This design comes from an exercise in tuning for small area on the open sky130 flow, not from production work. RTL that was checked went through simulation tests only; none was proved equivalent to the original. Not every run is shown, and edits may drop behaviour that the tests do not exercise. Function not checked in runs 2 to 6: the RTL went through the layout flow alone. In runs 9 to 11 the design's own scripts or RTL, not TritonCTS, make the clock network. No driver is modelled on the clock port, so clock power and skew are understated where the tree is cut down; a real chip needs a root buffer or a tree.

[flow/design.v]
`timescale 1ns / 1ps
module Project10_Pong_Top
  (input  i_Clk,
   input  i_Rst,
   input  i_UART_RX,
   input  i_Switch_1,
   input  i_Switch_2,
   input  i_Switch_3,
   input  i_Switch_4,
   output o_VGA_HSync,
   output o_VGA_VSync,
   output o_VGA_Red_0,
   output o_VGA_Red_1,
   output o_VGA_Red_2,
   output o_VGA_Grn_0,
   output o_VGA_Grn_1,
   output o_VGA_Grn_2,
   output o_VGA_Blu_0,
   output o_VGA_Blu_1,
   output o_VGA_Blu_2);
  reg       r_Rx_R, r_Rx;
  reg [11:0] r_U_Cnt;
  wire      w_U_Idle = &r_U_Cnt;
  wire      w_Rx_DV  = (r_U_Cnt == 12'd2062);
  always @(posedge i_Clk)
    if (i_Rst) begin
      r_Rx_R  <= 1'b1;
      r_Rx    <= 1'b1;
      r_U_Cnt <= 12'hFFF;
    end else begin
      r_Rx_R <= i_UART_RX;
      r_Rx   <= r_Rx_R;
      if (w_U_Idle) begin
        if (!r_Rx) r_U_Cnt <= 12'd0;
      end else if ((r_U_Cnt == 12'd108 && r_Rx) || w_Rx_DV)
        r_U_Cnt <= 12'hFFF;
      else
        r_U_Cnt <= r_U_Cnt + 1'b1;
    end
  reg [14:0] r_Db_Cnt;
  wire       w_Db_En = (r_Db_Cnt == 15'd24999);
  reg  [3:0] r_Q0, r_Q1, r_Q2;
  wire [3:0] w_Pb = r_Q1 & ~r_Q2;
  always @(posedge i_Clk)
    if (i_Rst || w_Db_En) r_Db_Cnt <= 0;
    else                  r_Db_Cnt <= r_Db_Cnt + 1'b1;
  always @(posedge i_Clk)
    if (i_Rst) begin
      r_Q0 <= 0;
      r_Q1 <= 0;
      r_Q2 <= 0;
    end else if (w_Db_En) begin
      r_Q0 <= {i_Switch_4, i_Switch_3, i_Switch_2, i_Switch_1};
      r_Q1 <= r_Q0;
      r_Q2 <= r_Q1;
    end
  localparam SPEED = 17'd125000;
  reg [16:0] r_P1_Cnt, r_P2_Cnt;
  reg  [4:0] r_P1_Y, r_P2_Y;
  wire       w_P1_Lim = (r_P1_Cnt == SPEED);
  wire       w_P2_Lim = (r_P2_Cnt == SPEED);
  always @(posedge i_Clk)
    if (i_Rst) begin
      r_P1_Cnt <= 0;
      r_P1_Y   <= 0;
    end else begin
      if (w_Pb[0] ^ w_Pb[1])
        r_P1_Cnt <= w_P1_Lim ? 17'd0 : r_P1_Cnt + 1'b1;
      if (w_Pb[0] && w_P1_Lim && r_P1_Y != 0)
        r_P1_Y <= r_P1_Y - 1'b1;
      else if (w_Pb[1] && w_P1_Lim && r_P1_Y != 23)
        r_P1_Y <= r_P1_Y + 1'b1;
    end
  always @(posedge i_Clk)
    if (i_Rst) begin
      r_P2_Cnt <= 0;
      r_P2_Y   <= 0;
    end else begin
      if (w_Pb[2] ^ w_Pb[3])
        r_P2_Cnt <= w_P2_Lim ? 17'd0 : r_P2_Cnt + 1'b1;
      if (w_Pb[2] && w_P2_Lim && r_P2_Y != 0)
        r_P2_Y <= r_P2_Y - 1'b1;
      else if (w_Pb[3] && w_P2_Lim && r_P2_Y != 23)
        r_P2_Y <= r_P2_Y + 1'b1;
    end
  localparam IDLE = 3'd0, RUNNING = 3'd1, P1_WINS = 3'd2, P2_WINS = 3'd3, CLEANUP = 3'd4;
  reg  [2:0] r_SM;
  reg  [3:0] r_P1_Score, r_P2_Score;
  wire       w_Active = (r_SM == RUNNING);
  reg [16:0] r_B_Cnt;
  reg  [5:0] r_B_X;
  reg  [4:0] r_B_Y;
  reg        r_B_DX, r_B_DY;
  wire       w_B_Lim = (r_B_Cnt == SPEED);
  wire w_Miss1 = ({1'b0, r_B_Y} < {1'b0, r_P1_Y}) || ({1'b0, r_B_Y} > {1'b0, r_P1_Y} + 6'd6);
  wire w_Miss2 = ({1'b0, r_B_Y} < {1'b0, r_P2_Y}) || ({1'b0, r_B_Y} > {1'b0, r_P2_Y} + 6'd6);
  always @(posedge i_Clk)
    if (i_Rst) begin
      r_SM       <= IDLE;
      r_P1_Score <= 0;
      r_P2_Score <= 0;
    end else
      case (r_SM)
        IDLE:    if (w_Rx_DV) r_SM <= RUNNING;
        RUNNING: if (r_B_X == 0 && w_Miss1) r_SM <= P2_WINS;
                 else if (r_B_X == 39 && w_Miss2) r_SM <= P1_WINS;
        P1_WINS: if (r_P1_Score == 8) r_P1_Score <= 0;
                 else begin
                   r_P1_Score <= r_P1_Score + 1'b1;
                   r_SM       <= CLEANUP;
                 end
        P2_WINS: if (r_P2_Score == 8) r_P2_Score <= 0;
                 else begin
                   r_P2_Score <= r_P2_Score + 1'b1;
                   r_SM       <= CLEANUP;
                 end
        CLEANUP: r_SM <= IDLE;
        default: ;
      endcase
  always @(posedge i_Clk)
    if (i_Rst || !w_Active) begin
      if (i_Rst) r_B_Cnt <= 0;
      r_B_X  <= 6'd20;
      r_B_Y  <= 5'd15;
      r_B_DX <= 1'b0;
      r_B_DY <= 1'b1;
    end else begin
      r_B_Cnt <= w_B_Lim ? 17'd0 : r_B_Cnt + 1'b1;
      if (w_B_Lim) begin
        if ((r_B_DX && r_B_X == 39) || (!r_B_DX && r_B_X != 0)) begin
          r_B_X  <= r_B_X - 1'b1;
          r_B_DX <= 1'b0;
        end else begin
          r_B_X  <= r_B_X + 1'b1;
          r_B_DX <= 1'b1;
        end
        if ((r_B_DY && r_B_Y == 29) || (!r_B_DY && r_B_Y != 0)) begin
          r_B_Y  <= r_B_Y - 1'b1;
          r_B_DY <= 1'b0;
        end else begin
          r_B_Y  <= r_B_Y + 1'b1;
          r_B_DY <= 1'b1;
        end
      end
    end
  reg [9:0] r_Col, r_Row;
  reg       r_Rst_D;    
  always @(posedge i_Clk) r_Rst_D <= i_Rst;
  always @(posedge i_Clk)
    if (i_Rst) begin
      r_Col <= 10'd799;
      r_Row <= 10'd524;
    end else if (r_Col == 10'd799) begin
      r_Col <= 0;
      r_Row <= (r_Row == 10'd524) ? 10'd0 : r_Row + 1'b1;
    end else
      r_Col <= r_Col + 1'b1;
  wire [5:0] w_Col_Div = r_Col[9:4];
  wire [5:0] w_Row_Div = r_Row[9:4];
  wire w_Draw_Ball = (w_Col_Div == r_B_X) && (w_Row_Div == {1'b0, r_B_Y});
  wire w_Draw_P1   = (w_Col_Div == 0) && (w_Row_Div >= {1'b0, r_P1_Y}) &&
                     (w_Row_Div <= {1'b0, r_P1_Y} + 6'd6);
  wire w_Draw_P2   = (w_Col_Div == 39) && (w_Row_Div >= {1'b0, r_P2_Y}) &&
                     (w_Row_Div <= {1'b0, r_P2_Y} + 6'd6);
  reg r_Draw, r_Vid1, r_Vid2;
  always @(posedge i_Clk)
    if (i_Rst) begin
      r_Draw <= 1'b0;
      r_Vid1 <= 1'b0;
      r_Vid2 <= 1'b0;
    end else begin
      r_Draw <= r_Rst_D | w_Draw_Ball | w_Draw_P1 | w_Draw_P2;
      r_Vid1 <= r_Draw;
      r_Vid2 <= r_Vid1;
    end
  wire w_HS_Low = (r_Col >= 10'd661) && (r_Col <= 10'd752);
  wire w_VS_Low = (r_Row == 10'd490 && r_Col >= 10'd3) || (r_Row == 10'd491) ||
                  (r_Row == 10'd492 && r_Col <= 10'd2);
  assign o_VGA_HSync = ~r_Rst_D & ~w_HS_Low;
  assign o_VGA_VSync = ~r_Rst_D & ~w_VS_Low;
  assign o_VGA_Red_0 = r_Vid2;
  assign o_VGA_Red_1 = r_Vid2;
  assign o_VGA_Red_2 = r_Vid2;
  assign o_VGA_Grn_0 = r_Vid2;
  assign o_VGA_Grn_1 = r_Vid2;
  assign o_VGA_Grn_2 = r_Vid2;
  assign o_VGA_Blu_0 = r_Vid2;
  assign o_VGA_Blu_1 = r_Vid2;
  assign o_VGA_Blu_2 = r_Vid2;
endmodule
[flow/run.sh]
#!/bin/bash
# synth_recipe.tcl (not shown) runs the flow's synth.tcl, then flattens the netlist and writes it again
# the make line also repeats each setting of config.mk as NAME=value (left out here)
make -C /OpenROAD-flow-scripts/flow DESIGN_CONFIG=/design/flow/config.mk WORK_HOME=/design/flow/orfs CLKGATE_MAP_FILE= SYNTH_SCRIPT=/design/flow/synth_recipe.tcl finish
[flow/config.mk]
export PLATFORM = sky130hd
export DESIGN_NAME = Project10_Pong_Top
export DESIGN_NICKNAME = Project10_Pong_Top
export VERILOG_FILES = /design/flow/design.v
export SDC_FILE = /design/flow/constraint.sdc
export NUM_CORES = 4
export LEC_CHECK = 0
export CAP_MARGIN = 20
export CORE_MARGIN = 2
export CORE_UTILIZATION = 40
export SLEW_MARGIN = 20
[flow/constraint.sdc]
create_clock -name core_clock -period 10.0 [get_ports {i_Clk}]
set_input_delay 2.0000 -clock core_clock [delete_from_list [all_inputs] [get_ports {i_Clk}]]
set_output_delay 2.0000 -clock core_clock [all_outputs]
set_load 0.01 [all_outputs]
==> impl_metrics.ini, run 1 <==
[outcome]
status = complete, no violations

[route]
drt-pass1-iter-count = 4
postRouteAntennaNets = 0
wirelength_mm = 16.4

[clock_network]
cts_buffer_depth = 2
cts_buffers = 17
post_cts_resized = 0
root_buffer = clkbuf_16
cts_sinks = 150
cts_hold_buffers = 0
cts_setup_buffers = 0

[worst_setup_path]
crit_top_cell = a21oi_1
crit_path_cell_trace = or3_4 > or4_4 > or4_1 > a21oi_1 > o21ai_1 > a21oi_1 > clkdlybuf4s50_1
crit_slowest_cell = clkdlybuf4s50_1
critPathLaunchType = flop
crit_path_max_fanout = 6
worstRegToRegCells = 11
r2r_end = r_B_X[5]
arrival_ns = 3.03
worstReg2RegStart = r_B_X[0]
required_ns = 8.00

[logic_synthesis]
syn_avg_cell_area_um2 = 8.71
async_flop_share = 0
ys_ff_latch = 150
ys.flop_type = dfxtp_1
synth_top_area_frac = 0.308
ys_types = 62

[timing]
tns_ns = 0
tightest_slew_ns = 0.817
hold_viol = 0
setup_violations = 0
fin_ws_ns = 4.97
finalCritPeriodShare = 0.503

[place]
dpl_worst_slack_ns = 5.43
gp_congestion = 0.837

[hold_path]
holdPathEnd = r_Rx
hold_class = reg -> reg

[global_routing]
grt-ovfl-total = 0
grt_antenna_before_repair = 0
track_usage = 0.153
grt_pass1_wl_mm = 28.5

[die]
start_util = 0.409

[final_layout]
final_nets = 1083
area_growth_pct = 11.0
[run 1: final cells by class]
type                       count  area [um2]  share of cell area
multi-input combinational    761        5130               0.535
sequential                   150        3170               0.331
clock buffer                  19         443              0.0462
tap                          275         344              0.0359
timing repair buffer          21         199              0.0207
inverter                      49         184              0.0192
clock inverter                13         123              0.0128
[run 1: per-stage QoR]
stage          area (um2)  cells  utilization
6_report             9600   1288        0.454
5_1_grt              9600   1288        0.454
4_1_cts              9590   1287        0.453
3_5_place_dp         9020   1255        0.426
3_3_place_gp         9020   1255        0.426
2_1_floorplan        8650    993            -
[run 1: logic make-up (layout without fill, tap and decap cells)]
group                    count (synthesis)  after routing  synth area share
AND/OR/NAND/NOR                        395            395             0.233
AO/OA/AOI/OAI                          160            160             0.111
adder cells (fa/ha/maj)                 78             78             0.116
flip-flops                             150            150             0.367
buffers and inverters                   82            102            0.0398
multiplexers                            25             25            0.0289
XOR/XNOR                               103            103             0.104
[run 1: critical path: cells and delay by family, from the launching register on]
family | cells | cell delay [ns]
AOI/OAI and AO/OA | 3 | 0.42
buffers and inverters | 1 | 0.56
DFF | 1 | 0.37
and+or+nand+nor | 3 | 1.26
[run 1: sequential cells by signal, indices dropped and copies added, names as in the netlist, 5 cells and up]
| signal | count |
|---|---|
| r_B_Cnt | 17 |
| r_B_X | 6 |
| r_B_Y | 5 |
| r_Col | 10 |
| r_Db_Cnt | 15 |
| r_P1_Cnt | 17 |
| r_P1_Y | 5 |
| r_P2_Cnt | 17 |
| r_P2_Y | 5 |
| r_Row | 10 |
| r_U_Cnt | 12 |
[run 1: layer usage]
metal / vias up / GRT usage / routed length (um) / part of all wire
met5: - / 0 / 0 / 0
met4: 0 / 0.0477 / 193 / 0.012
met3: 12 / 0.0346 / 429 / 0.026
met2: 56 / 0.247 / 7460 / 0.46
met1: 3059 / 0.204 / 8300 / 0.51
li1: 3501 / - / - / -
[run 1: worst max-delay path by stage]
stage / from / cells after the start / end / slack (ns)
final: r_Col[5] / 7 / o_VGA_VSync / 4.97
after global placement: r_Col[5] / 7 / o_VGA_VSync / 5.43
after CTS: r_Col[5] / 7 / o_VGA_VSync / 4.95
after global routing: r_Col[5] / 7 / o_VGA_VSync / 4.89
after detailed placement: r_Col[5] / 7 / o_VGA_VSync / 5.43
after floorplan: r_Col[5] / 6 / o_VGA_VSync / 6.00
[run 1: cells in the final DEF, fill, tap and decap left out, types with 7 or more instances in the layout]
cell / instances
nor3_1: 22
o21bai_1: 9
clkdlybuf4s50_1: 16
mux2i_1: 25
and4_1: 7
and3_1: 14
a21o_1: 14
edfxtp_1: 17
dfxtp_1: 133
o21ai_0: 52
nand3_1: 35
nor4_1: 14
a21oi_1: 49
xor2_1: 59
nand4_1: 26
inv_1: 48
or3_1: 17
xnor2_1: 44
ha_1: 72
clkbuf_16: 17
nor2b_1: 13
nand2_1: 65
nand2b_1: 10
nor2_1: 134
Fig. 1: run 1, PDN straps and rails
Drawn at 3 px/um. Pins as bars on the die edge. Tap cells in gray.
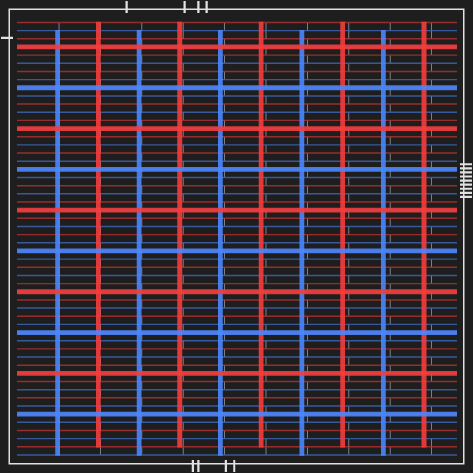
[red] VDD
[blue] VSS
met5 straps: 10
met1 rails: 54
Die X: 151 um

Fig. 2: run 1, placement by cell class
Drawn at 3 px/um.
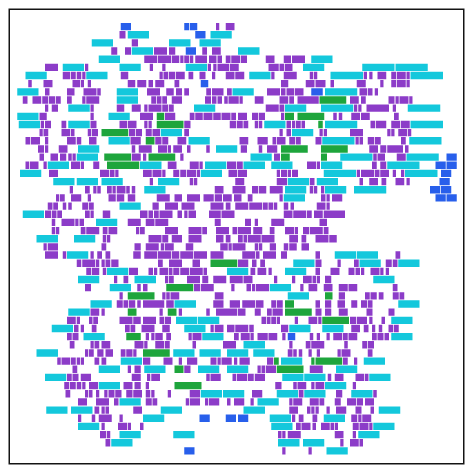
[green] clock drivers and dummy loads | cells: 32
[purple] combinational and other logic | cells: 810
[cyan] sequential cells | cells: 150
[blue] remaining buffers and delay cells | cells: 21
Core ar.: 0.0212 mm2
# rows: 53
Util after Layout: 0.454
design area: 0.00960 mm2
Seq area share: 0.331

Fig. 3: run 1, clock distribution
Drawn at 3 px/um.
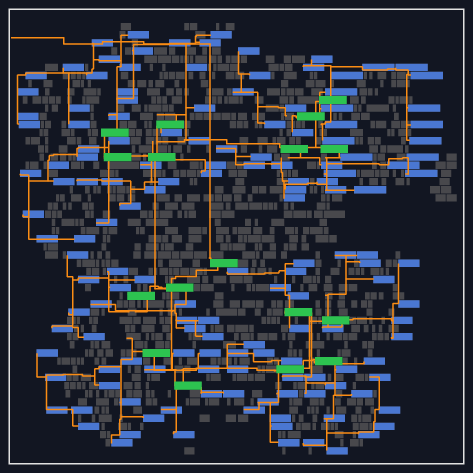
[green] clock drivers | count: 17
[orange] clock wires | length: 2,010 um
[blue] flip-flops | count: 150
routed clock nets: 18
Worst Skew: 0.0105 ns
clk latency of the worst-skew pair: 0.43 ns

## Run 2: files that changed since run 1, shown whole
==> flow/design.v <==
`timescale 1ns / 1ps
module Project10_Pong_Top
  (input  i_Clk,
   input  i_Rst,
   input  i_UART_RX,
   input  i_Switch_1,
   input  i_Switch_2,
   input  i_Switch_3,
   input  i_Switch_4,
   output o_VGA_HSync,
   output o_VGA_VSync,
   output o_VGA_Red_0,
   output o_VGA_Red_1,
   output o_VGA_Red_2,
   output o_VGA_Grn_0,
   output o_VGA_Grn_1,
   output o_VGA_Grn_2,
   output o_VGA_Blu_0,
   output o_VGA_Blu_1,
   output o_VGA_Blu_2);
  function automatic ge6(input [5:0] a, input [5:0] b);
    integer i;
    reg gt, eq;
    begin
      gt = 1'b0;
      eq = 1'b1;
      for (i = 5; i >= 0; i = i - 1) begin
        gt = gt | (eq & a[i] & ~b[i]);
        eq = eq & ~(a[i] ^ b[i]);
      end
      ge6 = gt | eq;
    end
  endfunction
  function automatic [5:0] add6(input [4:0] p);
    reg c3, c4;
    begin
      c3 = p[2] | p[1];
      c4 = p[3] & c3;
      add6 = {p[4] & c4, p[4] ^ c4, p[3] ^ c3, ~(p[2] ^ p[1]), ~p[1], p[0]};
    end
  endfunction
  function automatic in_paddle(input [5:0] a, input [4:0] p);
    in_paddle = ge6(a, {1'b0, p}) & ge6(add6(p), a);
  endfunction
  localparam [11:0] U_MID_M = 12'hFE7, U_MID_V = 12'h303;
  localparam [11:0] U_END_M = 12'hDEF, U_END_V = 12'h889;
  reg        r_Rx_R, r_Rx;
  reg [11:0] r_U;
  wire       w_U_Idle = ~|r_U[10:0];
  wire       w_U_Mid  = ((r_U & U_MID_M) == U_MID_V);
  wire       w_Rx_DV  = ((r_U & U_END_M) == U_END_V);
  always @(posedge i_Clk)
    if (i_Rst) begin
      r_Rx_R <= 1'b1;
      r_Rx   <= 1'b1;
    end else begin
      r_Rx_R <= i_UART_RX;
      r_Rx   <= r_Rx_R;
    end
  always @(posedge i_Clk)
    if (i_Rst || (w_U_Mid && r_Rx) || w_Rx_DV)
      r_U <= 12'd0;
    else
      r_U <= {r_U[10:0], (r_U[11] ^ r_U[10]) | (w_U_Idle & ~r_Rx)};
  localparam [14:0] DB_START = 15'd2935;
  localparam [14:0] DB_END_M = 15'h7B3F, DB_END_V = 15'h612E;
  reg [14:0] r_Db;
  wire       w_Db_En = ((r_Db & DB_END_M) == DB_END_V);
  reg  [3:0] r_Q0, r_Q1, r_Q2;
  wire [3:0] w_Pb = r_Q1 & ~r_Q2;
  always @(posedge i_Clk)
    if (i_Rst || w_Db_En) r_Db <= DB_START;
    else                  r_Db <= {r_Db[13:0], r_Db[14] ^ r_Db[13]};
  always @(posedge i_Clk)
    if (i_Rst) begin
      r_Q0 <= 0;
      r_Q1 <= 0;
      r_Q2 <= 0;
    end else if (w_Db_En) begin
      r_Q0 <= {i_Switch_4, i_Switch_3, i_Switch_2, i_Switch_1};
      r_Q1 <= r_Q0;
      r_Q2 <= r_Q1;
    end
  reg [16:0] r_P1_Cnt, r_P2_Cnt;
  reg  [4:0] r_P1_Y, r_P2_Y;
  wire       w_P1_En  = w_Pb[0] ^ w_Pb[1];
  wire       w_P2_En  = w_Pb[2] ^ w_Pb[3];
  wire       w_P1_Lim = &{r_P1_Cnt[16:13], r_P1_Cnt[11], r_P1_Cnt[6], r_P1_Cnt[3]};
  wire       w_P2_Lim = &{r_P2_Cnt[16:13], r_P2_Cnt[11], r_P2_Cnt[6], r_P2_Cnt[3]};
  wire       w_P1_Dec = w_Pb[0] & w_P1_Lim & (r_P1_Y != 0);
  wire       w_P1_Inc = ~w_P1_Dec & w_Pb[1] & w_P1_Lim & (r_P1_Y != 23);
  wire       w_P2_Dec = w_Pb[2] & w_P2_Lim & (r_P2_Y != 0);
  wire       w_P2_Inc = ~w_P2_Dec & w_Pb[3] & w_P2_Lim & (r_P2_Y != 23);
  always @(posedge i_Clk)
    if (i_Rst || (w_P1_En && w_P1_Lim)) r_P1_Cnt <= 0;
    else                                r_P1_Cnt <= r_P1_Cnt + w_P1_En;
  always @(posedge i_Clk)
    if (i_Rst || (w_P2_En && w_P2_Lim)) r_P2_Cnt <= 0;
    else                                r_P2_Cnt <= r_P2_Cnt + w_P2_En;
  always @(posedge i_Clk)
    if (i_Rst) begin
      r_P1_Y <= 0;
      r_P2_Y <= 0;
    end else begin
      if (w_P1_Dec)      r_P1_Y <= r_P1_Y - 1'b1;
      else if (w_P1_Inc) r_P1_Y <= r_P1_Y + 1'b1;
      if (w_P2_Dec)      r_P2_Y <= r_P2_Y - 1'b1;
      else if (w_P2_Inc) r_P2_Y <= r_P2_Y + 1'b1;
    end
  localparam IDLE = 3'b000, RUNNING = 3'b001, P1_WINS = 3'b010,
             P2_WINS = 3'b110, CLEANUP = 3'b100;
  reg  [2:0] r_SM;
  reg  [3:0] r_P1_Score, r_P2_Score;    
  wire       w_Active = r_SM[0];
  reg [16:0] r_B_Cnt;
  reg  [5:0] r_B_X;
  reg  [4:0] r_B_Y;
  reg        r_B_DX, r_B_DY;
  wire       w_B_Lim = &{r_B_Cnt[16:13], r_B_Cnt[11], r_B_Cnt[6], r_B_Cnt[3]};
  wire       w_B_Edge = (r_B_X == 6'd0) | (r_B_X == 6'd39);
  wire [4:0] w_Edge_Paddle = r_B_X[5] ? r_P2_Y : r_P1_Y;
  wire       w_Miss = w_B_Edge & ~in_paddle({1'b0, r_B_Y}, w_Edge_Paddle);
  always @(posedge i_Clk)
    if (i_Rst) begin
      r_SM       <= IDLE;
      r_P1_Score <= 0;
      r_P2_Score <= 0;
    end else
      case (r_SM)
        IDLE:    if (w_Rx_DV) r_SM <= RUNNING;
        RUNNING: if (w_Miss) r_SM <= r_B_X[5] ? P1_WINS : P2_WINS;
        P1_WINS: if (r_P1_Score[3]) r_P1_Score <= 0;
                 else begin
                   r_P1_Score <= r_P1_Score + 1'b1;
                   r_SM       <= CLEANUP;
                 end
        P2_WINS: if (r_P2_Score[3]) r_P2_Score <= 0;
                 else begin
                   r_P2_Score <= r_P2_Score + 1'b1;
                   r_SM       <= CLEANUP;
                 end
        CLEANUP: r_SM <= IDLE;
        default: ;
      endcase
  always @(posedge i_Clk)
    if (i_Rst || (w_Active && w_B_Lim)) r_B_Cnt <= 0;
    else                                r_B_Cnt <= r_B_Cnt + w_Active;
  always @(posedge i_Clk)
    if (i_Rst || !w_Active) begin
      r_B_X  <= 6'd20;
      r_B_Y  <= 5'd15;
      r_B_DX <= 1'b0;
      r_B_DY <= 1'b1;
    end else if (w_B_Lim) begin
      if ((r_B_DX && r_B_X == 39) || (!r_B_DX && r_B_X != 0)) begin
        r_B_X  <= r_B_X - 1'b1;
        r_B_DX <= 1'b0;
      end else begin
        r_B_X  <= r_B_X + 1'b1;
        r_B_DX <= 1'b1;
      end
      if ((r_B_DY && r_B_Y == 29) || (!r_B_DY && r_B_Y != 0)) begin
        r_B_Y  <= r_B_Y - 1'b1;
        r_B_DY <= 1'b0;
      end else begin
        r_B_Y  <= r_B_Y + 1'b1;
        r_B_DY <= 1'b1;
      end
    end
  reg [9:0] r_Col, r_Row;
  reg       r_Rst_D;    
  wire      w_Col_End = &{r_Col[9:8], r_Col[4:0]};    
  wire      w_Row_End = r_Row[9] & r_Row[3] & r_Row[2];   
  always @(posedge i_Clk) r_Rst_D <= i_Rst;
  always @(posedge i_Clk)
    if (i_Rst) begin
      r_Col <= 10'd799;
      r_Row <= 10'd524;
    end else if (w_Col_End) begin
      r_Col <= 0;
      r_Row <= w_Row_End ? 10'd0 : r_Row + 1'b1;
    end else
      r_Col <= r_Col + 1'b1;
  wire [5:0] w_Col_Div = r_Col[9:4];
  wire [5:0] w_Row_Div = r_Row[9:4];
  wire w_Draw_Ball   = (w_Col_Div == r_B_X) && (w_Row_Div == {1'b0, r_B_Y});
  wire w_Col_Paddle  = (w_Col_Div == 6'd0) | (w_Col_Div == 6'd39);
  wire [4:0] w_Col_Paddle_Y = w_Col_Div[5] ? r_P2_Y : r_P1_Y;
  wire w_Draw_Paddle = w_Col_Paddle & in_paddle(w_Row_Div, w_Col_Paddle_Y);
  reg r_Draw, r_Vid1, r_Vid2;
  always @(posedge i_Clk)
    if (i_Rst) begin
      r_Draw <= 1'b0;
      r_Vid1 <= 1'b0;
      r_Vid2 <= 1'b0;
    end else begin
      r_Draw <= r_Rst_D | w_Draw_Ball | w_Draw_Paddle;
      r_Vid1 <= r_Draw;
      r_Vid2 <= r_Vid1;
    end
  wire w_HS_Low = (r_Col >= 10'd661) && (r_Col <= 10'd752);
  wire w_VS_Low = (r_Row == 10'd490 && r_Col >= 10'd3) || (r_Row == 10'd491) ||
                  (r_Row == 10'd492 && r_Col <= 10'd2);
  assign o_VGA_HSync = ~r_Rst_D & ~w_HS_Low;
  assign o_VGA_VSync = ~r_Rst_D & ~w_VS_Low;
  assign o_VGA_Red_0 = r_Vid2;
  assign o_VGA_Red_1 = r_Vid2;
  assign o_VGA_Red_2 = r_Vid2;
  assign o_VGA_Grn_0 = r_Vid2;
  assign o_VGA_Grn_1 = r_Vid2;
  assign o_VGA_Grn_2 = r_Vid2;
  assign o_VGA_Blu_0 = r_Vid2;
  assign o_VGA_Blu_1 = r_Vid2;
  assign o_VGA_Blu_2 = r_Vid2;
endmodule
==> flow/config.mk <==
export PLATFORM = sky130hd
export DESIGN_NAME = Project10_Pong_Top
export DESIGN_NICKNAME = Project10_Pong_Top
export VERILOG_FILES = /design/flow/design.v
export SDC_FILE = /design/flow/constraint.sdc
export NUM_CORES = 4
export LEC_CHECK = 0
export CAP_MARGIN = 20
export CORE_MARGIN = 2
export CORE_UTILIZATION = 60
export CTS_BUF_LIST = sky130_fd_sc_hd__clkbuf_8
export CTS_CLUSTER_DIAMETER = 200
export CTS_CLUSTER_SIZE = 60
export SLEW_MARGIN = 20
Fig. 4: run 2, clock distribution
Drawn at 4 px/um.
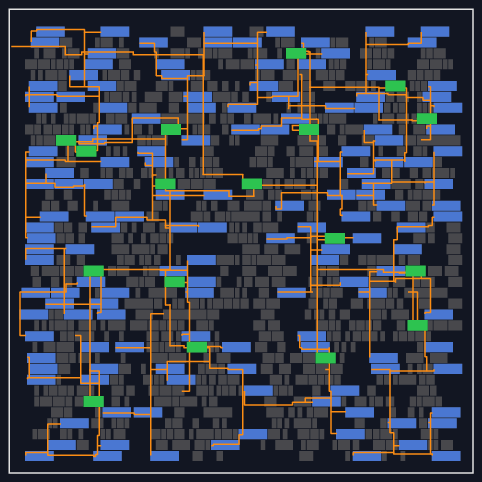
[orange] clock wires | length: 1,820 um
[green] clock drivers | count: 17
[blue] flip-flops | count: 150
routed clock nets: 18
Worst Skew: 0.0127 ns

Fig. 5: run 2, wiring by layer
Drawn at 6 px/um.
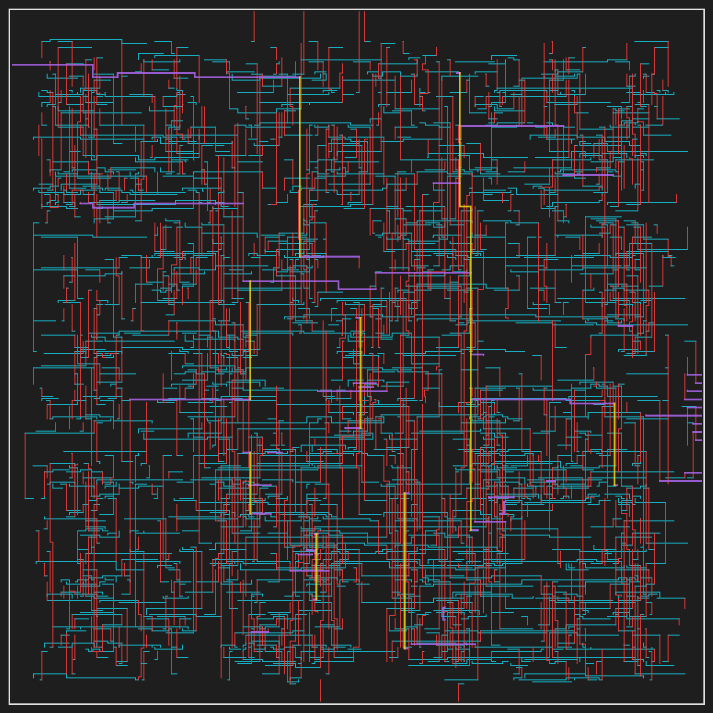
[red] metal 2 | wire length: 7,200 um
[yellow] metal 4 | wire length: 207 um
[cyan] metal 1 | wire length: 6,670 um
[purple] metal 3 | wire length: 315 um
Tot GR Track Use: 0.232
Avg WL per Cell: 14.0 um
final wirelength: 14.4 mm
via count: 5,732

==> impl_metrics.ini, run 2 <==
[clock_network]
cts_buffers = 17
path_clk_slew_ns = 0.08
root_buffer = clkbuf_8
cts_hold_buffers = 0
cts_buffer_depth = 2
post_cts_resized = 0
cts_setup_buffers = 0
cts_sinks = 150

[hold_path]
whs_path_depth = 1
hold_class = reg -> reg

[timing]
finalCritPeriodShare = 0.454
tightest_slew_ns = 0.832
fin_ws_ns = 5.46
setup_violations = 0
tns_ns = 0
hold_viol = 0

[worst_setup_path]
worstRegToRegCells = 10
crit_start = r_Col[9]
crit_path_cell_trace = nor4_1 > nand2_1 > o21ai_0 > a22oi_1 > a21oi_1 > clkdlybuf4s50_1
worstReg2RegStart = r_Col[9]
required_ns = 8.00
arrival_ns = 2.54
critPathLaunchType = flop
crit_slowest_cell = clkdlybuf4s50_1
crit_path_max_fanout = 16

[place]
placed_cells_incl_taps = 998
hpwl_mm = 10.2
gp_congestion = 0.814
dpl_worst_slack_ns = 5.94

[final_layout]
final_nets = 900
final_common_cell = dfxtp_1
fin_cells = 1029
top_regs = r_B_Cnt: 17 flops, r_P1_Cnt: 17 flops, r_P2_Cnt: 17 flops
layout_common_cells = 150 x dfxtp_1, 116 x nor2_1, 62 x nand2_1, 47 x xor2_1, 39 x ha_1
area_growth_pct = 8.06

[route]
postRouteAntennaNets = 0
drt-pass1-iter-count = 4

[logic_synthesis]
async_flop_share = 0
synth_top_area_frac = 0.402
ys_ff_latch = 150
syn_avg_cell_area_um2 = 8.71
ys.flop_type = dfxtp_1
synthTopCellsByCount = 150 x dfxtp_1, 116 x nor2_1, 62 x nand2_1, 47 x xor2_1, 39 x ha_1
ys_types = 66

[global_routing]
grt-ovfl-total = 0
use_met1 = 0.285
grt_pass1_wl_mm = 25.0
grt_antenna_before_repair = 0
busiest_layer = met2
use_met3 = 0.0507
grt_use_met2 = 0.401

[die]
die_area_mm2 = 0.0134

[outcome]
status = complete, no violations
Fig. 6: run 2, PDN straps and rails
Drawn at 4 px/um. Pins as bars on the die edge. Tap cells in gray.
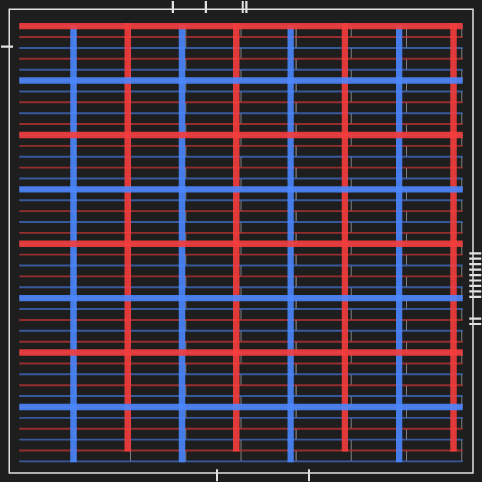
[blue] VSS
[red] VDD
signal pins: 18
tap cells: 168
met4 straps: 8
met1 rails: 41
Core ar.: 0.0121 mm2
Die Ht: 116 um
Die X: 116 um

Fig. 7: run 2, placement by cell class
Drawn at 4 px/um.
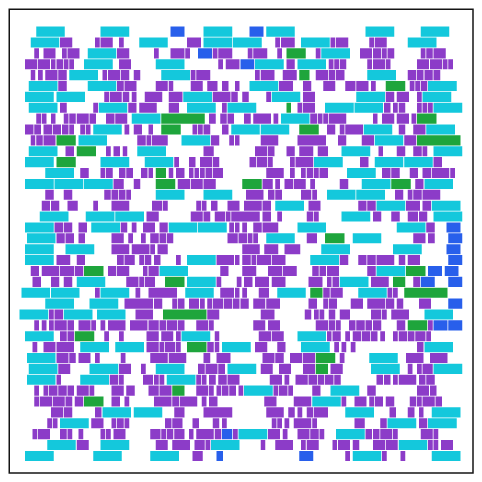
[blue] remaining buffers and delay cells | cells: 18
[purple] combinational and other logic | cells: 662
[cyan] sequential cells | cells: 150
[green] clock drivers and dummy loads | cells: 31
Seq area share: 0.372
Util after Layout: 0.669
design area: 0.00807 mm2
# rows: 40

[run 2: changes by cell type after synthesis, sizes merged, moves of 11 or more]
cell,previous run,this run
dfxtp,133,150
or3,18,6
and2,3,14
ha,72,39
inv,49,34
nor2,134,116
o21ai,53,16
edfxtp,17,0
xor2,59,47
clkbuf,19,30
a21oi,49,37
[run 2: cells by family after synthesis]
logic type	share of synthesized area
and+or+nand+nor	0.242
DFF	0.402
buffers and inverters	0.0479
AOI/OAI and AO/OA	0.0995
adders and majority gates	0.0801
xor gates and xnor gates	0.0974
muxes	0.0312
[run 2: cell type report]
| cell class | count | area [um2] |
|---|---|---|
| Fill cell | 1020 | 3990 |
| Sequential cell | 150 | 3000 |
| Tap cell | 168 | 210 |
| Clock buffer | 20 | 275 |
| Multi-Input combinational cell | 628 | 4110 |
| Timing Repair Buffer | 18 | 173 |
| Inverter | 34 | 128 |
| Clock inverter | 11 | 174 |
[run 2: per-layer routing]
metal | wire, um | share of wire
met5 | 0 | 0
met4 | 206 | 0.014
met3 | 315 | 0.022
met2 | 7200 | 0.50
met1 | 6670 | 0.46
[run 2: critical path, delay by kind of cell (launching register included)]
kind	cells	cell delay, ns
flops	1	0.51
simple gates	2	0.63
buf+inv	1	0.55
compound gates	3	0.41
[run 2: stage by stage]
stage	cell area (um2)	util	hold slack, ns
final	8070	0.669	0.408
after global routing	8070	0.669	0.420
after CTS	8070	0.669	0.415
after detailed placement	7620	0.632	0.401
after global placement	7620	0.632	0.393
after floorplan	7470	-	0.386
[run 2: worst paths after layout]
kind / endpoint
max: o_VGA_VSync
min: r_Rx
max reg2reg: r_Draw
min reg2reg: r_Rx
==> run 3: changes to the inputs <==
--- a/flow/config.mk
+++ b/flow/config.mk
@@ -11,4 +11,4 @@
 export CTS_BUF_LIST = sky130_fd_sc_hd__clkbuf_8
-export CTS_CLUSTER_DIAMETER = 200
-export CTS_CLUSTER_SIZE = 60
+export CTS_CLUSTER_DIAMETER = 50
+export CTS_CLUSTER_SIZE = 10
 export SLEW_MARGIN = 20
==> impl_metrics.ini, run 3 <==
[worst_setup_path]
arrival_ns = 2.54
crit_path_cell_trace = nor4_1 > nand2_1 > o21ai_0 > a22oi_1 > a21oi_1 > clkdlybuf4s50_1
critPathLaunchType = flop
crit_slowest_cell = clkdlybuf4s50_1

[clock_network]
cts_hold_buffers = 0
root_buffer = clkbuf_8
path_clk_slew_ns = 0.08
cts_buffers = 17
post_cts_resized = 0

[route]
postRouteAntennaNets = 0
wirelength_mm = 14.4
wl_per_cell_um = 14.0
vias = 5732

[outcome]
status = complete, no violations

[global_routing]
grt_antenna_before_repair = 0
grt_pass1_wl_mm = 25.0
grt-ovfl-total = 0

[final_layout]
num-fill-cells = 1020
final_util = 0.669
top_regs = r_B_Cnt: 17 flops, r_P1_Cnt: 17 flops, r_P2_Cnt: 17 flops
layout_common_cells = 150 x dfxtp_1, 116 x nor2_1, 62 x nand2_1, 47 x xor2_1, 39 x ha_1

[logic_synthesis]
synthTopCellsByCount = 150 x dfxtp_1, 116 x nor2_1, 62 x nand2_1, 47 x xor2_1, 39 x ha_1
synth_top_area_frac = 0.402

[place]
gp_congestion = 0.814

[timing]
skew_ns = 0.0127

[die]
rows = 40
==> run 3: cell counts after synthesis <==
Identical to the previous run, type by type.
==> run 3: metal layers <==
layer,part of all wire,up-vias
li1,-,2911
met1,0.46,2730
met2,0.50,70
met3,0.022,21
met4,0.014,0
met5,0,-
==> run 3: path summary, 6_finish.rpt <==
kind                 start  depth (start not counted)          end  slack (ns)
setup reg to reg  r_Col[9]                         10       r_Draw        7.16
hold / removal      r_Rx_R                          1         r_Rx        0.41
hold reg to reg     r_Rx_R                          1         r_Rx        0.41
setup / recovery  r_Col[9]                          6  o_VGA_VSync        5.46
==> run 3: cell type report <==
cell class                      count  area (um2)  share of cell area
Tap cell                          168         210              0.0261
Multi-Input combinational cell    628        4110               0.509
Inverter                           34         128              0.0158
Sequential cell                   150        3000               0.372
Timing Repair Buffer               18         173              0.0214
Clock inverter                     11         174              0.0216
Clock buffer                       20         275              0.0341
==> run 3: metrics by stage <==
step | instance area [um2] | worst slack, ns | hold WS (ns) | std cells
after floorplan | 7470 | 6.44 | 0.386 | 857
final | 8070 | 5.46 | 0.408 | 1029
after global routing | 8070 | 5.17 | 0.420 | 1029
after CTS | 8070 | 5.44 | 0.415 | 1029
after detailed placement | 7620 | 5.94 | 0.401 | 998
after global placement | 7620 | 5.94 | 0.393 | 998
==> run 3: worst max-delay path, delay by kind of cell, from the launching register on <==
family / cells / cell delay, ns
AOI/OAI and AO/OA: 3 / 0.41
and+or+nand+nor: 2 / 0.63
DFF: 1 / 0.51
buffers and inverters: 1 / 0.55
==> run 3: cells by family after synthesis <==
kind of cell | synth area share
AO/OA/AOI/OAI | 0.0995
AND/OR/NAND/NOR | 0.242
flip-flops | 0.402
adder cells (fa/ha/maj) | 0.0801
buffers and inverters | 0.0479
multiplexers | 0.0312
XOR/XNOR | 0.0974
==> run 4: changes to the inputs <==
--- a/flow/config.mk
+++ b/flow/config.mk
@@ -10,5 +10,5 @@
 export CORE_UTILIZATION = 60
-export CTS_BUF_LIST = sky130_fd_sc_hd__clkbuf_8
-export CTS_CLUSTER_DIAMETER = 50
-export CTS_CLUSTER_SIZE = 10
+export CTS_BUF_LIST = sky130_fd_sc_hd__clkbuf_16
+export CTS_CLUSTER_DIAMETER = 500
+export CTS_CLUSTER_SIZE = 100
 export SLEW_MARGIN = 20
Fig. 8: run 4, wiring by layer
Drawn at 6 px/um.
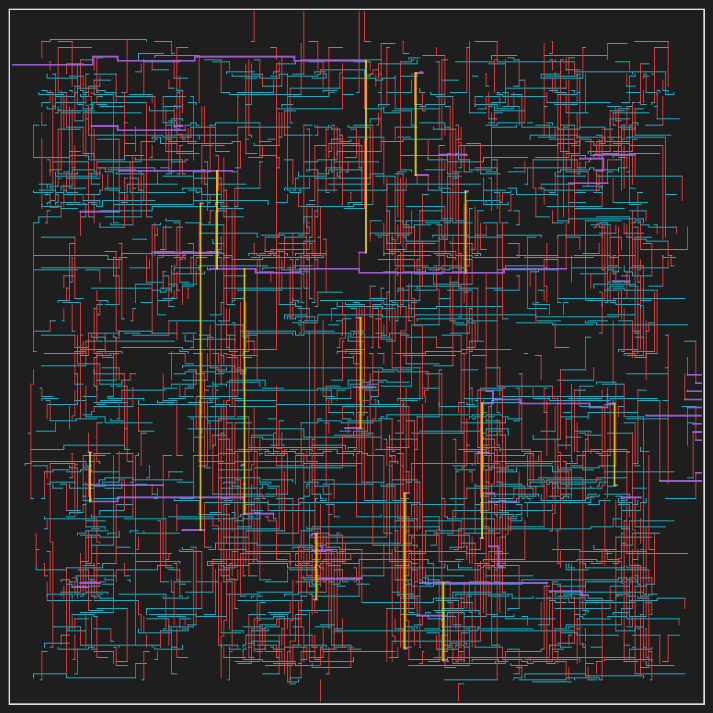
[yellow] metal 4 | wire length: 286 um
[cyan] metal 1 | wire length: 6,670 um
[red] metal 2 | wire length: 7,220 um
[purple] metal 3 | wire length: 397 um
via count: 5,785
Avg WL per Cell: 14.2 um
Tot GR Track Use: 0.235
final wirelength: 14.6 mm

Fig. 9: run 4, placement by cell class
Drawn at 4 px/um.
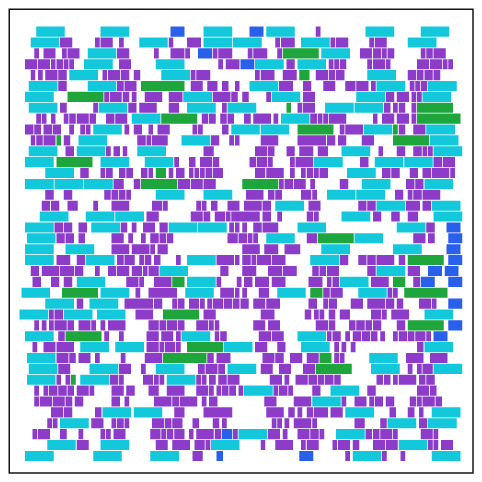
[purple] combinational and other logic | cells: 662
[green] clock drivers and dummy loads | cells: 31
[cyan] sequential cells | cells: 150
[blue] remaining buffers and delay cells | cells: 18
design area: 0.00823 mm2
Util after Layout: 0.682
Seq area share: 0.365

==> impl_metrics.ini, run 4 <==
[outcome]
status = complete, no violations

[route]
dr_wl_met3_um = 396
postRouteAntennaNets = 0
detail_route.wirelength.met1_mm = 6.67
dr_wl_met2_mm = 7.22
routed.top_layer = met4

[final_layout]
top_regs = r_B_Cnt: 17 flops, r_P1_Cnt: 17 flops, r_P2_Cnt: 17 flops
layout_common_cells = 150 x dfxtp_1, 116 x nor2_1, 62 x nand2_1, 47 x xor2_1, 39 x ha_1

[worst_setup_path]
critPathLaunchType = flop
r2r_end = r_B_X[5]
worstRegToRegCells = 11
r2r_slack_ns = 7.18
worstReg2RegStart = r_B_X[0]
arrival_ns = 2.49
crit_path_max_fanout = 16

[global_routing]
grt-ovfl-total = 0
grt_antenna_before_repair = 0
grt_pass1_wl_mm = 25.2

[logic_synthesis]
synthTopCellsByCount = 150 x dfxtp_1, 116 x nor2_1, 62 x nand2_1, 47 x xor2_1, 39 x ha_1

[timing]
finalCritPeriodShare = 0.449
fin_ws_ns = 5.51

[clock_network]
cts_tree = done
root_buffer = clkbuf_16
path_clk_slew_ns = 0.06
post_cts_resized = 0
cts_buffers = 17

[hold_path]
holdPathEnd = r_Rx
min-delay-start = r_Rx_R
whs_path_depth = 1

[place]
gp_congestion = 0.814
dpl_worst_slack_ns = 5.94

[die]
start_util = 0.619
rows = 40
Fig. 10: run 4, clock distribution
Drawn at 4 px/um.
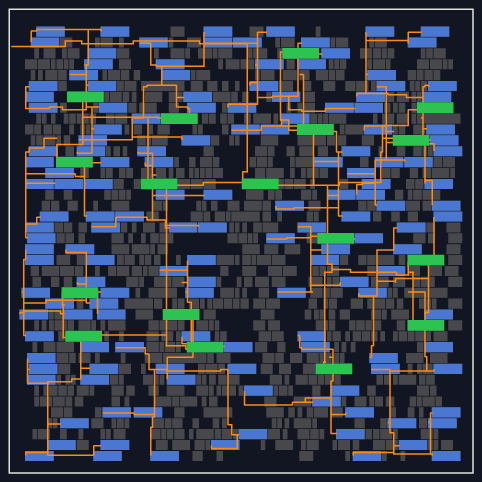
[green] clock drivers | count: 17
[orange] clock wires | length: 1,810 um
[blue] flip-flops | count: 150
routed clock nets: 18
Worst Skew: 0.0111 ns

run 4: metrics by stage:
stage / instances / hold slack (ns) / util / cell area [um2]
final: 1029 / 0.408 / 0.682 / 8230
after global routing: 1029 / 0.420 / 0.682 / 8230
after CTS: 1029 / 0.416 / 0.682 / 8230
after detailed placement: 998 / 0.401 / 0.632 / 7620
after global placement: 998 / 0.393 / 0.632 / 7620
after floorplan: 857 / 0.386 / - / 7470
run 4: per-layer routing:
layer / vias to the layer above / GRT usage
li1: 2921 / -
met1: 2748 / 0.284
met2: 88 / 0.407
met3: 28 / 0.0476
met4: 0 / 0.102
met5: - / 0
run 4: cells by family after synthesis:
kind of cell / count (synthesis) / synth area share
buffers and inverters: 79 / 0.0479
muxes: 23 / 0.0312
AOI/OAI and AO/OA: 114 / 0.0995
adders and majority gates: 45 / 0.0801
DFF: 150 / 0.402
xor gates and xnor gates: 83 / 0.0974
and+or+nand+nor: 363 / 0.242
run 4: worst max-delay path by stage:
stage | startpoint | to | slack [ns]
after floorplan | r_Col[9] | o_VGA_VSync | 6.44
after global placement | r_Col[9] | o_VGA_VSync | 5.94
after detailed placement | r_Col[9] | o_VGA_VSync | 5.94
after CTS | r_Col[9] | o_VGA_VSync | 5.49
after global routing | r_Col[9] | o_VGA_VSync | 5.21
final | r_Col[9] | o_VGA_VSync | 5.51
run 4: final cells by class:
class / count / area (um2)
fill: 995 / 3830
clock inverter: 14 / 185
multi-input combinational: 628 / 4110
sequential: 150 / 3000
clock buffer: 17 / 425
tap: 168 / 210
timing repair buffer: 18 / 173
inverter: 34 / 128
run 4: worst max-delay path: stages, from the launching register on:
cell and delay [ns]:
dfxtp_1 0.50, nor4_1 0.53, nand2_1 0.09, o21ai_0 0.16
a22oi_1 0.08, a21oi_1 0.16, clkdlybuf4s50_1 0.55
==> run 5: changes to the inputs <==
--- a/flow/config.mk
+++ b/flow/config.mk
@@ -10,5 +10,3 @@
 export CORE_UTILIZATION = 60
-export CTS_BUF_LIST = sky130_fd_sc_hd__clkbuf_16
-export CTS_CLUSTER_DIAMETER = 500
-export CTS_CLUSTER_SIZE = 100
+export CTS_BUF_LIST = sky130_fd_sc_hd__clkbuf_4 sky130_fd_sc_hd__clkbuf_8 sky130_fd_sc_hd__clkbuf_16
 export SLEW_MARGIN = 20
Fig. 11: run 5, wiring by layer
Drawn at 6 px/um.
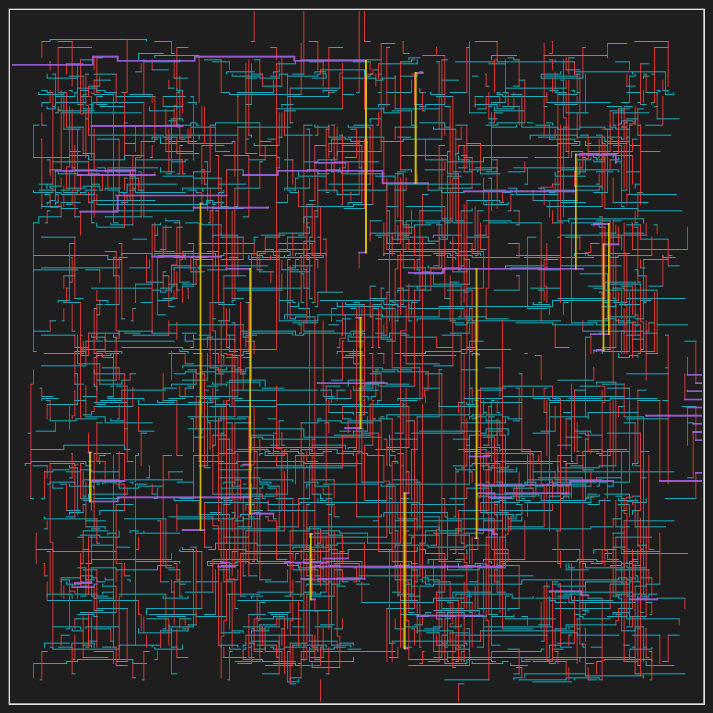
[yellow] metal 4 | wire length: 309 um
[red] metal 2 | wire length: 7,270 um
[purple] metal 3 | wire length: 489 um
[cyan] metal 1 | wire length: 6,620 um
final wirelength: 14.7 mm
via count: 5,789
Tot GR Track Use: 0.236
Avg WL per Cell: 14.3 um

Fig. 12: run 5, placement by cell class
Drawn at 4 px/um.
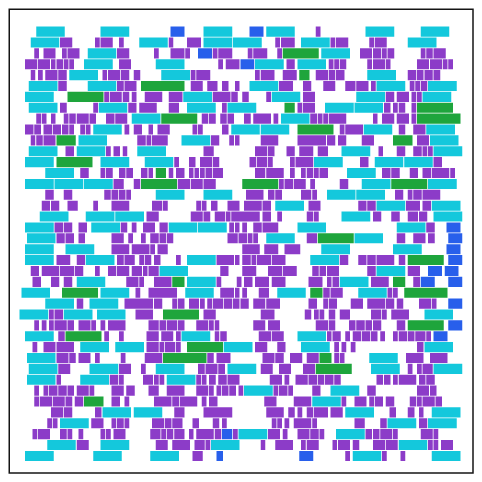
[green] clock drivers and dummy loads | cells: 31
[cyan] sequential cells | cells: 150
[blue] remaining buffers and delay cells | cells: 18
[purple] combinational and other logic | cells: 662
Seq area share: 0.363
design area: 0.00826 mm2
Util after Layout: 0.685

==> impl_metrics.ini, run 5 <==
[outcome]
status = complete, no violations

[timing]
finalCritPeriodShare = 0.449

[clock_network]
cts_tree = done
cts_buffers = 17
post_cts_resized = 0
root_buffer = clkbuf_16
path_clk_slew_ns = 0.06

[global_routing]
grt_pass1_wl_mm = 25.3
use_met3 = 0.0492
use_met1 = 0.284
grt_antenna_before_repair = 0
grt_use_met2 = 0.407
grt-ovfl-total = 0
busiest_layer = met2

[place]
postPlaceCellArea_mm2 = 0.00762
gp_congestion = 0.814

[route]
postRouteAntennaNets = 0

[worst_setup_path]
worstReg2RegStart = r_Col[9]
crit_path_max_fanout = 16
critPathLaunchType = flop
r2r_end = r_Draw
worstRegToRegCells = 10
crit_start = r_Col[9]

[logic_synthesis]
synthTopCellsByCount = 150 x dfxtp_1, 116 x nor2_1, 62 x nand2_1, 47 x xor2_1, 39 x ha_1

[die]
rows = 40
start_util = 0.619

[hold_path]
holdPathEnd = r_Rx
min-delay-start = r_Rx_R
Fig. 13: run 5, clock distribution
Drawn at 4 px/um.
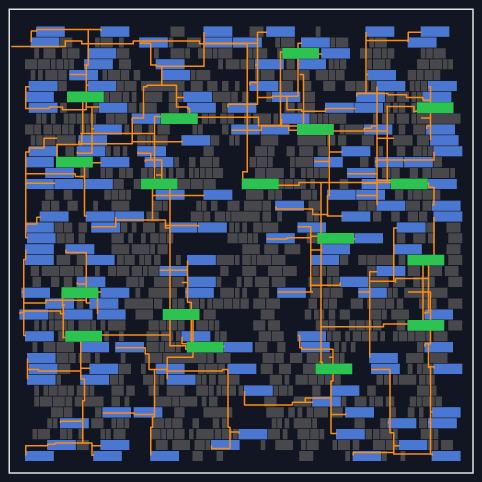
[blue] flip-flops | count: 150
[green] clock drivers | count: 17
[orange] clock wires | length: 1,820 um
flops lie: widely spread
Worst Skew: 0.0137 ns

## run 5: area by class of cell
type | count | area share
Timing Repair Buffer | 18 | 0.0209
Clock buffer | 21 | 0.0574
Sequential cell | 150 | 0.363
Clock inverter | 10 | 0.0206
Inverter | 34 | 0.0154
Multi-Input combinational cell | 628 | 0.497
Tap cell | 168 | 0.0254
## run 5: critical path: stages (launching register included)
cell	delay, ns
dfxtp_1	0.50
nor4_1	0.53
nand2_1	0.09
o21ai_0	0.16
a22oi_1	0.08
a21oi_1	0.16
clkdlybuf4s50_1	0.55
## run 5: cells by family after synthesis
logic type,synth area share
multiplexers,0.0312
buffers and inverters,0.0479
flip-flops,0.402
AO/OA/AOI/OAI,0.0995
AND/OR/NAND/NOR,0.242
XOR/XNOR,0.0974
adder cells (fa/ha/maj),0.0801
## run 5: worst max path at each step
| stage | to | cells past startpoint |
|---|---|---|
| after CTS | o_VGA_VSync | 6 |
| after global routing | o_VGA_VSync | 6 |
| final | o_VGA_VSync | 6 |
| after global placement | o_VGA_VSync | 6 |
| after floorplan | o_VGA_VSync | 7 |
| after detailed placement | o_VGA_VSync | 6 |
## run 5: metrics by stage
stage | util | instances | setup slack [ns]
after floorplan | - | 857 | 6.44
after global placement | 0.632 | 998 | 5.94
after detailed placement | 0.632 | 998 | 5.94
after CTS | 0.685 | 1029 | 5.49
after global routing | 0.685 | 1029 | 5.21
final | 0.685 | 1029 | 5.51
## run 5: metal layers
metal  wire length (um)  part of all wire
met1               6620              0.45
met2               7270              0.50
met3                489             0.033
met4                308             0.021
met5                  0                 0
==> run 6: changes to the inputs <==
==> flow/flow/run.sh (new file) <==
#!/bin/bash
# The standard layout (standard.sh, standard synthesis unchanged),
# with two changes to how the layout is made:
#  - the ports are buffered with sky130_fd_sc_hd__buf_1;
#  - clock tree synthesis does not add dummy load cells.
# ORFS writes each step's full log under orfs/logs/; the make output is
# in standard.log.
set -euo pipefail
bash standard.sh \
  BUFFER_PORTS_ARGS="-buffer_cell sky130_fd_sc_hd__buf_1" \
  CTS_ARGS="-sink_clustering_enable -repair_clock_nets -dont_use_dummy_load -buf_list sky130_fd_sc_hd__clkbuf_8" \
  finish > standard.log 2>&1
==> flow/standard.sh (new file) <==
#!/bin/bash
# synth_recipe.tcl (not shown) runs the flow's synth.tcl, then flattens the netlist and writes it again
# the make line also repeats each setting of config.mk as NAME=value (left out here)
make -C /OpenROAD-flow-scripts/flow DESIGN_CONFIG=/design/flow/config.mk WORK_HOME=/design/flow/orfs CLKGATE_MAP_FILE= SYNTH_SCRIPT=/design/flow/synth_recipe.tcl "${@:-finish}"
--- a/flow/config.mk
+++ b/flow/config.mk
@@ -10,3 +10,3 @@
 export CORE_UTILIZATION = 60
-export CTS_BUF_LIST = sky130_fd_sc_hd__clkbuf_4 sky130_fd_sc_hd__clkbuf_8 sky130_fd_sc_hd__clkbuf_16
+export CTS_BUF_LIST = sky130_fd_sc_hd__clkbuf_8
 export SLEW_MARGIN = 20
removed: flow/run.sh
Fig. 14: run 6, clock distribution
Drawn at 4 px/um.
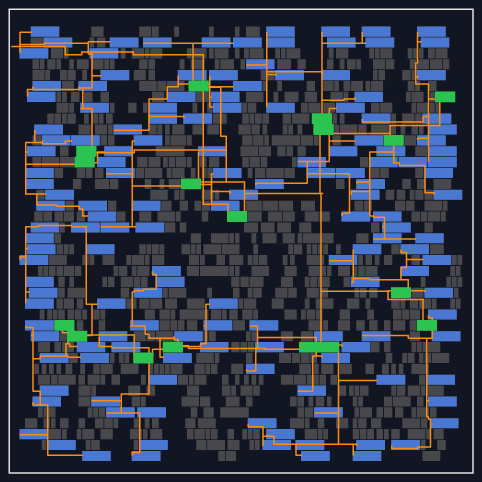
[blue] flip-flops | count: 150
[orange] clock wires | length: 1,600 um
[green] clock drivers | count: 17
routed clock nets: 18
clk latency of the worst-skew pair: 0.44 ns
Worst Skew: 0.0179 ns

Fig. 15: run 6, placement by cell class
Drawn at 4 px/um.
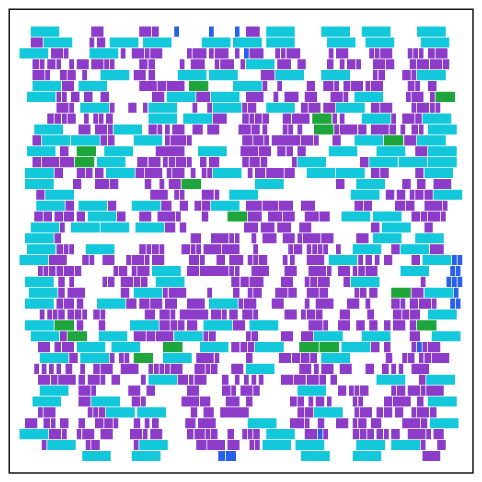
[green] clock drivers | cells: 17
[blue] remaining buffers and delay cells | cells: 18
[cyan] sequential cells | cells: 150
[purple] combinational and other logic | cells: 662
Util after Layout: 0.643
design area: 0.00775 mm2
Seq area share: 0.387

==> impl_metrics.ini, run 6 <==
[outcome]
status = complete, no violations

[die]
start_util = 0.619
rows = 40
fp.dieH_um = 116

[clock_network]
root_buffer = clkbuf_8
path_clk_slew_ns = 0.06
cts_tree = done
post_cts_resized = 0
cts_hold_buffers = 0
cts_buffers = 17

[timing]
finalCritPeriodShare = 0.422
layout_min_cycle_time_ns = 4.22
fin_ws_ns = 5.78
fmax_mhz = 237

[hold_path]
holdPathEnd = r_Db[8]
min-delay-start = r_Db[7]
whs_path_depth = 1

[worst_setup_path]
cp-end-kind = output port
crit_path_max_fanout = 16
r2r_end = r_SM[2]
worstReg2RegStart = r_B_X[5]
worstRegToRegCells = 9
critPathLaunchType = flop
r2r_slack_ns = 7.19

[logic_synthesis]
synth_top_area_cell = dfxtp_1
synth_most_common_cell = dfxtp_1
ys.flop_type = dfxtp_1
synth-edff-count = 0
synthTopCellsByCount = 150 x dfxtp_1, 116 x nor2_1, 62 x nand2_1, 47 x xor2_1, 39 x ha_1
syn_nets = 908
ys_ff_latch = 150

[final_layout]
fin_cells = 1015
num-fill-cells = 1065

[route]
postRouteAntennaNets = 0
wl_per_cell_um = 13.4
drt-pass1-iter-count = 4

[flow_run]
cap_violations = 0

[global_routing]
grt_pass1_wl_mm = 23.6
track_usage = 0.216
grt-ovfl-total = 0
grt_antenna_before_repair = 0
first_global_vias = 5374

[place]
dpl_worst_slack_ns = 5.99
placed_cells_incl_taps = 998
gp_congestion = 0.836
Fig. 16: run 6, wiring by layer
Drawn at 6 px/um.
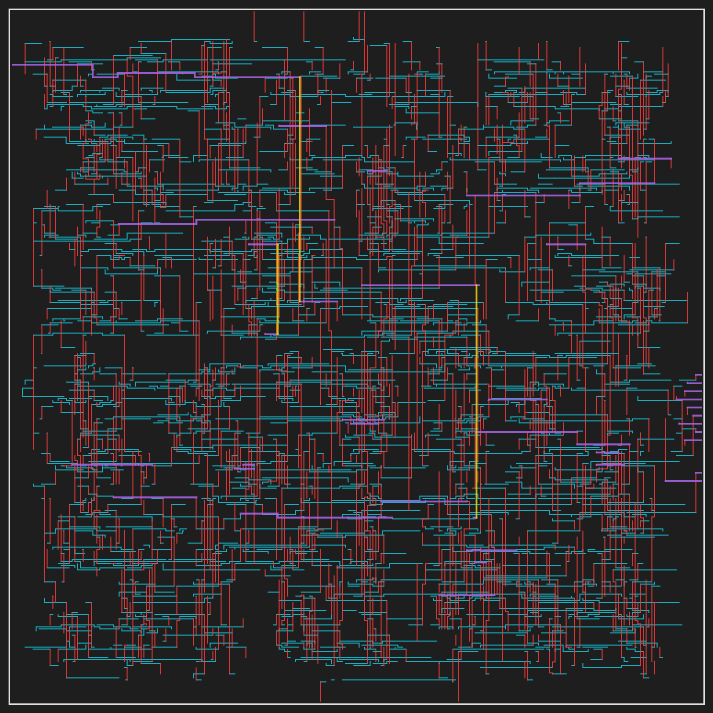
[purple] metal 3 | wire length: 352 um
[red] metal 2 | wire length: 6,390 um
[yellow] metal 4 | wire length: 91.1 um
[cyan] metal 1 | wire length: 6,730 um
final wirelength: 13.6 mm
via count: 5,633

-- run 6: metrics by stage --
stage / cell area, um2
final: 7750
after floorplan: 7470
after CTS: 7750
after global routing: 7750
after detailed placement: 7520
after global placement: 7520
-- run 6: routing by layer --
| layer | part of all wire | vias to the layer above | GRT usage |
|---|---|---|---|
| li1 | - | 2900 | - |
| met1 | 0.50 | 2662 | 0.278 |
| met2 | 0.47 | 64 | 0.363 |
| met3 | 0.026 | 7 | 0.0549 |
| met4 | 0.0067 | 0 | 0.0570 |
| met5 | 0 | - | 0 |
-- run 6: cells by family after synthesis --
logic type	count (synthesis)	share of synthesized area
simple gates	363	0.242
flops	150	0.402
compound gates	114	0.0995
xor+xnor	83	0.0974
buf+inv	79	0.0479
fa+ha+maj	45	0.0801
mux	23	0.0312
-- run 6: worst max-delay path, cell delays in order, from the launching register on --
cell	delay, ns
dfxtp_1	0.52
nor4_1	0.54
nand2_1	0.10
o21ai_0	0.20
a22oi_1	0.09
a21oi_1	0.17
buf_1	0.18
-- run 6: layout make-up --
cell class	instances	area (um2)	share of cell area
multi-input combinational	628	4110	0.530
inverter	34	128	0.0165
sequential	150	3000	0.387
clock buffer	17	234	0.0302
tap	168	210	0.0271
timing repair buffer	18	72.6	0.00936
-- run 6: how the worst max path moves through the flow --
stage	start	endpoint	slack (ns)	depth (start not counted)
2_1_floorplan	r_Col[9]	o_VGA_VSync	6.44	7
3_3_place_gp	i_Rst	r_B_Cnt[2]	6.06	5
3_5_place_dp	i_Rst	r_B_Cnt[11]	5.99	5
4_1_cts	r_Col[9]	o_VGA_VSync	5.77	6
5_1_grt	r_Col[9]	o_VGA_VSync	5.56	6
6_report	r_Col[9]	o_VGA_VSync	5.78	6
==> run 7: changes to the inputs <==
--- a/flow/design.v
+++ b/flow/design.v
@@ -20,21 +20,11 @@
    output o_VGA_Blu_2);
-  function automatic ge6(input [5:0] a, input [5:0] b);
+  function automatic [16:0] inc(input [16:0] q, input cin);
     integer i;
-    reg gt, eq;
+    reg c;
     begin
-      gt = 1'b0;
-      eq = 1'b1;
-      for (i = 5; i >= 0; i = i - 1) begin
-        gt = gt | (eq & a[i] & ~b[i]);
-        eq = eq & ~(a[i] ^ b[i]);
+      c = cin;
+      for (i = 0; i < 17; i = i + 1) begin
+        inc[i] = q[i] ^ c;
+        c = c & q[i];
       end
-      ge6 = gt | eq;
-    end
-  endfunction
-  function automatic [5:0] add6(input [4:0] p);
-    reg c3, c4;
-    begin
-      c3 = p[2] | p[1];
-      c4 = p[3] & c3;
-      add6 = {p[4] & c4, p[4] ^ c4, p[3] ^ c3, ~(p[2] ^ p[1]), ~p[1], p[0]};
     end
@@ -42,3 +32,14 @@
   function automatic in_paddle(input [5:0] a, input [4:0] p);
-    in_paddle = ge6(a, {1'b0, p}) & ge6(add6(p), a);
+    integer i;
+    reg b;
+    reg [5:0] d, pp;
+    begin
+      b = 1'b0;
+      pp = {1'b0, p};
+      for (i = 0; i < 6; i = i + 1) begin
+        d[i] = a[i] ^ pp[i] ^ b;
+        b = (~a[i] & pp[i]) | (~(a[i] ^ pp[i]) & b);
+      end
+      in_paddle = ~b & ~(d[5] | d[4] | d[3]) & ~(d[2] & d[1] & d[0]);
+    end
   endfunction
@@ -93,8 +94,6 @@
   wire       w_P2_Inc = ~w_P2_Dec & w_Pb[3] & w_P2_Lim & (r_P2_Y != 23);
-  always @(posedge i_Clk)
-    if (i_Rst || (w_P1_En && w_P1_Lim)) r_P1_Cnt <= 0;
-    else                                r_P1_Cnt <= r_P1_Cnt + w_P1_En;
-  always @(posedge i_Clk)
-    if (i_Rst || (w_P2_En && w_P2_Lim)) r_P2_Cnt <= 0;
-    else                                r_P2_Cnt <= r_P2_Cnt + w_P2_En;
+  always @(posedge i_Clk) begin
+    r_P1_Cnt <= (i_Rst | (w_P1_En & w_P1_Lim)) ? 17'd0 : inc(r_P1_Cnt, w_P1_En);
+    r_P2_Cnt <= (i_Rst | (w_P2_En & w_P2_Lim)) ? 17'd0 : inc(r_P2_Cnt, w_P2_En);
+  end
   always @(posedge i_Clk)
@@ -145,26 +144,18 @@
   always @(posedge i_Clk)
-    if (i_Rst || (w_Active && w_B_Lim)) r_B_Cnt <= 0;
-    else                                r_B_Cnt <= r_B_Cnt + w_Active;
-  always @(posedge i_Clk)
-    if (i_Rst || !w_Active) begin
-      r_B_X  <= 6'd20;
-      r_B_Y  <= 5'd15;
-      r_B_DX <= 1'b0;
-      r_B_DY <= 1'b1;
-    end else if (w_B_Lim) begin
-      if ((r_B_DX && r_B_X == 39) || (!r_B_DX && r_B_X != 0)) begin
-        r_B_X  <= r_B_X - 1'b1;
-        r_B_DX <= 1'b0;
-      end else begin
-        r_B_X  <= r_B_X + 1'b1;
-        r_B_DX <= 1'b1;
-      end
-      if ((r_B_DY && r_B_Y == 29) || (!r_B_DY && r_B_Y != 0)) begin
-        r_B_Y  <= r_B_Y - 1'b1;
-        r_B_DY <= 1'b0;
-      end else begin
-        r_B_Y  <= r_B_Y + 1'b1;
-        r_B_DY <= 1'b1;
-      end
-    end
+    r_B_Cnt <= (i_Rst | (w_Active & w_B_Lim)) ? 17'd0 : inc(r_B_Cnt, w_Active);
+  wire       w_Bounce_X = r_B_DX ? (r_B_X[5] & r_B_X[2] & r_B_X[1] & r_B_X[0]) : ~|r_B_X;
+  wire       w_Bounce_Y = r_B_DY ? (r_B_Y[4] & r_B_Y[3] & r_B_Y[2] & r_B_Y[0]) : ~|r_B_Y;
+  wire       w_New_DX = r_B_DX ^ w_Bounce_X;
+  wire       w_New_DY = r_B_DY ^ w_Bounce_Y;
+  wire [5:0] w_XC = r_B_X ^ {6{~w_New_DX}};
+  wire [4:0] w_YC = r_B_Y ^ {5{~w_New_DY}};
+  wire [5:0] w_XT = {&w_XC[4:0], &w_XC[3:0], &w_XC[2:0], &w_XC[1:0], w_XC[0], 1'b1} & {6{w_B_Lim}};
+  wire [4:0] w_YT = {&w_YC[3:0], &w_YC[2:0], &w_YC[1:0], w_YC[0], 1'b1} & {5{w_B_Lim}};
+  wire       w_B_Hold = i_Rst | ~w_Active;    
+  always @(posedge i_Clk) begin
+    r_B_X  <= w_B_Hold ? 6'd20 : r_B_X ^ w_XT;
+    r_B_Y  <= w_B_Hold ? 5'd15 : r_B_Y ^ w_YT;
+    r_B_DX <= ~w_B_Hold & (w_B_Lim ? w_New_DX : r_B_DX);
+    r_B_DY <= w_B_Hold | (w_B_Lim ? w_New_DY : r_B_DY);
+  end
   reg [9:0] r_Col, r_Row;
@@ -174,11 +165,8 @@
   always @(posedge i_Clk) r_Rst_D <= i_Rst;
-  always @(posedge i_Clk)
-    if (i_Rst) begin
-      r_Col <= 10'd799;
-      r_Row <= 10'd524;
-    end else if (w_Col_End) begin
-      r_Col <= 0;
-      r_Row <= w_Row_End ? 10'd0 : r_Row + 1'b1;
-    end else
-      r_Col <= r_Col + 1'b1;
+  wire [16:0] w_Col_Inc = inc({7'd0, r_Col}, 1'b1);
+  wire [16:0] w_Row_Inc = inc({7'd0, r_Row}, w_Col_End);
+  always @(posedge i_Clk) begin
+    r_Col <= i_Rst ? 10'd799 : w_Col_End ? 10'd0 : w_Col_Inc[9:0];
+    r_Row <= i_Rst ? 10'd524 : (w_Col_End & w_Row_End) ? 10'd0 : w_Row_Inc[9:0];
+  end
   wire [5:0] w_Col_Div = r_Col[9:4];
Fig. 17: run 7, PDN straps and rails
Drawn at 4 px/um. Pins as bars on the die edge. Tap cells in gray.
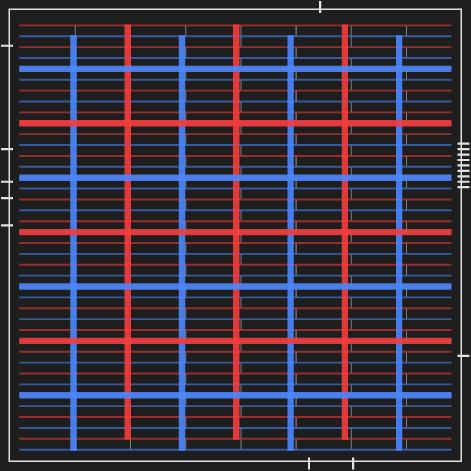
[red] VDD
[blue] VSS
met4 straps: 7
rows: 39
Core ar.: 0.0115 mm2
Die X: 113 um
Die Ht: 113 um

Fig. 18: run 7, wiring by layer
Drawn at 6 px/um.
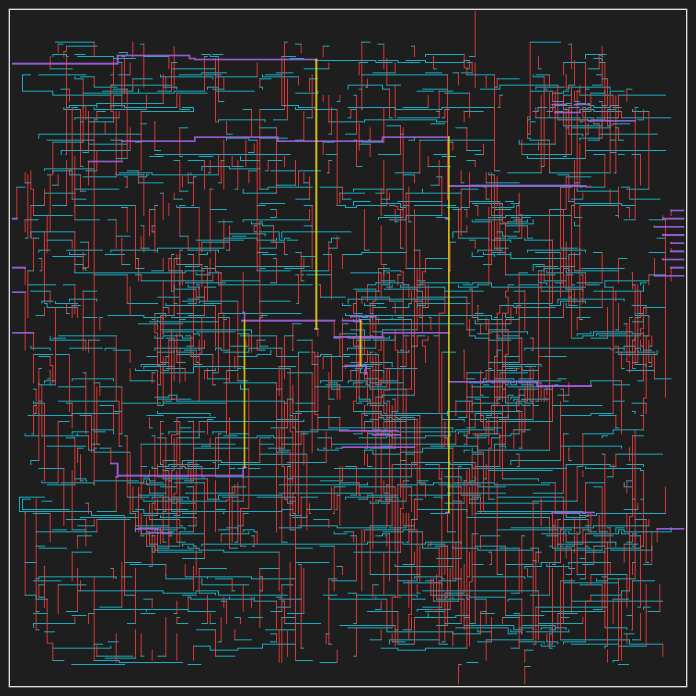
[cyan] metal 1 | wire length: 5,620 um
[purple] metal 3 | wire length: 335 um
[yellow] metal 4 | wire length: 139 um
[red] metal 2 | wire length: 5,330 um
final wirelength: 11.4 mm
Tot GR Track Use: 0.194

==> impl_metrics.ini, run 7 <==
[outcome]
status = complete, no violations

[logic_synthesis]
ys_ff_latch = 150
netlist_instances = 706
synth_most_common_cell = dfxtp_1
synth-simple-area-share = 0.197
synthTopCellsByCount = 150 x dfxtp_1, 81 x ha_1, 71 x and2_1, 45 x nor2_1
synthAdderAreaFrac = 0.171
synth-compound-area-share = 0.0864
synth_xor_area_frac = 0.0383
synth-edff-count = 0
syn_nets = 804
synth_top_area_cell = dfxtp_1
synthMuxAreaShare = 0.0422
synth_top_family_by_area = simple AND/OR/NAND/NOR gates

[hold_path]
whs_path_depth = 1
min-delay-start = r_Rx_R

[die]
io_pins = 18
start_util = 0.618

[global_routing]
grt_pass1_wl_mm = 20.2
grt-ovfl-total = 0
first_global_vias = 4640

[clock_network]
post_cts_resized = 0
cts_buffers = 17
root_buffer = clkbuf_8
path_clk_slew_ns = 0.08
cts_hold_buffers = 0
cts_tree = done

[route]
postRouteAntennaNets = 0
drt-pass1-iter-count = 4
wl_per_cell_um = 13.4
vias = 4724

[worst_setup_path]
crit_path_max_incr_delay_ns = 0.46
crit_slowest_cell = dfxtp_1
arrival_ns = 2.07
worstRegToRegCells = 20
critPathLaunchType = flop
worstReg2RegStart = r_Q1[3]
crit_start = r_Col[9]
crit_path_max_fanout = 11
cp-end-kind = output port

[timing]
layout_min_cycle_time_ns = 4.07
finalCritPeriodShare = 0.407

[final_layout]
num-fill-cells = 961

[place]
gp_congestion = 0.829

[flow_run]
cap_violations = 0
Fig. 19: run 7, clock distribution
Drawn at 4 px/um.
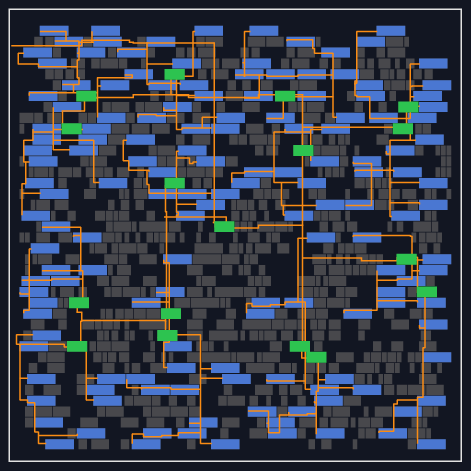
[orange] clock wires | length: 1,660 um
[blue] flip-flops | count: 150
[green] clock drivers | count: 17
routed clock nets: 18
clk latency of the worst-skew pair: 0.43 ns
Worst Skew: 0.0248 ns

Fig. 20: run 7, placement by cell class
Drawn at 4 px/um.
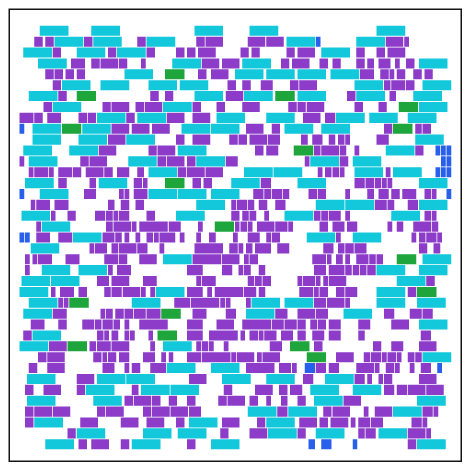
[cyan] sequential cells | cells: 150
[purple] combinational and other logic | cells: 523
[blue] remaining buffers and delay cells | cells: 19
[green] clock drivers | cells: 17
# rows: 39
Util after Layout: 0.646
design area: 0.00741 mm2
Seq area share: 0.405

## run 7: changes by cell type in the layout (fill, tap and decap cells not counted), sizes merged, moves of 6 or more
cell and delta:
nor2 -70, nand2 -36, xor2 -29, xnor2 -23, o211ai -7, and2 +57
and3 -11, nor3 -13, nand3 -30, ha +42, a21oi -6
## run 7: layout make-up
type                    count  area [um2]  share of cell area
multi-input cells         492        3790               0.512
flip-flops and latches    150        3000               0.405
clock buffers              17         234              0.0316
well taps                 143         179              0.0242
inverters                  31         116              0.0157
repair buffers             19        80.1              0.0108
## run 7: stage by stage
stage	std cells	hold WS (ns)	instance area [um2]	setup slack, ns
global route	852	0.442	7410	5.61
floorplan	706	0.386	7080	6.24
detailed placement	835	0.400	7170	5.97
finish	852	0.419	7410	5.93
global placement	835	0.390	7170	6.12
CTS	852	0.422	7410	5.87
## run 7: routing by layer
metal | track usage | vias up | wire [um] | share of wire
met5 | 0 | - | 0 | 0
met4 | 0.0642 | 0 | 139 | 0.012
met3 | 0.0518 | 12 | 335 | 0.029
met2 | 0.328 | 57 | 5330 | 0.47
met1 | 0.240 | 2218 | 5620 | 0.49
li1 | - | 2437 | - | -
## run 7: cell families (layout without fill, tap and decap cells)
family,after synthesis,in the layout
AND/OR/NAND/NOR,248,248
buffers and inverters,64,67
adder cells (fa/ha/maj),91,91
multiplexers,29,29
flip-flops,150,150
AO/OA/AOI/OAI,93,93
XOR/XNOR,31,31
## run 7: worst max-delay path: cells and delay by family, from the launching register on
family,cells,cell delay (ns)
and+or+nand+nor,2,0.53
buffers and inverters,1,0.16
AOI/OAI and AO/OA,3,0.51
DFF,1,0.46
## run 7: final timing paths
check | end | slack [ns]
worst min-delay path | r_Rx | 0.42
worst max-delay path | o_VGA_VSync | 5.93
worst max register to register | r_P2_Cnt[16] | 6.00
worst min register to register | r_Rx | 0.42
==> run 8: changes to the inputs <==
--- a/flow/design.v
+++ b/flow/design.v
@@ -30,2 +30,5 @@
     end
+  endfunction
+  function automatic [3:0] score_next(input [3:0] s, input en);
+    score_next = s ^ {en & (s[3] | (s[2] & s[1] & s[0])), en & s[1] & s[0], en & s[0], en & ~s[3]};
   endfunction
@@ -90,6 +93,8 @@
   wire       w_P2_Lim = &{r_P2_Cnt[16:13], r_P2_Cnt[11], r_P2_Cnt[6], r_P2_Cnt[3]};
-  wire       w_P1_Dec = w_Pb[0] & w_P1_Lim & (r_P1_Y != 0);
-  wire       w_P1_Inc = ~w_P1_Dec & w_Pb[1] & w_P1_Lim & (r_P1_Y != 23);
-  wire       w_P2_Dec = w_Pb[2] & w_P2_Lim & (r_P2_Y != 0);
-  wire       w_P2_Inc = ~w_P2_Dec & w_Pb[3] & w_P2_Lim & (r_P2_Y != 23);
+  wire       w_P1_Dec = w_Pb[0] & w_P1_Lim & (|r_P1_Y);
+  wire       w_P1_Inc = ~w_P1_Dec & w_Pb[1] & w_P1_Lim &
+                        ~(r_P1_Y[4] & r_P1_Y[2] & r_P1_Y[1] & r_P1_Y[0]);
+  wire       w_P2_Dec = w_Pb[2] & w_P2_Lim & (|r_P2_Y);
+  wire       w_P2_Inc = ~w_P2_Dec & w_Pb[3] & w_P2_Lim &
+                        ~(r_P2_Y[4] & r_P2_Y[2] & r_P2_Y[1] & r_P2_Y[0]);
   always @(posedge i_Clk) begin
@@ -98,14 +103,6 @@
   end
-  always @(posedge i_Clk)
-    if (i_Rst) begin
-      r_P1_Y <= 0;
-      r_P2_Y <= 0;
-    end else begin
-      if (w_P1_Dec)      r_P1_Y <= r_P1_Y - 1'b1;
-      else if (w_P1_Inc) r_P1_Y <= r_P1_Y + 1'b1;
-      if (w_P2_Dec)      r_P2_Y <= r_P2_Y - 1'b1;
-      else if (w_P2_Inc) r_P2_Y <= r_P2_Y + 1'b1;
-    end
-  localparam IDLE = 3'b000, RUNNING = 3'b001, P1_WINS = 3'b010,
-             P2_WINS = 3'b110, CLEANUP = 3'b100;
+  always @(posedge i_Clk) begin
+    r_P1_Y <= {5{~i_Rst}} & (r_P1_Y + {{4{w_P1_Dec}}, w_P1_Dec | w_P1_Inc});
+    r_P2_Y <= {5{~i_Rst}} & (r_P2_Y + {{4{w_P2_Dec}}, w_P2_Dec | w_P2_Inc});
+  end
   reg  [2:0] r_SM;
@@ -121,24 +118,16 @@
   wire       w_Miss = w_B_Edge & ~in_paddle({1'b0, r_B_Y}, w_Edge_Paddle);
-  always @(posedge i_Clk)
-    if (i_Rst) begin
-      r_SM       <= IDLE;
-      r_P1_Score <= 0;
-      r_P2_Score <= 0;
-    end else
-      case (r_SM)
-        IDLE:    if (w_Rx_DV) r_SM <= RUNNING;
-        RUNNING: if (w_Miss) r_SM <= r_B_X[5] ? P1_WINS : P2_WINS;
-        P1_WINS: if (r_P1_Score[3]) r_P1_Score <= 0;
-                 else begin
-                   r_P1_Score <= r_P1_Score + 1'b1;
-                   r_SM       <= CLEANUP;
-                 end
-        P2_WINS: if (r_P2_Score[3]) r_P2_Score <= 0;
-                 else begin
-                   r_P2_Score <= r_P2_Score + 1'b1;
-                   r_SM       <= CLEANUP;
-                 end
-        CLEANUP: r_SM <= IDLE;
-        default: ;
-      endcase
+  wire       w_Idle = ~|r_SM;
+  wire       w_P1_Wins = r_SM[1] & ~r_SM[2];
+  wire       w_P2_Wins = r_SM[1] & r_SM[2];
+  wire [2:0] w_SM_Next;
+  assign w_SM_Next[0] = (w_Idle & w_Rx_DV) | (w_Active & ~w_Miss);
+  assign w_SM_Next[1] = (w_Active & w_Miss) | (w_P1_Wins & r_P1_Score[3]) |
+                        (w_P2_Wins & r_P2_Score[3]);
+  assign w_SM_Next[2] = (w_Active & w_Miss & ~r_B_X[5]) | w_P2_Wins |
+                        (w_P1_Wins & ~r_P1_Score[3]);
+  always @(posedge i_Clk) begin
+    r_SM       <= {3{~i_Rst}} & w_SM_Next;
+    r_P1_Score <= {4{~i_Rst}} & score_next(r_P1_Score, w_P1_Wins);
+    r_P2_Score <= {4{~i_Rst}} & score_next(r_P2_Score, w_P2_Wins);
+  end
   always @(posedge i_Clk)
@@ -165,7 +154,7 @@
   always @(posedge i_Clk) r_Rst_D <= i_Rst;
-  wire [16:0] w_Col_Inc = inc({7'd0, r_Col}, 1'b1);
+  wire [16:0] w_Col_Inc = inc({7'd0, r_Col}, ~r_Rst_D);
   wire [16:0] w_Row_Inc = inc({7'd0, r_Row}, w_Col_End);
   always @(posedge i_Clk) begin
-    r_Col <= i_Rst ? 10'd799 : w_Col_End ? 10'd0 : w_Col_Inc[9:0];
-    r_Row <= i_Rst ? 10'd524 : (w_Col_End & w_Row_End) ? 10'd0 : w_Row_Inc[9:0];
+    r_Col <= (i_Rst | w_Col_End) ? 10'd0 : w_Col_Inc[9:0];
+    r_Row <= (i_Rst | (w_Col_End & w_Row_End)) ? 10'd0 : w_Row_Inc[9:0];
   end
@@ -184,3 +173,3 @@
     end else begin
-      r_Draw <= r_Rst_D | w_Draw_Ball | w_Draw_Paddle;
+      r_Draw <= w_Draw_Ball | w_Draw_Paddle;
       r_Vid1 <= r_Draw;
Fig. 21: run 8, placement by cell class
Drawn at 4 px/um.
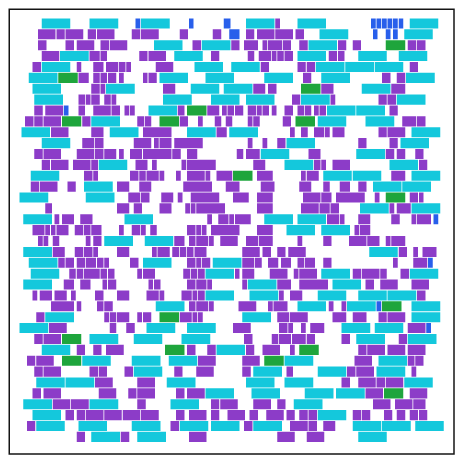
[cyan] sequential cells | cells: 150
[green] clock drivers | cells: 17
[purple] combinational and other logic | cells: 487
[blue] remaining buffers and delay cells | cells: 18
design area: 0.00717 mm2
Util after Layout: 0.636
Core ar.: 0.0113 mm2
Seq area share: 0.419

Fig. 22: run 8, PDN straps and rails
Drawn at 4 px/um. Pins as bars on the die edge. Tap cells in gray.
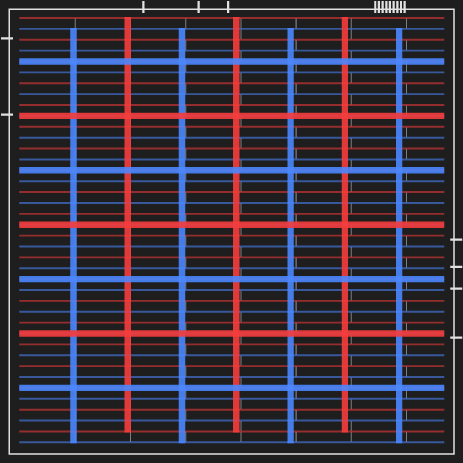
[blue] VSS
[red] VDD
signal pins: 18
met4 straps: 7
met1 rails: 40
met5 straps: 7
tap cells: 143
Die Ht: 111 um
Die X: 111 um

==> impl_metrics.ini, run 8 <==
[outcome]
status = complete, no violations

[clock_network]
post_cts_resized = 0
root_buffer = clkbuf_8
path_clk_slew_ns = 0.07
cts_tree = done

[die]
rows = 39
start_util = 0.607

[timing]
layout_min_cycle_time_ns = 4.01
finalCritPeriodShare = 0.401

[logic_synthesis]
synthTopCellsByCount = 150 x dfxtp_1, 81 x and2_1, 80 x ha_1, 46 x nor2_1, 25 x nand2_1
synth_top_area_cell = dfxtp_1
syn_nets = 766
synth-edff-count = 0
synth_most_common_cell = dfxtp_1

[worst_setup_path]
critPathLaunchType = flop
arrival_ns = 2.01
r2r_slack_ns = 6.02
crit_path_max_fanout = 10

[flow_run]
cap_violations = 0

[place]
gp_congestion = 0.812

[route]
drt-pass1-iter-count = 4

[global_routing]
first_global_vias = 4264
Fig. 23: run 8, wiring by layer
Drawn at 6 px/um.
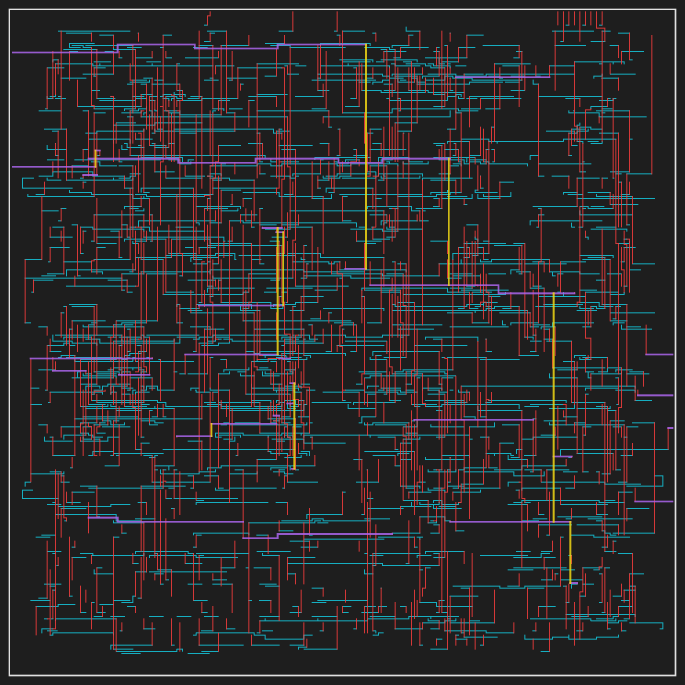
[purple] metal 3 | wire length: 395 um
[yellow] metal 4 | wire length: 159 um
[red] metal 2 | wire length: 4,870 um
[cyan] metal 1 | wire length: 5,250 um
via count: 4,384
Avg WL per Cell: 13.1 um
final wirelength: 10.7 mm
Tot GR Track Use: 0.191

Fig. 24: run 8, clock distribution
Drawn at 4 px/um.
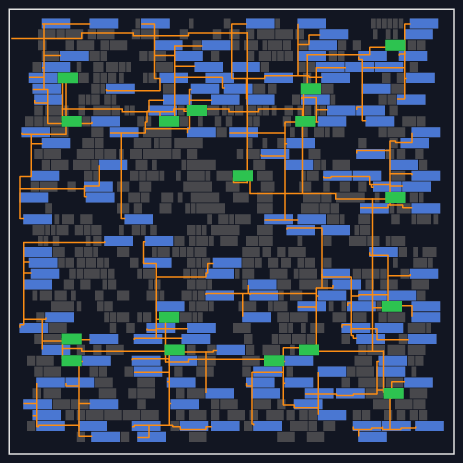
[orange] clock wires | length: 1,630 um
[blue] flip-flops | count: 150
[green] clock drivers | count: 17
routed clock nets: 18
clk latency of the worst-skew pair: 0.44 ns
Worst Skew: 0.0131 ns

[run 8: cell type report]
| class | count | area [um2] |
|---|---|---|
| multi-input cells | 470 | 3620 |
| repair buffers | 18 | 72.6 |
| clock buffers | 17 | 234 |
| inverters | 17 | 63.8 |
| flip-flops and latches | 150 | 3000 |
| fillers | 941 | 4100 |
| well taps | 143 | 179 |
[run 8: cell families (layout without fill, tap and decap cells)]
family          after synthesis  count (layout)  synth area share
simple gates                264             264             0.216
fa+ha+maj                    90              90             0.176
flops                       150             150             0.439
compound gates               56              56            0.0548
buf+inv                      49              52            0.0325
mux                          22              22            0.0335
xor+xnor                     38              38            0.0486
[run 8: path summary, 6_finish.rpt]
check,start,endpoint,cells past startpoint
hold reg to reg,r_Db[10],r_Db[11],1
setup reg to reg,r_Q1[1],r_P1_Cnt[16],20
hold / removal,r_Db[10],r_Db[11],1
setup / recovery,r_Col[9],o_VGA_VSync,6
[run 8: per-stage QoR]
step	utilization	hold slack, ns	std cells	setup slack [ns]
finish	0.636	0.407	815	5.99
global route	0.636	0.427	815	5.72
CTS	0.636	0.410	815	5.94
detailed placement	0.615	0.393	798	6.03
global placement	0.615	0.395	798	6.13
floorplan	-	0.386	669	6.26
[run 8: metal layers]
layer	vias up	part of all wire	GRT usage
met1	2044	0.49	0.246
met5	-	0	0
met2	46	0.46	0.303
li1	2275	-	-
met3	19	0.037	0.0645
met4	0	0.015	0.0675
[run 8: critical path, stage by stage (launching register included)]
cell	delay, ns
dfxtp_1	0.46
nor4_1	0.51
a31oi_1	0.14
nand2_1	0.09
o21ai_0	0.07
a21oi_1	0.14
buf_1	0.18
==> run 9: changes to the inputs <==
==> flow/flow/run.sh (replaced) <==
#!/bin/bash
# The standard layout (standard.sh, standard synthesis unchanged),
# with two changes to how the layout is made:
#  - the ports are buffered with sky130_fd_sc_hd__buf_1;
#  - the clock tree is built by flow/cts.tcl (flow/mycts.tcl) instead of
#    TritonCTS: the clock port drives 3 buffers, which drive 10 leaf
#    buffers, each driving a group of about 15 flip-flops.
# Each tool's full log: ORFS's under orfs/logs/, make's output in
# place.log and finish.log, the clock tree step's in cts.log.
set -euo pipefail
here=$(pwd)
bash standard.sh BUFFER_PORTS_ARGS="-buffer_cell sky130_fd_sc_hd__buf_1" place > place.log 2>&1
RESULTS_DIR=$here/orfs/results/sky130hd/Project10_Pong_Top/base \
CLK_NLEAF=10 CLK_NTOP=3 CLK_LEAF=sky130_fd_sc_hd__clkbuf_8 CLK_TOP=sky130_fd_sc_hd__clkbuf_4 \
  openroad -no_init -exit flow/cts.tcl > cts.log 2>&1
sleep 1
touch orfs/results/sky130hd/Project10_Pong_Top/base/4_cts.odb orfs/results/sky130hd/Project10_Pong_Top/base/4_cts.sdc
bash standard.sh BUFFER_PORTS_ARGS="-buffer_cell sky130_fd_sc_hd__buf_1" finish > finish.log 2>&1
==> flow/flow/cts.tcl (new file) <==
# Clock tree step run in place of ORFS's TritonCTS step: reads the placed
# design, builds the clock tree of mycts.tcl, legalizes, repairs hold if
# needed and writes the files ORFS's cts step would (4_1_cts.odb,
# 4_cts.odb, 4_cts.sdc).
set res $::env(RESULTS_DIR)
set plat $::env(FLOW_HOME)/platforms/sky130hd
read_liberty $plat/lib/sky130_fd_sc_hd__tt_025C_1v80.lib
read_db $res/3_place.odb
read_sdc $res/3_place.sdc
source $plat/setRC.tcl

source [file dirname [info script]]/mycts.tcl

detailed_placement
check_placement -verbose
set_propagated_clock [all_clocks]
estimate_parasitics -placement

set worst 0
foreach pin [get_pins -of_objects [all_registers] -filter "is_clock==1"] {
  set s [get_property $pin slew_max]
  if {$s > $worst} { set worst $s }
}
puts "cts: largest flip-flop clock-pin slew (placement estimate) $worst"
report_clock_skew
report_worst_slack -min
report_worst_slack -max

if {[sta::worst_slack -min] < 0} {
  puts "cts: repairing hold"
  set_dont_use {sky130_fd_sc_hd__probe_p_8 sky130_fd_sc_hd__probec_p_8 sky130_fd_sc_hd__lpflow_*}
  repair_timing -hold
  detailed_placement
  check_placement -verbose
  report_worst_slack -min
}

write_db $res/4_1_cts.odb
write_sdc -no_timestamp $res/4_cts.sdc
file copy -force $res/4_1_cts.odb $res/4_cts.odb
file mtime $res/4_cts.sdc [clock seconds]
==> flow/flow/mycts.tcl (new file) <==
# Manual clock tree. The flip-flops are split into CLK_NLEAF groups by
# k-means on their placed positions; each group is driven by one leaf
# buffer (CLK_LEAF). With CLK_NTOP > 0 the leaf buffers are split the same
# way into CLK_NTOP groups, each driven by one CLK_TOP buffer; the clock
# port drives the top buffers (or the leaf buffers when CLK_NTOP is 0).
proc env_or {name def} { if {[info exists ::env($name)]} { return $::env($name) } ; return $def }

# pts: list of {x y}; returns {assignment centres}. Balanced k-means: each
# group holds at most ceil(n/k) + slack points.
proc kmeans {pts k {slack 1}} {
  set n [llength $pts]
  set cap [expr {($n + $k - 1) / $k + $slack}]
  set sorted [lsort -real -index 0 $pts]
  set cs {}
  for {set j 0} {$j < $k} {incr j} {
    lappend cs [lindex $sorted [expr {int(($j + 0.5) * $n / $k)}]]
  }
  set asg {}
  for {set iter 0} {$iter < 60} {incr iter} {
    # all point/centre pairs by distance, assigned greedily within capacity
    set pairs {}
    set i 0
    foreach p $pts {
      for {set j 0} {$j < $k} {incr j} {
        set c [lindex $cs $j]
        lappend pairs [list [expr {abs([lindex $p 0] - [lindex $c 0]) + abs([lindex $p 1] - [lindex $c 1])}] $i $j]
      }
      incr i
    }
    set asg [lrepeat $n -1]
    set sc [lrepeat $k 0]
    foreach pr [lsort -real -index 0 $pairs] {
      lassign $pr d i j
      if {[lindex $asg $i] >= 0 || [lindex $sc $j] >= $cap} { continue }
      lset asg $i $j
      lset sc $j [expr {[lindex $sc $j] + 1}]
    }
    set sx [lrepeat $k 0.0]; set sy [lrepeat $k 0.0]
    set i 0
    foreach p $pts {
      set j [lindex $asg $i]
      lset sx $j [expr {[lindex $sx $j] + [lindex $p 0]}]
      lset sy $j [expr {[lindex $sy $j] + [lindex $p 1]}]
      incr i
    }
    set new {}
    for {set j 0} {$j < $k} {incr j} {
      if {[lindex $sc $j] > 0} {
        lappend new [list [expr {[lindex $sx $j] / [lindex $sc $j]}] [expr {[lindex $sy $j] / [lindex $sc $j]}]]
      } else {
        lappend new [lindex $cs $j]
      }
    }
    if {$new == $cs} { break }
    set cs $new
  }
  return [list $asg $cs]
}

proc add_buffer {block master name innet x y} {
  set inst [odb::dbInst_create $block $master $name]
  set net [odb::dbNet_create $block "${name}_net"]
  $net setSigType CLOCK
  [$inst findITerm A] connect $innet
  [$inst findITerm X] connect $net
  set w [[$inst getMaster] getWidth]
  set h [[$inst getMaster] getHeight]
  $inst setLocation [expr int($x - $w / 2)] [expr int($y - $h / 2)]
  $inst setPlacementStatus PLACED
  return $net
}

set nleaf [env_or CLK_NLEAF 8]
set ntop [env_or CLK_NTOP 2]
set leafcell [env_or CLK_LEAF sky130_fd_sc_hd__clkbuf_8]
set topcell [env_or CLK_TOP sky130_fd_sc_hd__clkbuf_8]
set db [ord::get_db]
set block [ord::get_db_block]
set clknet [$block findNet [env_or CLK_PORT i_Clk]]

set sinks {}
set pts {}
foreach it [$clknet getITerms] {
  set bb [[$it getInst] getBBox]
  lappend sinks $it
  lappend pts [list [expr ([$bb xMin] + [$bb xMax]) / 2.0] [expr ([$bb yMin] + [$bb yMax]) / 2.0]]
}
puts "mycts: [llength $sinks] clock sinks, $nleaf x $leafcell leaves, $ntop x $topcell tops"
lassign [kmeans $pts $nleaf] lasg lcs
set lcnt [lrepeat $nleaf 0]
foreach a $lasg { lset lcnt $a [expr [lindex $lcnt $a] + 1] }
puts "mycts: leaf group sizes $lcnt"

set topnets {}
if {$ntop > 0} {
  lassign [kmeans $lcs $ntop] tasg tcs
  for {set t 0} {$t < $ntop} {incr t} {
    set c [lindex $tcs $t]
    lappend topnets [add_buffer $block [$db findMaster $topcell] "clkbuf_top_$t" $clknet [lindex $c 0] [lindex $c 1]]
  }
}
set leafnets {}
for {set j 0} {$j < $nleaf} {incr j} {
  set c [lindex $lcs $j]
  set drv $clknet
  if {$ntop > 0} { set drv [lindex $topnets [lindex $tasg $j]] }
  lappend leafnets [add_buffer $block [$db findMaster $leafcell] "clkbuf_leaf_$j" $drv [lindex $c 0] [lindex $c 1]]
}
set i 0
foreach it $sinks {
  $it disconnect
  $it connect [lindex $leafnets [lindex $lasg $i]]
  incr i
}
Fig. 25: run 9, clock distribution
Drawn at 4 px/um.
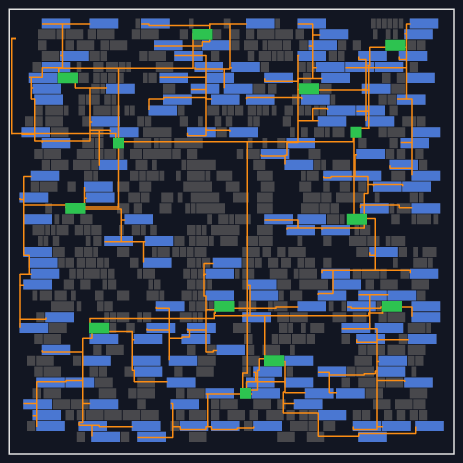
[orange] clock wires | length: 1,610 um
[green] clock drivers | count: 13
[blue] flip-flops | count: 150
flops lie: widely spread
routed clock nets: 14
clk latency of the worst-skew pair: 0.36 ns
Worst Skew: 0.0372 ns

Fig. 26: run 9, placement by cell class
Drawn at 4 px/um.
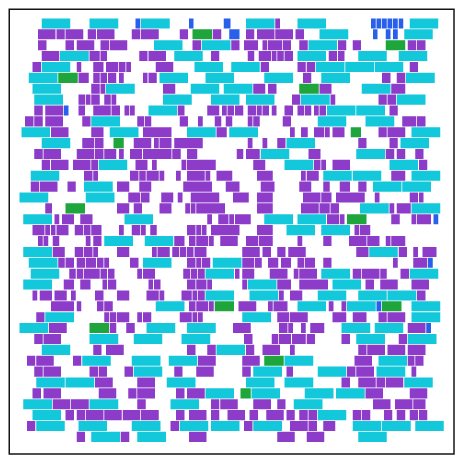
[purple] combinational and other logic | cells: 487
[green] clock drivers | cells: 13
[blue] remaining buffers and delay cells | cells: 18
[cyan] sequential cells | cells: 150
Util after Layout: 0.630
design area: 0.00710 mm2

==> impl_metrics.ini, run 9 <==
[worst_setup_path]
crit_buf_inv = 0
crit_slowest_cell = dfxtp_1
worstReg2RegStart = r_Q1[1]
arrival_ns = 4.21
critPathTopFamily = adder cells
critPathLaunchType = flop
crit_start = r_Q1[1]
r2r_end = r_P1_Cnt[16]
crit_path_max_fanout = 3
r2r_slack_ns = 6.04

[timing]
layout_min_cycle_time_ns = 3.96
fin_ws_ns = 6.04

[logic_synthesis]
synth-simple-area-share = 0.216
synth_most_common_cell = dfxtp_1
synth-compound-area-share = 0.0548
synthAdderAreaFrac = 0.176
synth_top_area_cell = dfxtp_1
synth_top_family_by_area = simple AND/OR/NAND/NOR gates
synthTopCellsByCount = 150 x dfxtp_1, 81 x and2_1, 80 x ha_1, 46 x nor2_1, 25 x nand2_1
synthMuxAreaShare = 0.0335

[place]
dpl_worst_slack_ns = 6.03
gp_congestion = 0.812

[die]
start_util = 0.607
fp.dieW_um = 111
core_mm2 = 0.0113
fp.dieH_um = 111

[final_layout]
multi_input_area_mm2 = 0.00362
num-fill-cells = 957
regArea_mm2 = 0.00300

[hold_path]
min-delay-start = r_Db[7]
holdPathEnd = r_Db[8]
whs_path_depth = 1

[outcome]
status = complete, no violations

[flow_run]
cap_violations = 0

[route]
drt-pass1-iter-count = 4

[clock_network]
path_clk_slew_ns = 0.10

[pwr]
Fig. 27: run 9, wiring by layer
Drawn at 6 px/um.
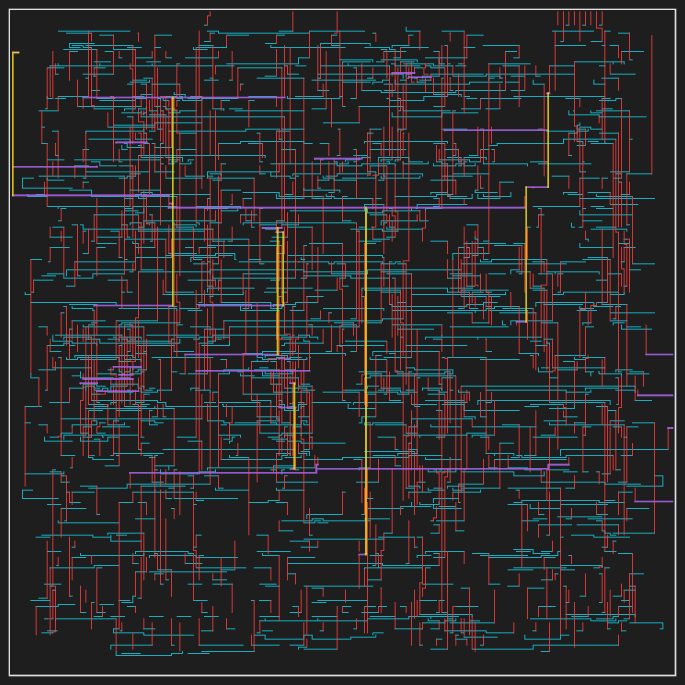
[red] metal 2 | wire length: 4,810 um
[yellow] metal 4 | wire length: 203 um
[cyan] metal 1 | wire length: 5,280 um
[purple] metal 3 | wire length: 367 um
via count: 4,351
Tot GR Track Use: 0.178
Avg WL per Cell: 13.1 um
final wirelength: 10.7 mm

==> run 9: worst max path at each step <==
| stage | to | slack (ns) | depth (start not counted) |
|---|---|---|---|
| after floorplan | r_P2_Cnt[16] | 6.26 | 20 |
| after global placement | r_P1_Cnt[16] | 6.13 | 20 |
| after detailed placement | r_P1_Cnt[16] | 6.03 | 20 |
| after global routing | r_P1_Cnt[16] | 5.77 | 20 |
| final | r_P1_Cnt[16] | 6.04 | 20 |
==> run 9: logic make-up after synthesis <==
| family | after synthesis |
|---|---|
| compound gates | 56 |
| xor+xnor | 38 |
| fa+ha+maj | 90 |
| buf+inv | 49 |
| flops | 150 |
| mux | 22 |
| simple gates | 264 |
==> run 9: final cells by class <==
class | count | area share
timing repair buffer | 18 | 0.0102
sequential | 150 | 0.423
multi-input combinational | 470 | 0.510
buffer | 13 | 0.0226
inverter | 17 | 0.00899
tap | 143 | 0.0252
==> run 9: worst register-to-register path, stage by stage, from the launching register on <==
cell and delay, ns:
dfxtp_1 0.37, nor2b_1 0.22, xnor2_1 0.12, ha_1 0.19, ha_1 0.18, ha_1 0.19
ha_1 0.19, ha_1 0.18, ha_1 0.18, ha_1 0.18, ha_1 0.18, ha_1 0.18
ha_1 0.18, ha_1 0.17, ha_1 0.17, ha_1 0.18, ha_1 0.18, ha_1 0.18
ha_1 0.18, xor2_1 0.14, and2_1 0.15
==> run 9: layer usage <==
| metal | vias to the layer above | GRT usage | wire [um] |
|---|---|---|---|
| met4 | 0 | 0.0408 | 202 |
| met2 | 54 | 0.299 | 4810 |
| met1 | 2014 | 0.248 | 5280 |
| met3 | 18 | 0.0213 | 366 |
| li1 | 2265 | - | - |
| met5 | - | 0 | 0 |
==> run 9: stage by stage <==
stage | std cells | hold WS, ns | instance area, um2
3_3_place_gp | 798 | 0.395 | 6940
5_1_grt | 811 | 0.440 | 7100
3_5_place_dp | 798 | 0.393 | 6940
2_1_floorplan | 669 | 0.386 | 6840
6_report | 811 | 0.422 | 7100
==> run 10: changes to the inputs <==
--- a/flow/design.v
+++ b/flow/design.v
@@ -115,3 +115,3 @@
   wire       w_B_Lim = &{r_B_Cnt[16:13], r_B_Cnt[11], r_B_Cnt[6], r_B_Cnt[3]};
-  wire       w_B_Edge = (r_B_X == 6'd0) | (r_B_X == 6'd39);
+  wire       w_B_Edge = ~|r_B_X | (r_B_X[5] & r_B_X[2] & r_B_X[1] & r_B_X[0]);
   wire [4:0] w_Edge_Paddle = r_B_X[5] ? r_P2_Y : r_P1_Y;
Fig. 28: run 10, wiring by layer
Drawn at 6 px/um.
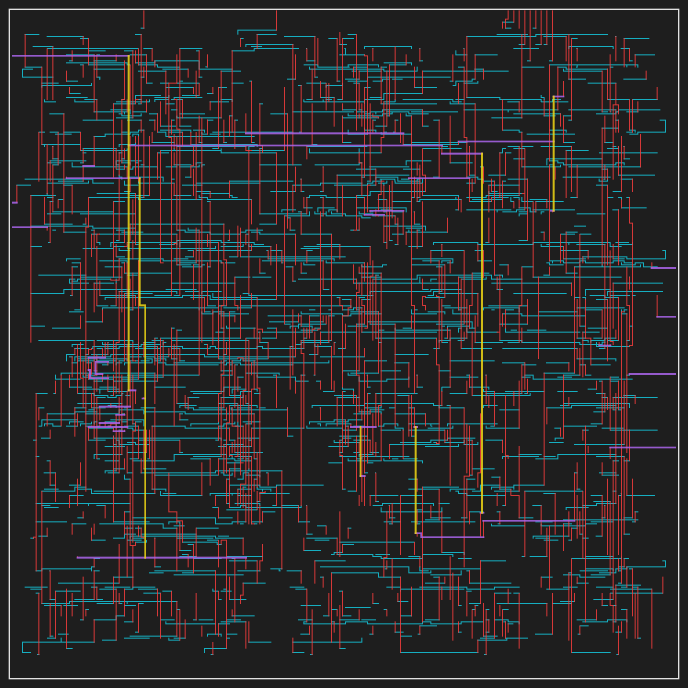
[purple] metal 3 | wire length: 281 um
[cyan] metal 1 | wire length: 5,250 um
[red] metal 2 | wire length: 5,010 um
[yellow] metal 4 | wire length: 225 um
final wirelength: 10.8 mm
Tot GR Track Use: 0.178
via count: 4,352
Avg WL per Cell: 13.3 um

Fig. 29: run 10, placement by cell class
Drawn at 4 px/um.
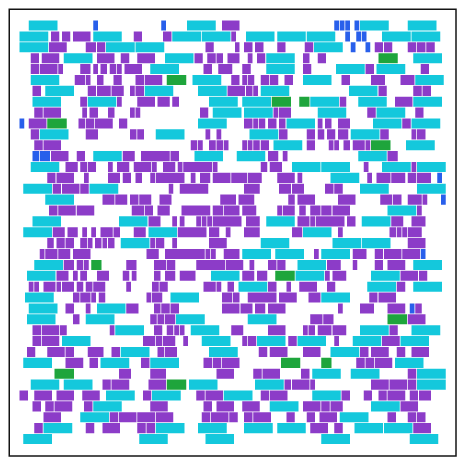
[blue] remaining buffers and delay cells | cells: 18
[green] clock drivers | cells: 13
[purple] combinational and other logic | cells: 481
[cyan] sequential cells | cells: 150
Seq area share: 0.423
Core ar.: 0.0113 mm2

==> impl_metrics.ini, run 10 <==
[place]
gp_congestion = 0.818
hpwl_mm = 7.66

[final_layout]
final_util = 0.627
final_nets = 761
num-fill-cells = 979

[worst_setup_path]
critical_path_class = reg -> reg
critPathTopFamily = adder cells
arrival_ns = 4.21
cp-end-kind = flop
crit_path_max_fanout = 2
crit_top_cell = ha_1
crit_slowest_cell = dfxtp_1
critPathLaunchType = flop
crit_buf_inv = 0

[timing]
layout_min_cycle_time_ns = 3.99
hold_viol = 0
rsz0062_at_grt = no
slew_viol_final = 0
max_slew_margin = 0.384
setup_violations = 0
finalCritPeriodShare = 0.399
tightest_slew_ns = 0.924

[logic_synthesis]
synth-edff-count = 0
synth_top_area_cell = dfxtp_1
synthTopCellsByCount = 150 x dfxtp_1, 81 x and2_1, 80 x ha_1, 46 x nor2_1
syn_nets = 760
syn_area_mm2 = 0.00691
ys_ff_latch = 150
netlist_instances = 663
yosysSeqAreaShare = 0.434
yosysWarnings = 1
synth_most_common_cell = dfxtp_1
syn_avg_cell_area_um2 = 10.4

[hold_path]
hold_class = reg -> reg

[route]
drc = 0
drt-pass1-iter-count = 4
postRouteAntennaNets = 0

[outcome]
status = complete, no violations

[global_routing]
grt_use_met2 = 0.309
use_met3 = 0.0174
busiest_layer = met2
use_met1 = 0.245
first_global_vias = 4353
grt-ovfl-total = 0

[flow_run]
cap_violations = 0

[die]
io_pins = 18
start_util = 0.611
die_area_mm2 = 0.0124

[clock_network]
path_clk_slew_ns = 0.09
Fig. 30: run 10, clock distribution
Drawn at 4 px/um.
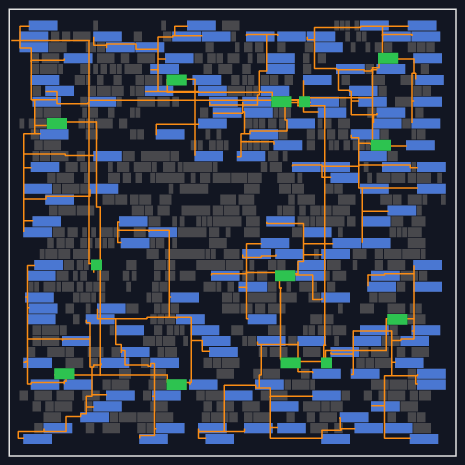
[blue] flip-flops | count: 150
[orange] clock wires | length: 1,640 um
[green] clock drivers | count: 13
routed clock nets: 14
flops lie: widely spread
Worst Skew: 0.0348 ns
clk latency of the worst-skew pair: 0.35 ns

Fig. 31: run 10, PDN straps and rails
Drawn at 4 px/um. Pins as bars on the die edge. Tap cells in gray.
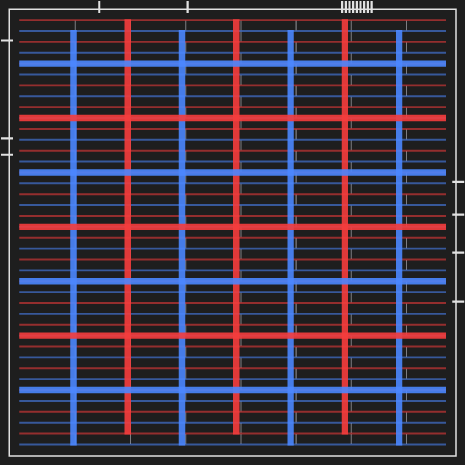
[blue] VSS
[red] VDD
signal pins: 18
met4 straps: 7
rows: 39
tap cells: 143
Die Ht: 111 um
Die X: 111 um

run 10: cell count changes in the layout (fill, tap and decap cells not counted), sizes merged, moves of 3 or more:
| cell | delta |
|---|---|
| nand3 | -4 |
| a21oi | +3 |
| nor2b | -3 |
| o21ai | +3 |
| or2 | -3 |
| or3 | -3 |
run 10: cell families (layout without fill, tap and decap cells):
| group | Yosys count | in the layout | share of synthesized area |
|---|---|---|---|
| mux | 22 | 22 | 0.0331 |
| simple gates | 255 | 255 | 0.213 |
| xor+xnor | 38 | 38 | 0.0482 |
| buf+inv | 50 | 49 | 0.0433 |
| fa+ha+maj | 90 | 90 | 0.174 |
| compound gates | 58 | 58 | 0.0547 |
| flops | 150 | 150 | 0.434 |
| other cells | 0 | 2 | 0 |
run 10: through the flow:
step	hold WS (ns)	cell area [um2]	std cells	setup slack (ns)
after floorplan	0.386	6910	663	6.24
after global placement	0.396	6930	792	6.11
after detailed placement	0.401	6930	792	6.02
after global routing	0.455	7090	806	5.75
final	0.422	7100	807	6.01
run 10: path summary, 6_finish.rpt:
path           start            to  slack (ns)  cells past startpoint
max reg2reg  r_Q2[1]  r_P1_Cnt[16]        6.01                     20
min          r_Db[7]       r_Db[8]        0.42                      1
min reg2reg  r_Db[7]       r_Db[8]        0.42                      1
max          r_Q2[1]  r_P1_Cnt[16]        6.01                     20
run 10: layout make-up:
| class | instances | area [um2] | area share |
|---|---|---|---|
| timing repair buffer | 18 | 72.6 | 0.0102 |
| buffer | 13 | 160 | 0.0226 |
| sequential | 150 | 3000 | 0.423 |
| inverter | 18 | 67.6 | 0.00952 |
| tap | 143 | 179 | 0.0252 |
| multi-input combinational | 463 | 3610 | 0.509 |
| antenna | 2 | 5.00 | 0.000705 |
run 10: per-layer routing:
metal / wire, um / part of all wire
met1: 5250 / 0.49
met5: 0 / 0
met4: 224 / 0.021
met2: 5010 / 0.47
met3: 281 / 0.026
==> run 11: changes to the inputs <==
--- a/flow/design.v
+++ b/flow/design.v
@@ -34,36 +34,31 @@
   endfunction
-  function automatic in_paddle(input [5:0] a, input [4:0] p);
+  function automatic in_paddle(input [4:0] a, input [4:0] p);
     integer i;
     reg b;
-    reg [5:0] d, pp;
+    reg [4:0] d;
     begin
       b = 1'b0;
-      pp = {1'b0, p};
-      for (i = 0; i < 6; i = i + 1) begin
-        d[i] = a[i] ^ pp[i] ^ b;
-        b = (~a[i] & pp[i]) | (~(a[i] ^ pp[i]) & b);
+      for (i = 0; i < 5; i = i + 1) begin
+        d[i] = a[i] ^ p[i] ^ b;
+        b = (~a[i] & p[i]) | (~(a[i] ^ p[i]) & b);
       end
-      in_paddle = ~b & ~(d[5] | d[4] | d[3]) & ~(d[2] & d[1] & d[0]);
+      in_paddle = ~b & ~(d[4] | d[3]) & ~(d[2] & d[1] & d[0]);
     end
   endfunction
-  localparam [11:0] U_MID_M = 12'hFE7, U_MID_V = 12'h303;
-  localparam [11:0] U_END_M = 12'hDEF, U_END_V = 12'h889;
-  reg        r_Rx_R, r_Rx;
+  localparam [11:0] U_MID_M = 12'hB7F, U_MID_V = 12'h303;
+  localparam [11:0] U_ID2_M = 12'hBDF, U_ID2_V = 12'h113;
   reg [11:0] r_U;
-  wire       w_U_Idle = ~|r_U[10:0];
-  wire       w_U_Mid  = ((r_U & U_MID_M) == U_MID_V);
-  wire       w_Rx_DV  = ((r_U & U_END_M) == U_END_V);
-  always @(posedge i_Clk)
-    if (i_Rst) begin
-      r_Rx_R <= 1'b1;
-      r_Rx   <= 1'b1;
-    end else begin
-      r_Rx_R <= i_UART_RX;
-      r_Rx   <= r_Rx_R;
-    end
-  always @(posedge i_Clk)
-    if (i_Rst || (w_U_Mid && r_Rx) || w_Rx_DV)
-      r_U <= 12'd0;
+  reg        r_Rx_DV;
+  wire       w_U_Idle2 = ((r_U & U_ID2_M) == U_ID2_V);
+  wire       w_U_Idle  = ~|r_U[10:0] | w_U_Idle2;
+  wire       w_U_Mid   = ((r_U & U_MID_M) == U_MID_V);
+  wire       w_U_Start = w_U_Idle & ~i_UART_RX;
+  wire       w_Rx_DV   = r_Rx_DV;
+  always @(posedge i_Clk) begin
+    r_Rx_DV <= ~i_Rst & w_U_Idle2;
+    if (i_Rst || (w_U_Mid && i_UART_RX) || w_U_Idle2)
+      r_U <= {11'd0, ~i_Rst & w_U_Start};
     else
-      r_U <= {r_U[10:0], (r_U[11] ^ r_U[10]) | (w_U_Idle & ~r_Rx)};
+      r_U <= {r_U[10:0], (r_U[11] ^ r_U[10]) | w_U_Start};
+  end
   localparam [14:0] DB_START = 15'd2935;
@@ -117,3 +112,3 @@
   wire [4:0] w_Edge_Paddle = r_B_X[5] ? r_P2_Y : r_P1_Y;
-  wire       w_Miss = w_B_Edge & ~in_paddle({1'b0, r_B_Y}, w_Edge_Paddle);
+  wire       w_Miss = w_B_Edge & ~in_paddle(r_B_Y, w_Edge_Paddle);
   wire       w_Idle = ~|r_SM;
@@ -165,3 +160,3 @@
   wire [4:0] w_Col_Paddle_Y = w_Col_Div[5] ? r_P2_Y : r_P1_Y;
-  wire w_Draw_Paddle = w_Col_Paddle & in_paddle(w_Row_Div, w_Col_Paddle_Y);
+  wire w_Draw_Paddle = w_Col_Paddle & ~w_Row_Div[5] & in_paddle(w_Row_Div[4:0], w_Col_Paddle_Y);
   reg r_Draw, r_Vid1, r_Vid2;
--- a/flow/flow/run.sh
+++ b/flow/flow/run.sh
@@ -5,4 +5,5 @@
 #  - the clock tree is built by flow/cts.tcl (flow/mycts.tcl) instead of
-#    TritonCTS: the clock port drives 3 buffers, which drive 10 leaf
-#    buffers, each driving a group of about 15 flip-flops.
+#    TritonCTS: the clock port drives 3 inverters, which drive 10 leaf
+#    inverters, each driving a group of about 15 flip-flops (two
+#    inversions, so every flip-flop sees the clock's own polarity).
 # Each tool's full log: ORFS's under orfs/logs/, make's output in
@@ -13,3 +14,3 @@
 RESULTS_DIR=$here/orfs/results/sky130hd/Project10_Pong_Top/base \
-CLK_NLEAF=10 CLK_NTOP=3 CLK_LEAF=sky130_fd_sc_hd__clkbuf_8 CLK_TOP=sky130_fd_sc_hd__clkbuf_4 \
+CLK_NLEAF=10 CLK_NTOP=3 CLK_LEAF=sky130_fd_sc_hd__inv_8 CLK_TOP=sky130_fd_sc_hd__inv_2 \
   openroad -no_init -exit flow/cts.tcl > cts.log 2>&1
--- a/flow/flow/mycts.tcl
+++ b/flow/flow/mycts.tcl
@@ -1,6 +1,7 @@
 # Manual clock tree. The flip-flops are split into CLK_NLEAF groups by
-# k-means on their placed positions; each group is driven by one leaf
-# buffer (CLK_LEAF). With CLK_NTOP > 0 the leaf buffers are split the same
-# way into CLK_NTOP groups, each driven by one CLK_TOP buffer; the clock
-# port drives the top buffers (or the leaf buffers when CLK_NTOP is 0).
+# balanced k-means on their placed positions; each group is driven by one
+# leaf cell (CLK_LEAF, a buffer or an inverter). With CLK_NTOP > 0 the leaf
+# cells are split the same way into CLK_NTOP groups, each driven by one
+# CLK_TOP cell; the clock port drives the top cells (or the leaf cells when
+# CLK_NTOP is 0). With inverters, use them at both levels.
 proc env_or {name def} { if {[info exists ::env($name)]} { return $::env($name) } ; return $def }
@@ -64,3 +65,5 @@
   [$inst findITerm A] connect $innet
-  [$inst findITerm X] connect $net
+  set out [$inst findITerm X]
+  if {$out == "NULL"} { set out [$inst findITerm Y] }
+  $out connect $net
   set w [[$inst getMaster] getWidth]
Fig. 32: run 11, placement by cell class
Drawn at 4 px/um.
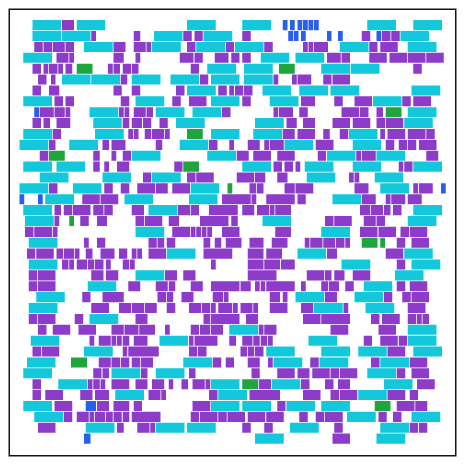
[blue] remaining buffers and delay cells | cells: 18
[green] clock drivers | cells: 13
[purple] combinational and other logic | cells: 475
[cyan] sequential cells | cells: 149
design area: 0.00709 mm2
Util after Layout: 0.627
Seq area share: 0.421

Fig. 33: run 11, wiring by layer
Drawn at 6 px/um.
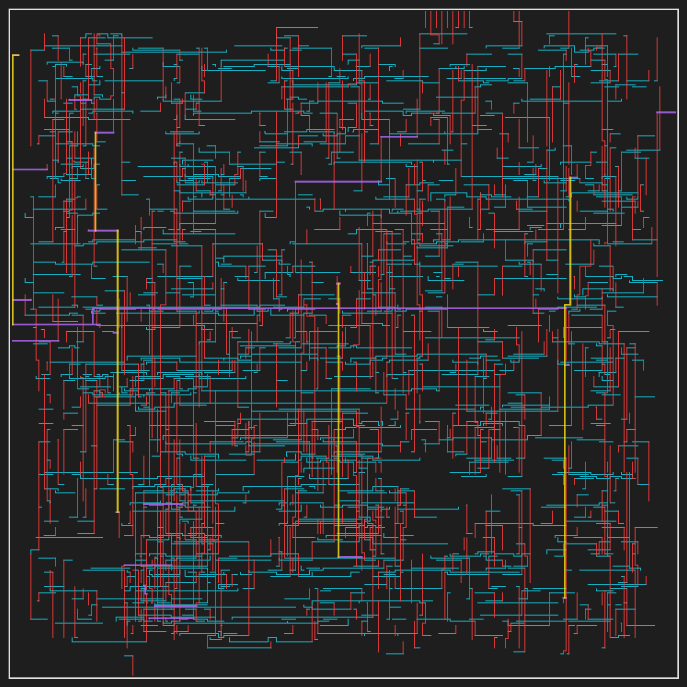
[yellow] metal 4 | wire length: 226 um
[cyan] metal 1 | wire length: 5,130 um
[red] metal 2 | wire length: 5,170 um
[purple] metal 3 | wire length: 187 um
Avg WL per Cell: 13.4 um
final wirelength: 10.7 mm
via count: 4,313
Tot GR Track Use: 0.176

==> impl_metrics.ini, run 11 <==
[timing]
max_slew_margin = 0.387
finalCritPeriodShare = 0.401
fin_ws_ns = 5.99
worst_hold_slack_ns = 0.399
rsz0062_at_grt = no
layout_min_cycle_time_ns = 4.01
setup_violations = 0

[worst_setup_path]
worstReg2RegStart = r_Q2[1]
cp-end-kind = flop
r2r_end = r_P1_Cnt[16]
crit_path_max_fanout = 2
arrival_ns = 4.15
worstRegToRegCells = 20
r2r_slack_ns = 5.99
critPathLaunchType = flop

[clock_network]
path_clk_slew_ns = 0.09

[place]
placed_cells_incl_taps = 785
dpl_worst_slack_ns = 6.04
hpwl_mm = 7.79
postPlaceCellArea_mm2 = 0.00697
gp_congestion = 0.794

[die]
core_mm2 = 0.0113
io_pins = 18
die_area_mm2 = 0.0124

[logic_synthesis]
netlist_instances = 657
syn_avg_cell_area_um2 = 10.5
ys_ff_latch = 149
synth_most_common_cell = dfxtp_1
yosysSeqAreaShare = 0.432
syn_nets = 751
yosysWarnings = 1
synthTopCellsByCount = 149 x dfxtp_1, 82 x and2_1, 77 x ha_1, 48 x nor2_1, 23 x xor2_1
synth_top_area_cell = dfxtp_1
synth-edff-count = 0

[outcome]
status = complete, no violations

[final_layout]
antenna_cells = 0
num-fill-cells = 952
fin_cells = 798
final_nets = 751

[hold_path]
holdPathEnd = r_Db[3]
min-delay-start = r_Db[2]
hold_class = reg -> reg
whs_path_depth = 1

[route]
drc = 0
postRouteAntennaNets = 0
drt-pass1-iter-count = 4

[global_routing]
grt_antenna_before_repair = 0
first_global_vias = 4297
grt-ovfl-total = 0
grt_max_degree = 60

[flow_run]
cap_violations = 0
Fig. 34: run 11, PDN straps and rails
Drawn at 4 px/um. Pins as bars on the die edge. Tap cells in gray.
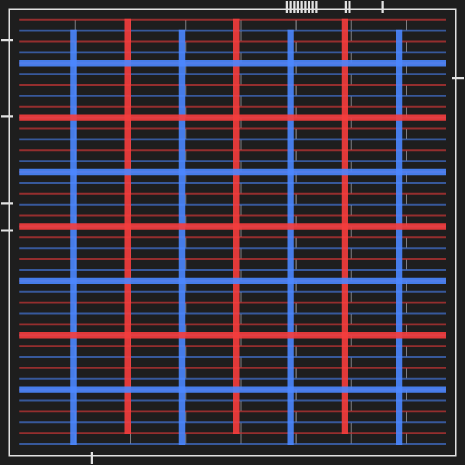
[blue] VSS
[red] VDD
rows: 39
met4 straps: 7
met1 rails: 40
signal pins: 18
tap cells: 143
Die X: 111 um
Die Ht: 111 um

Fig. 35: run 11, clock distribution
Drawn at 4 px/um.
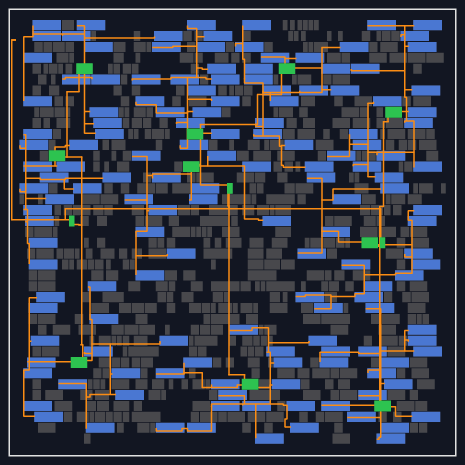
[green] clock drivers | count: 13
[orange] clock wires | length: 1,570 um
[blue] flip-flops | count: 149
routed clock nets: 14
clk latency of the worst-skew pair: 0.29 ns
Worst Skew: 0.0623 ns

## run 11: layer usage
layer / share of wire / vias up / GRT usage
met5: 0 / - / 0
li1: - / 2252 / -
met2: 0.48 / 33 / 0.317
met4: 0.021 / 0 / 0.0379
met3: 0.017 / 12 / 0.0115
met1: 0.48 / 2016 / 0.233
## run 11: cell type report
class | count | area [um2] | area share
multi-input cells | 461 | 3680 | 0.519
flip-flops and latches | 149 | 2980 | 0.421
well taps | 143 | 179 | 0.0252
inverters | 27 | 176 | 0.0249
repair buffers | 18 | 72.6 | 0.0102
## run 11: cells by family (layout without fill, tap and decap cells)
kind of cell,count (synthesis),in the layout,synth area share
AND/OR/NAND/NOR,255,255,0.219
flip-flops,149,149,0.432
adder cells (fa/ha/maj),87,87,0.169
AO/OA/AOI/OAI,58,58,0.0633
buffers and inverters,47,45,0.0339
XOR/XNOR,39,39,0.0495
multiplexers,22,22,0.0334
## run 11: how the worst max path moves through the flow
stage                 start      endpoint  slack (ns)  cells past startpoint
finish              r_Q2[1]  r_P1_Cnt[16]        5.99                     20
global route        r_Q2[1]  r_P1_Cnt[16]        5.76                     20
detailed placement  r_Q2[1]  r_P1_Cnt[16]        6.04                     20
global placement    r_Q2[3]  r_P2_Cnt[16]        6.11                     20
floorplan           r_Q2[1]  r_P1_Cnt[16]        6.24                     20
## run 11: worst max-delay path, cell delays in order (launching register included)
cell	delay, ns
dfxtp_1	0.33
and2b_1	0.20
xnor2_1	0.14
ha_1	0.19
ha_1	0.17
ha_1	0.17
ha_1	0.19
ha_1	0.18
ha_1	0.18
ha_1	0.18
ha_1	0.18
ha_1	0.18
ha_1	0.18
ha_1	0.18
ha_1	0.19
ha_1	0.19
ha_1	0.18
ha_1	0.18
ha_1	0.18
xor2_1	0.14
and2_1	0.15

## static timing again, ports no longer ideal
No port has a modelled driver above. Below, the same layouts with a new extraction and two added sets of constraints. Step 1 (the two cells are an assumption about what drives the block):
set clk [get_ports {i_Clk}]
set_driving_cell -lib_cell sky130_fd_sc_hd__clkbuf_16 $clk
set_driving_cell -lib_cell sky130_fd_sc_hd__buf_2 [delete_from_list [all_inputs] $clk]
Step 2 adds t to the input delays and takes it off the output delays; t is the mean of the earliest and latest rising clock arrival at the registers after step 1. Input paths then give back, and output paths get back, about the clock's delay inside the block. Three values: ideal ports, drivers, drivers and shift; two values: the first two.
run | t (ns) | setup slack, ns | slew at the worst register clock pin (ns) | pins driven straight from the clock port
run 1 | 0.467 | 4.973 / 4.926 / 5.393 | 0.07 / 0.07 | 1
run 2 | 0.488 | 5.456 / 5.423 / 5.912 | 0.09 / 0.09 | 1
run 3 | 0.488 | 5.456 / 5.423 / 5.912 | 0.09 / 0.09 | 1
run 4 | 0.463 | 5.509 / 5.471 / 5.933 | 0.06 / 0.06 | 1
run 5 | 0.467 | 5.507 / 5.469 / 5.936 | 0.06 / 0.06 | 1
run 6 | 0.462 | 5.783 / 5.749 / 6.027 | 0.08 / 0.08 | 1
run 7 | 0.457 | 5.925 / 5.893 / 6.000 | 0.08 / 0.08 | 1
run 8 | 0.464 | 5.991 / 5.956 / 6.018 | 0.08 / 0.08 | 1
run 9 | 0.387 | 6.044 / 6.023 / 6.044 | 0.10 / 0.10 | 3
run 10 | 0.388 | 6.012 / 6.002 / 6.012 | 0.10 / 0.10 | 3
run 11 | 0.313 | 5.992 / 5.993 / 5.993 | 0.10 / 0.10 | 3
After both steps setup and hold are still met in every run listed.
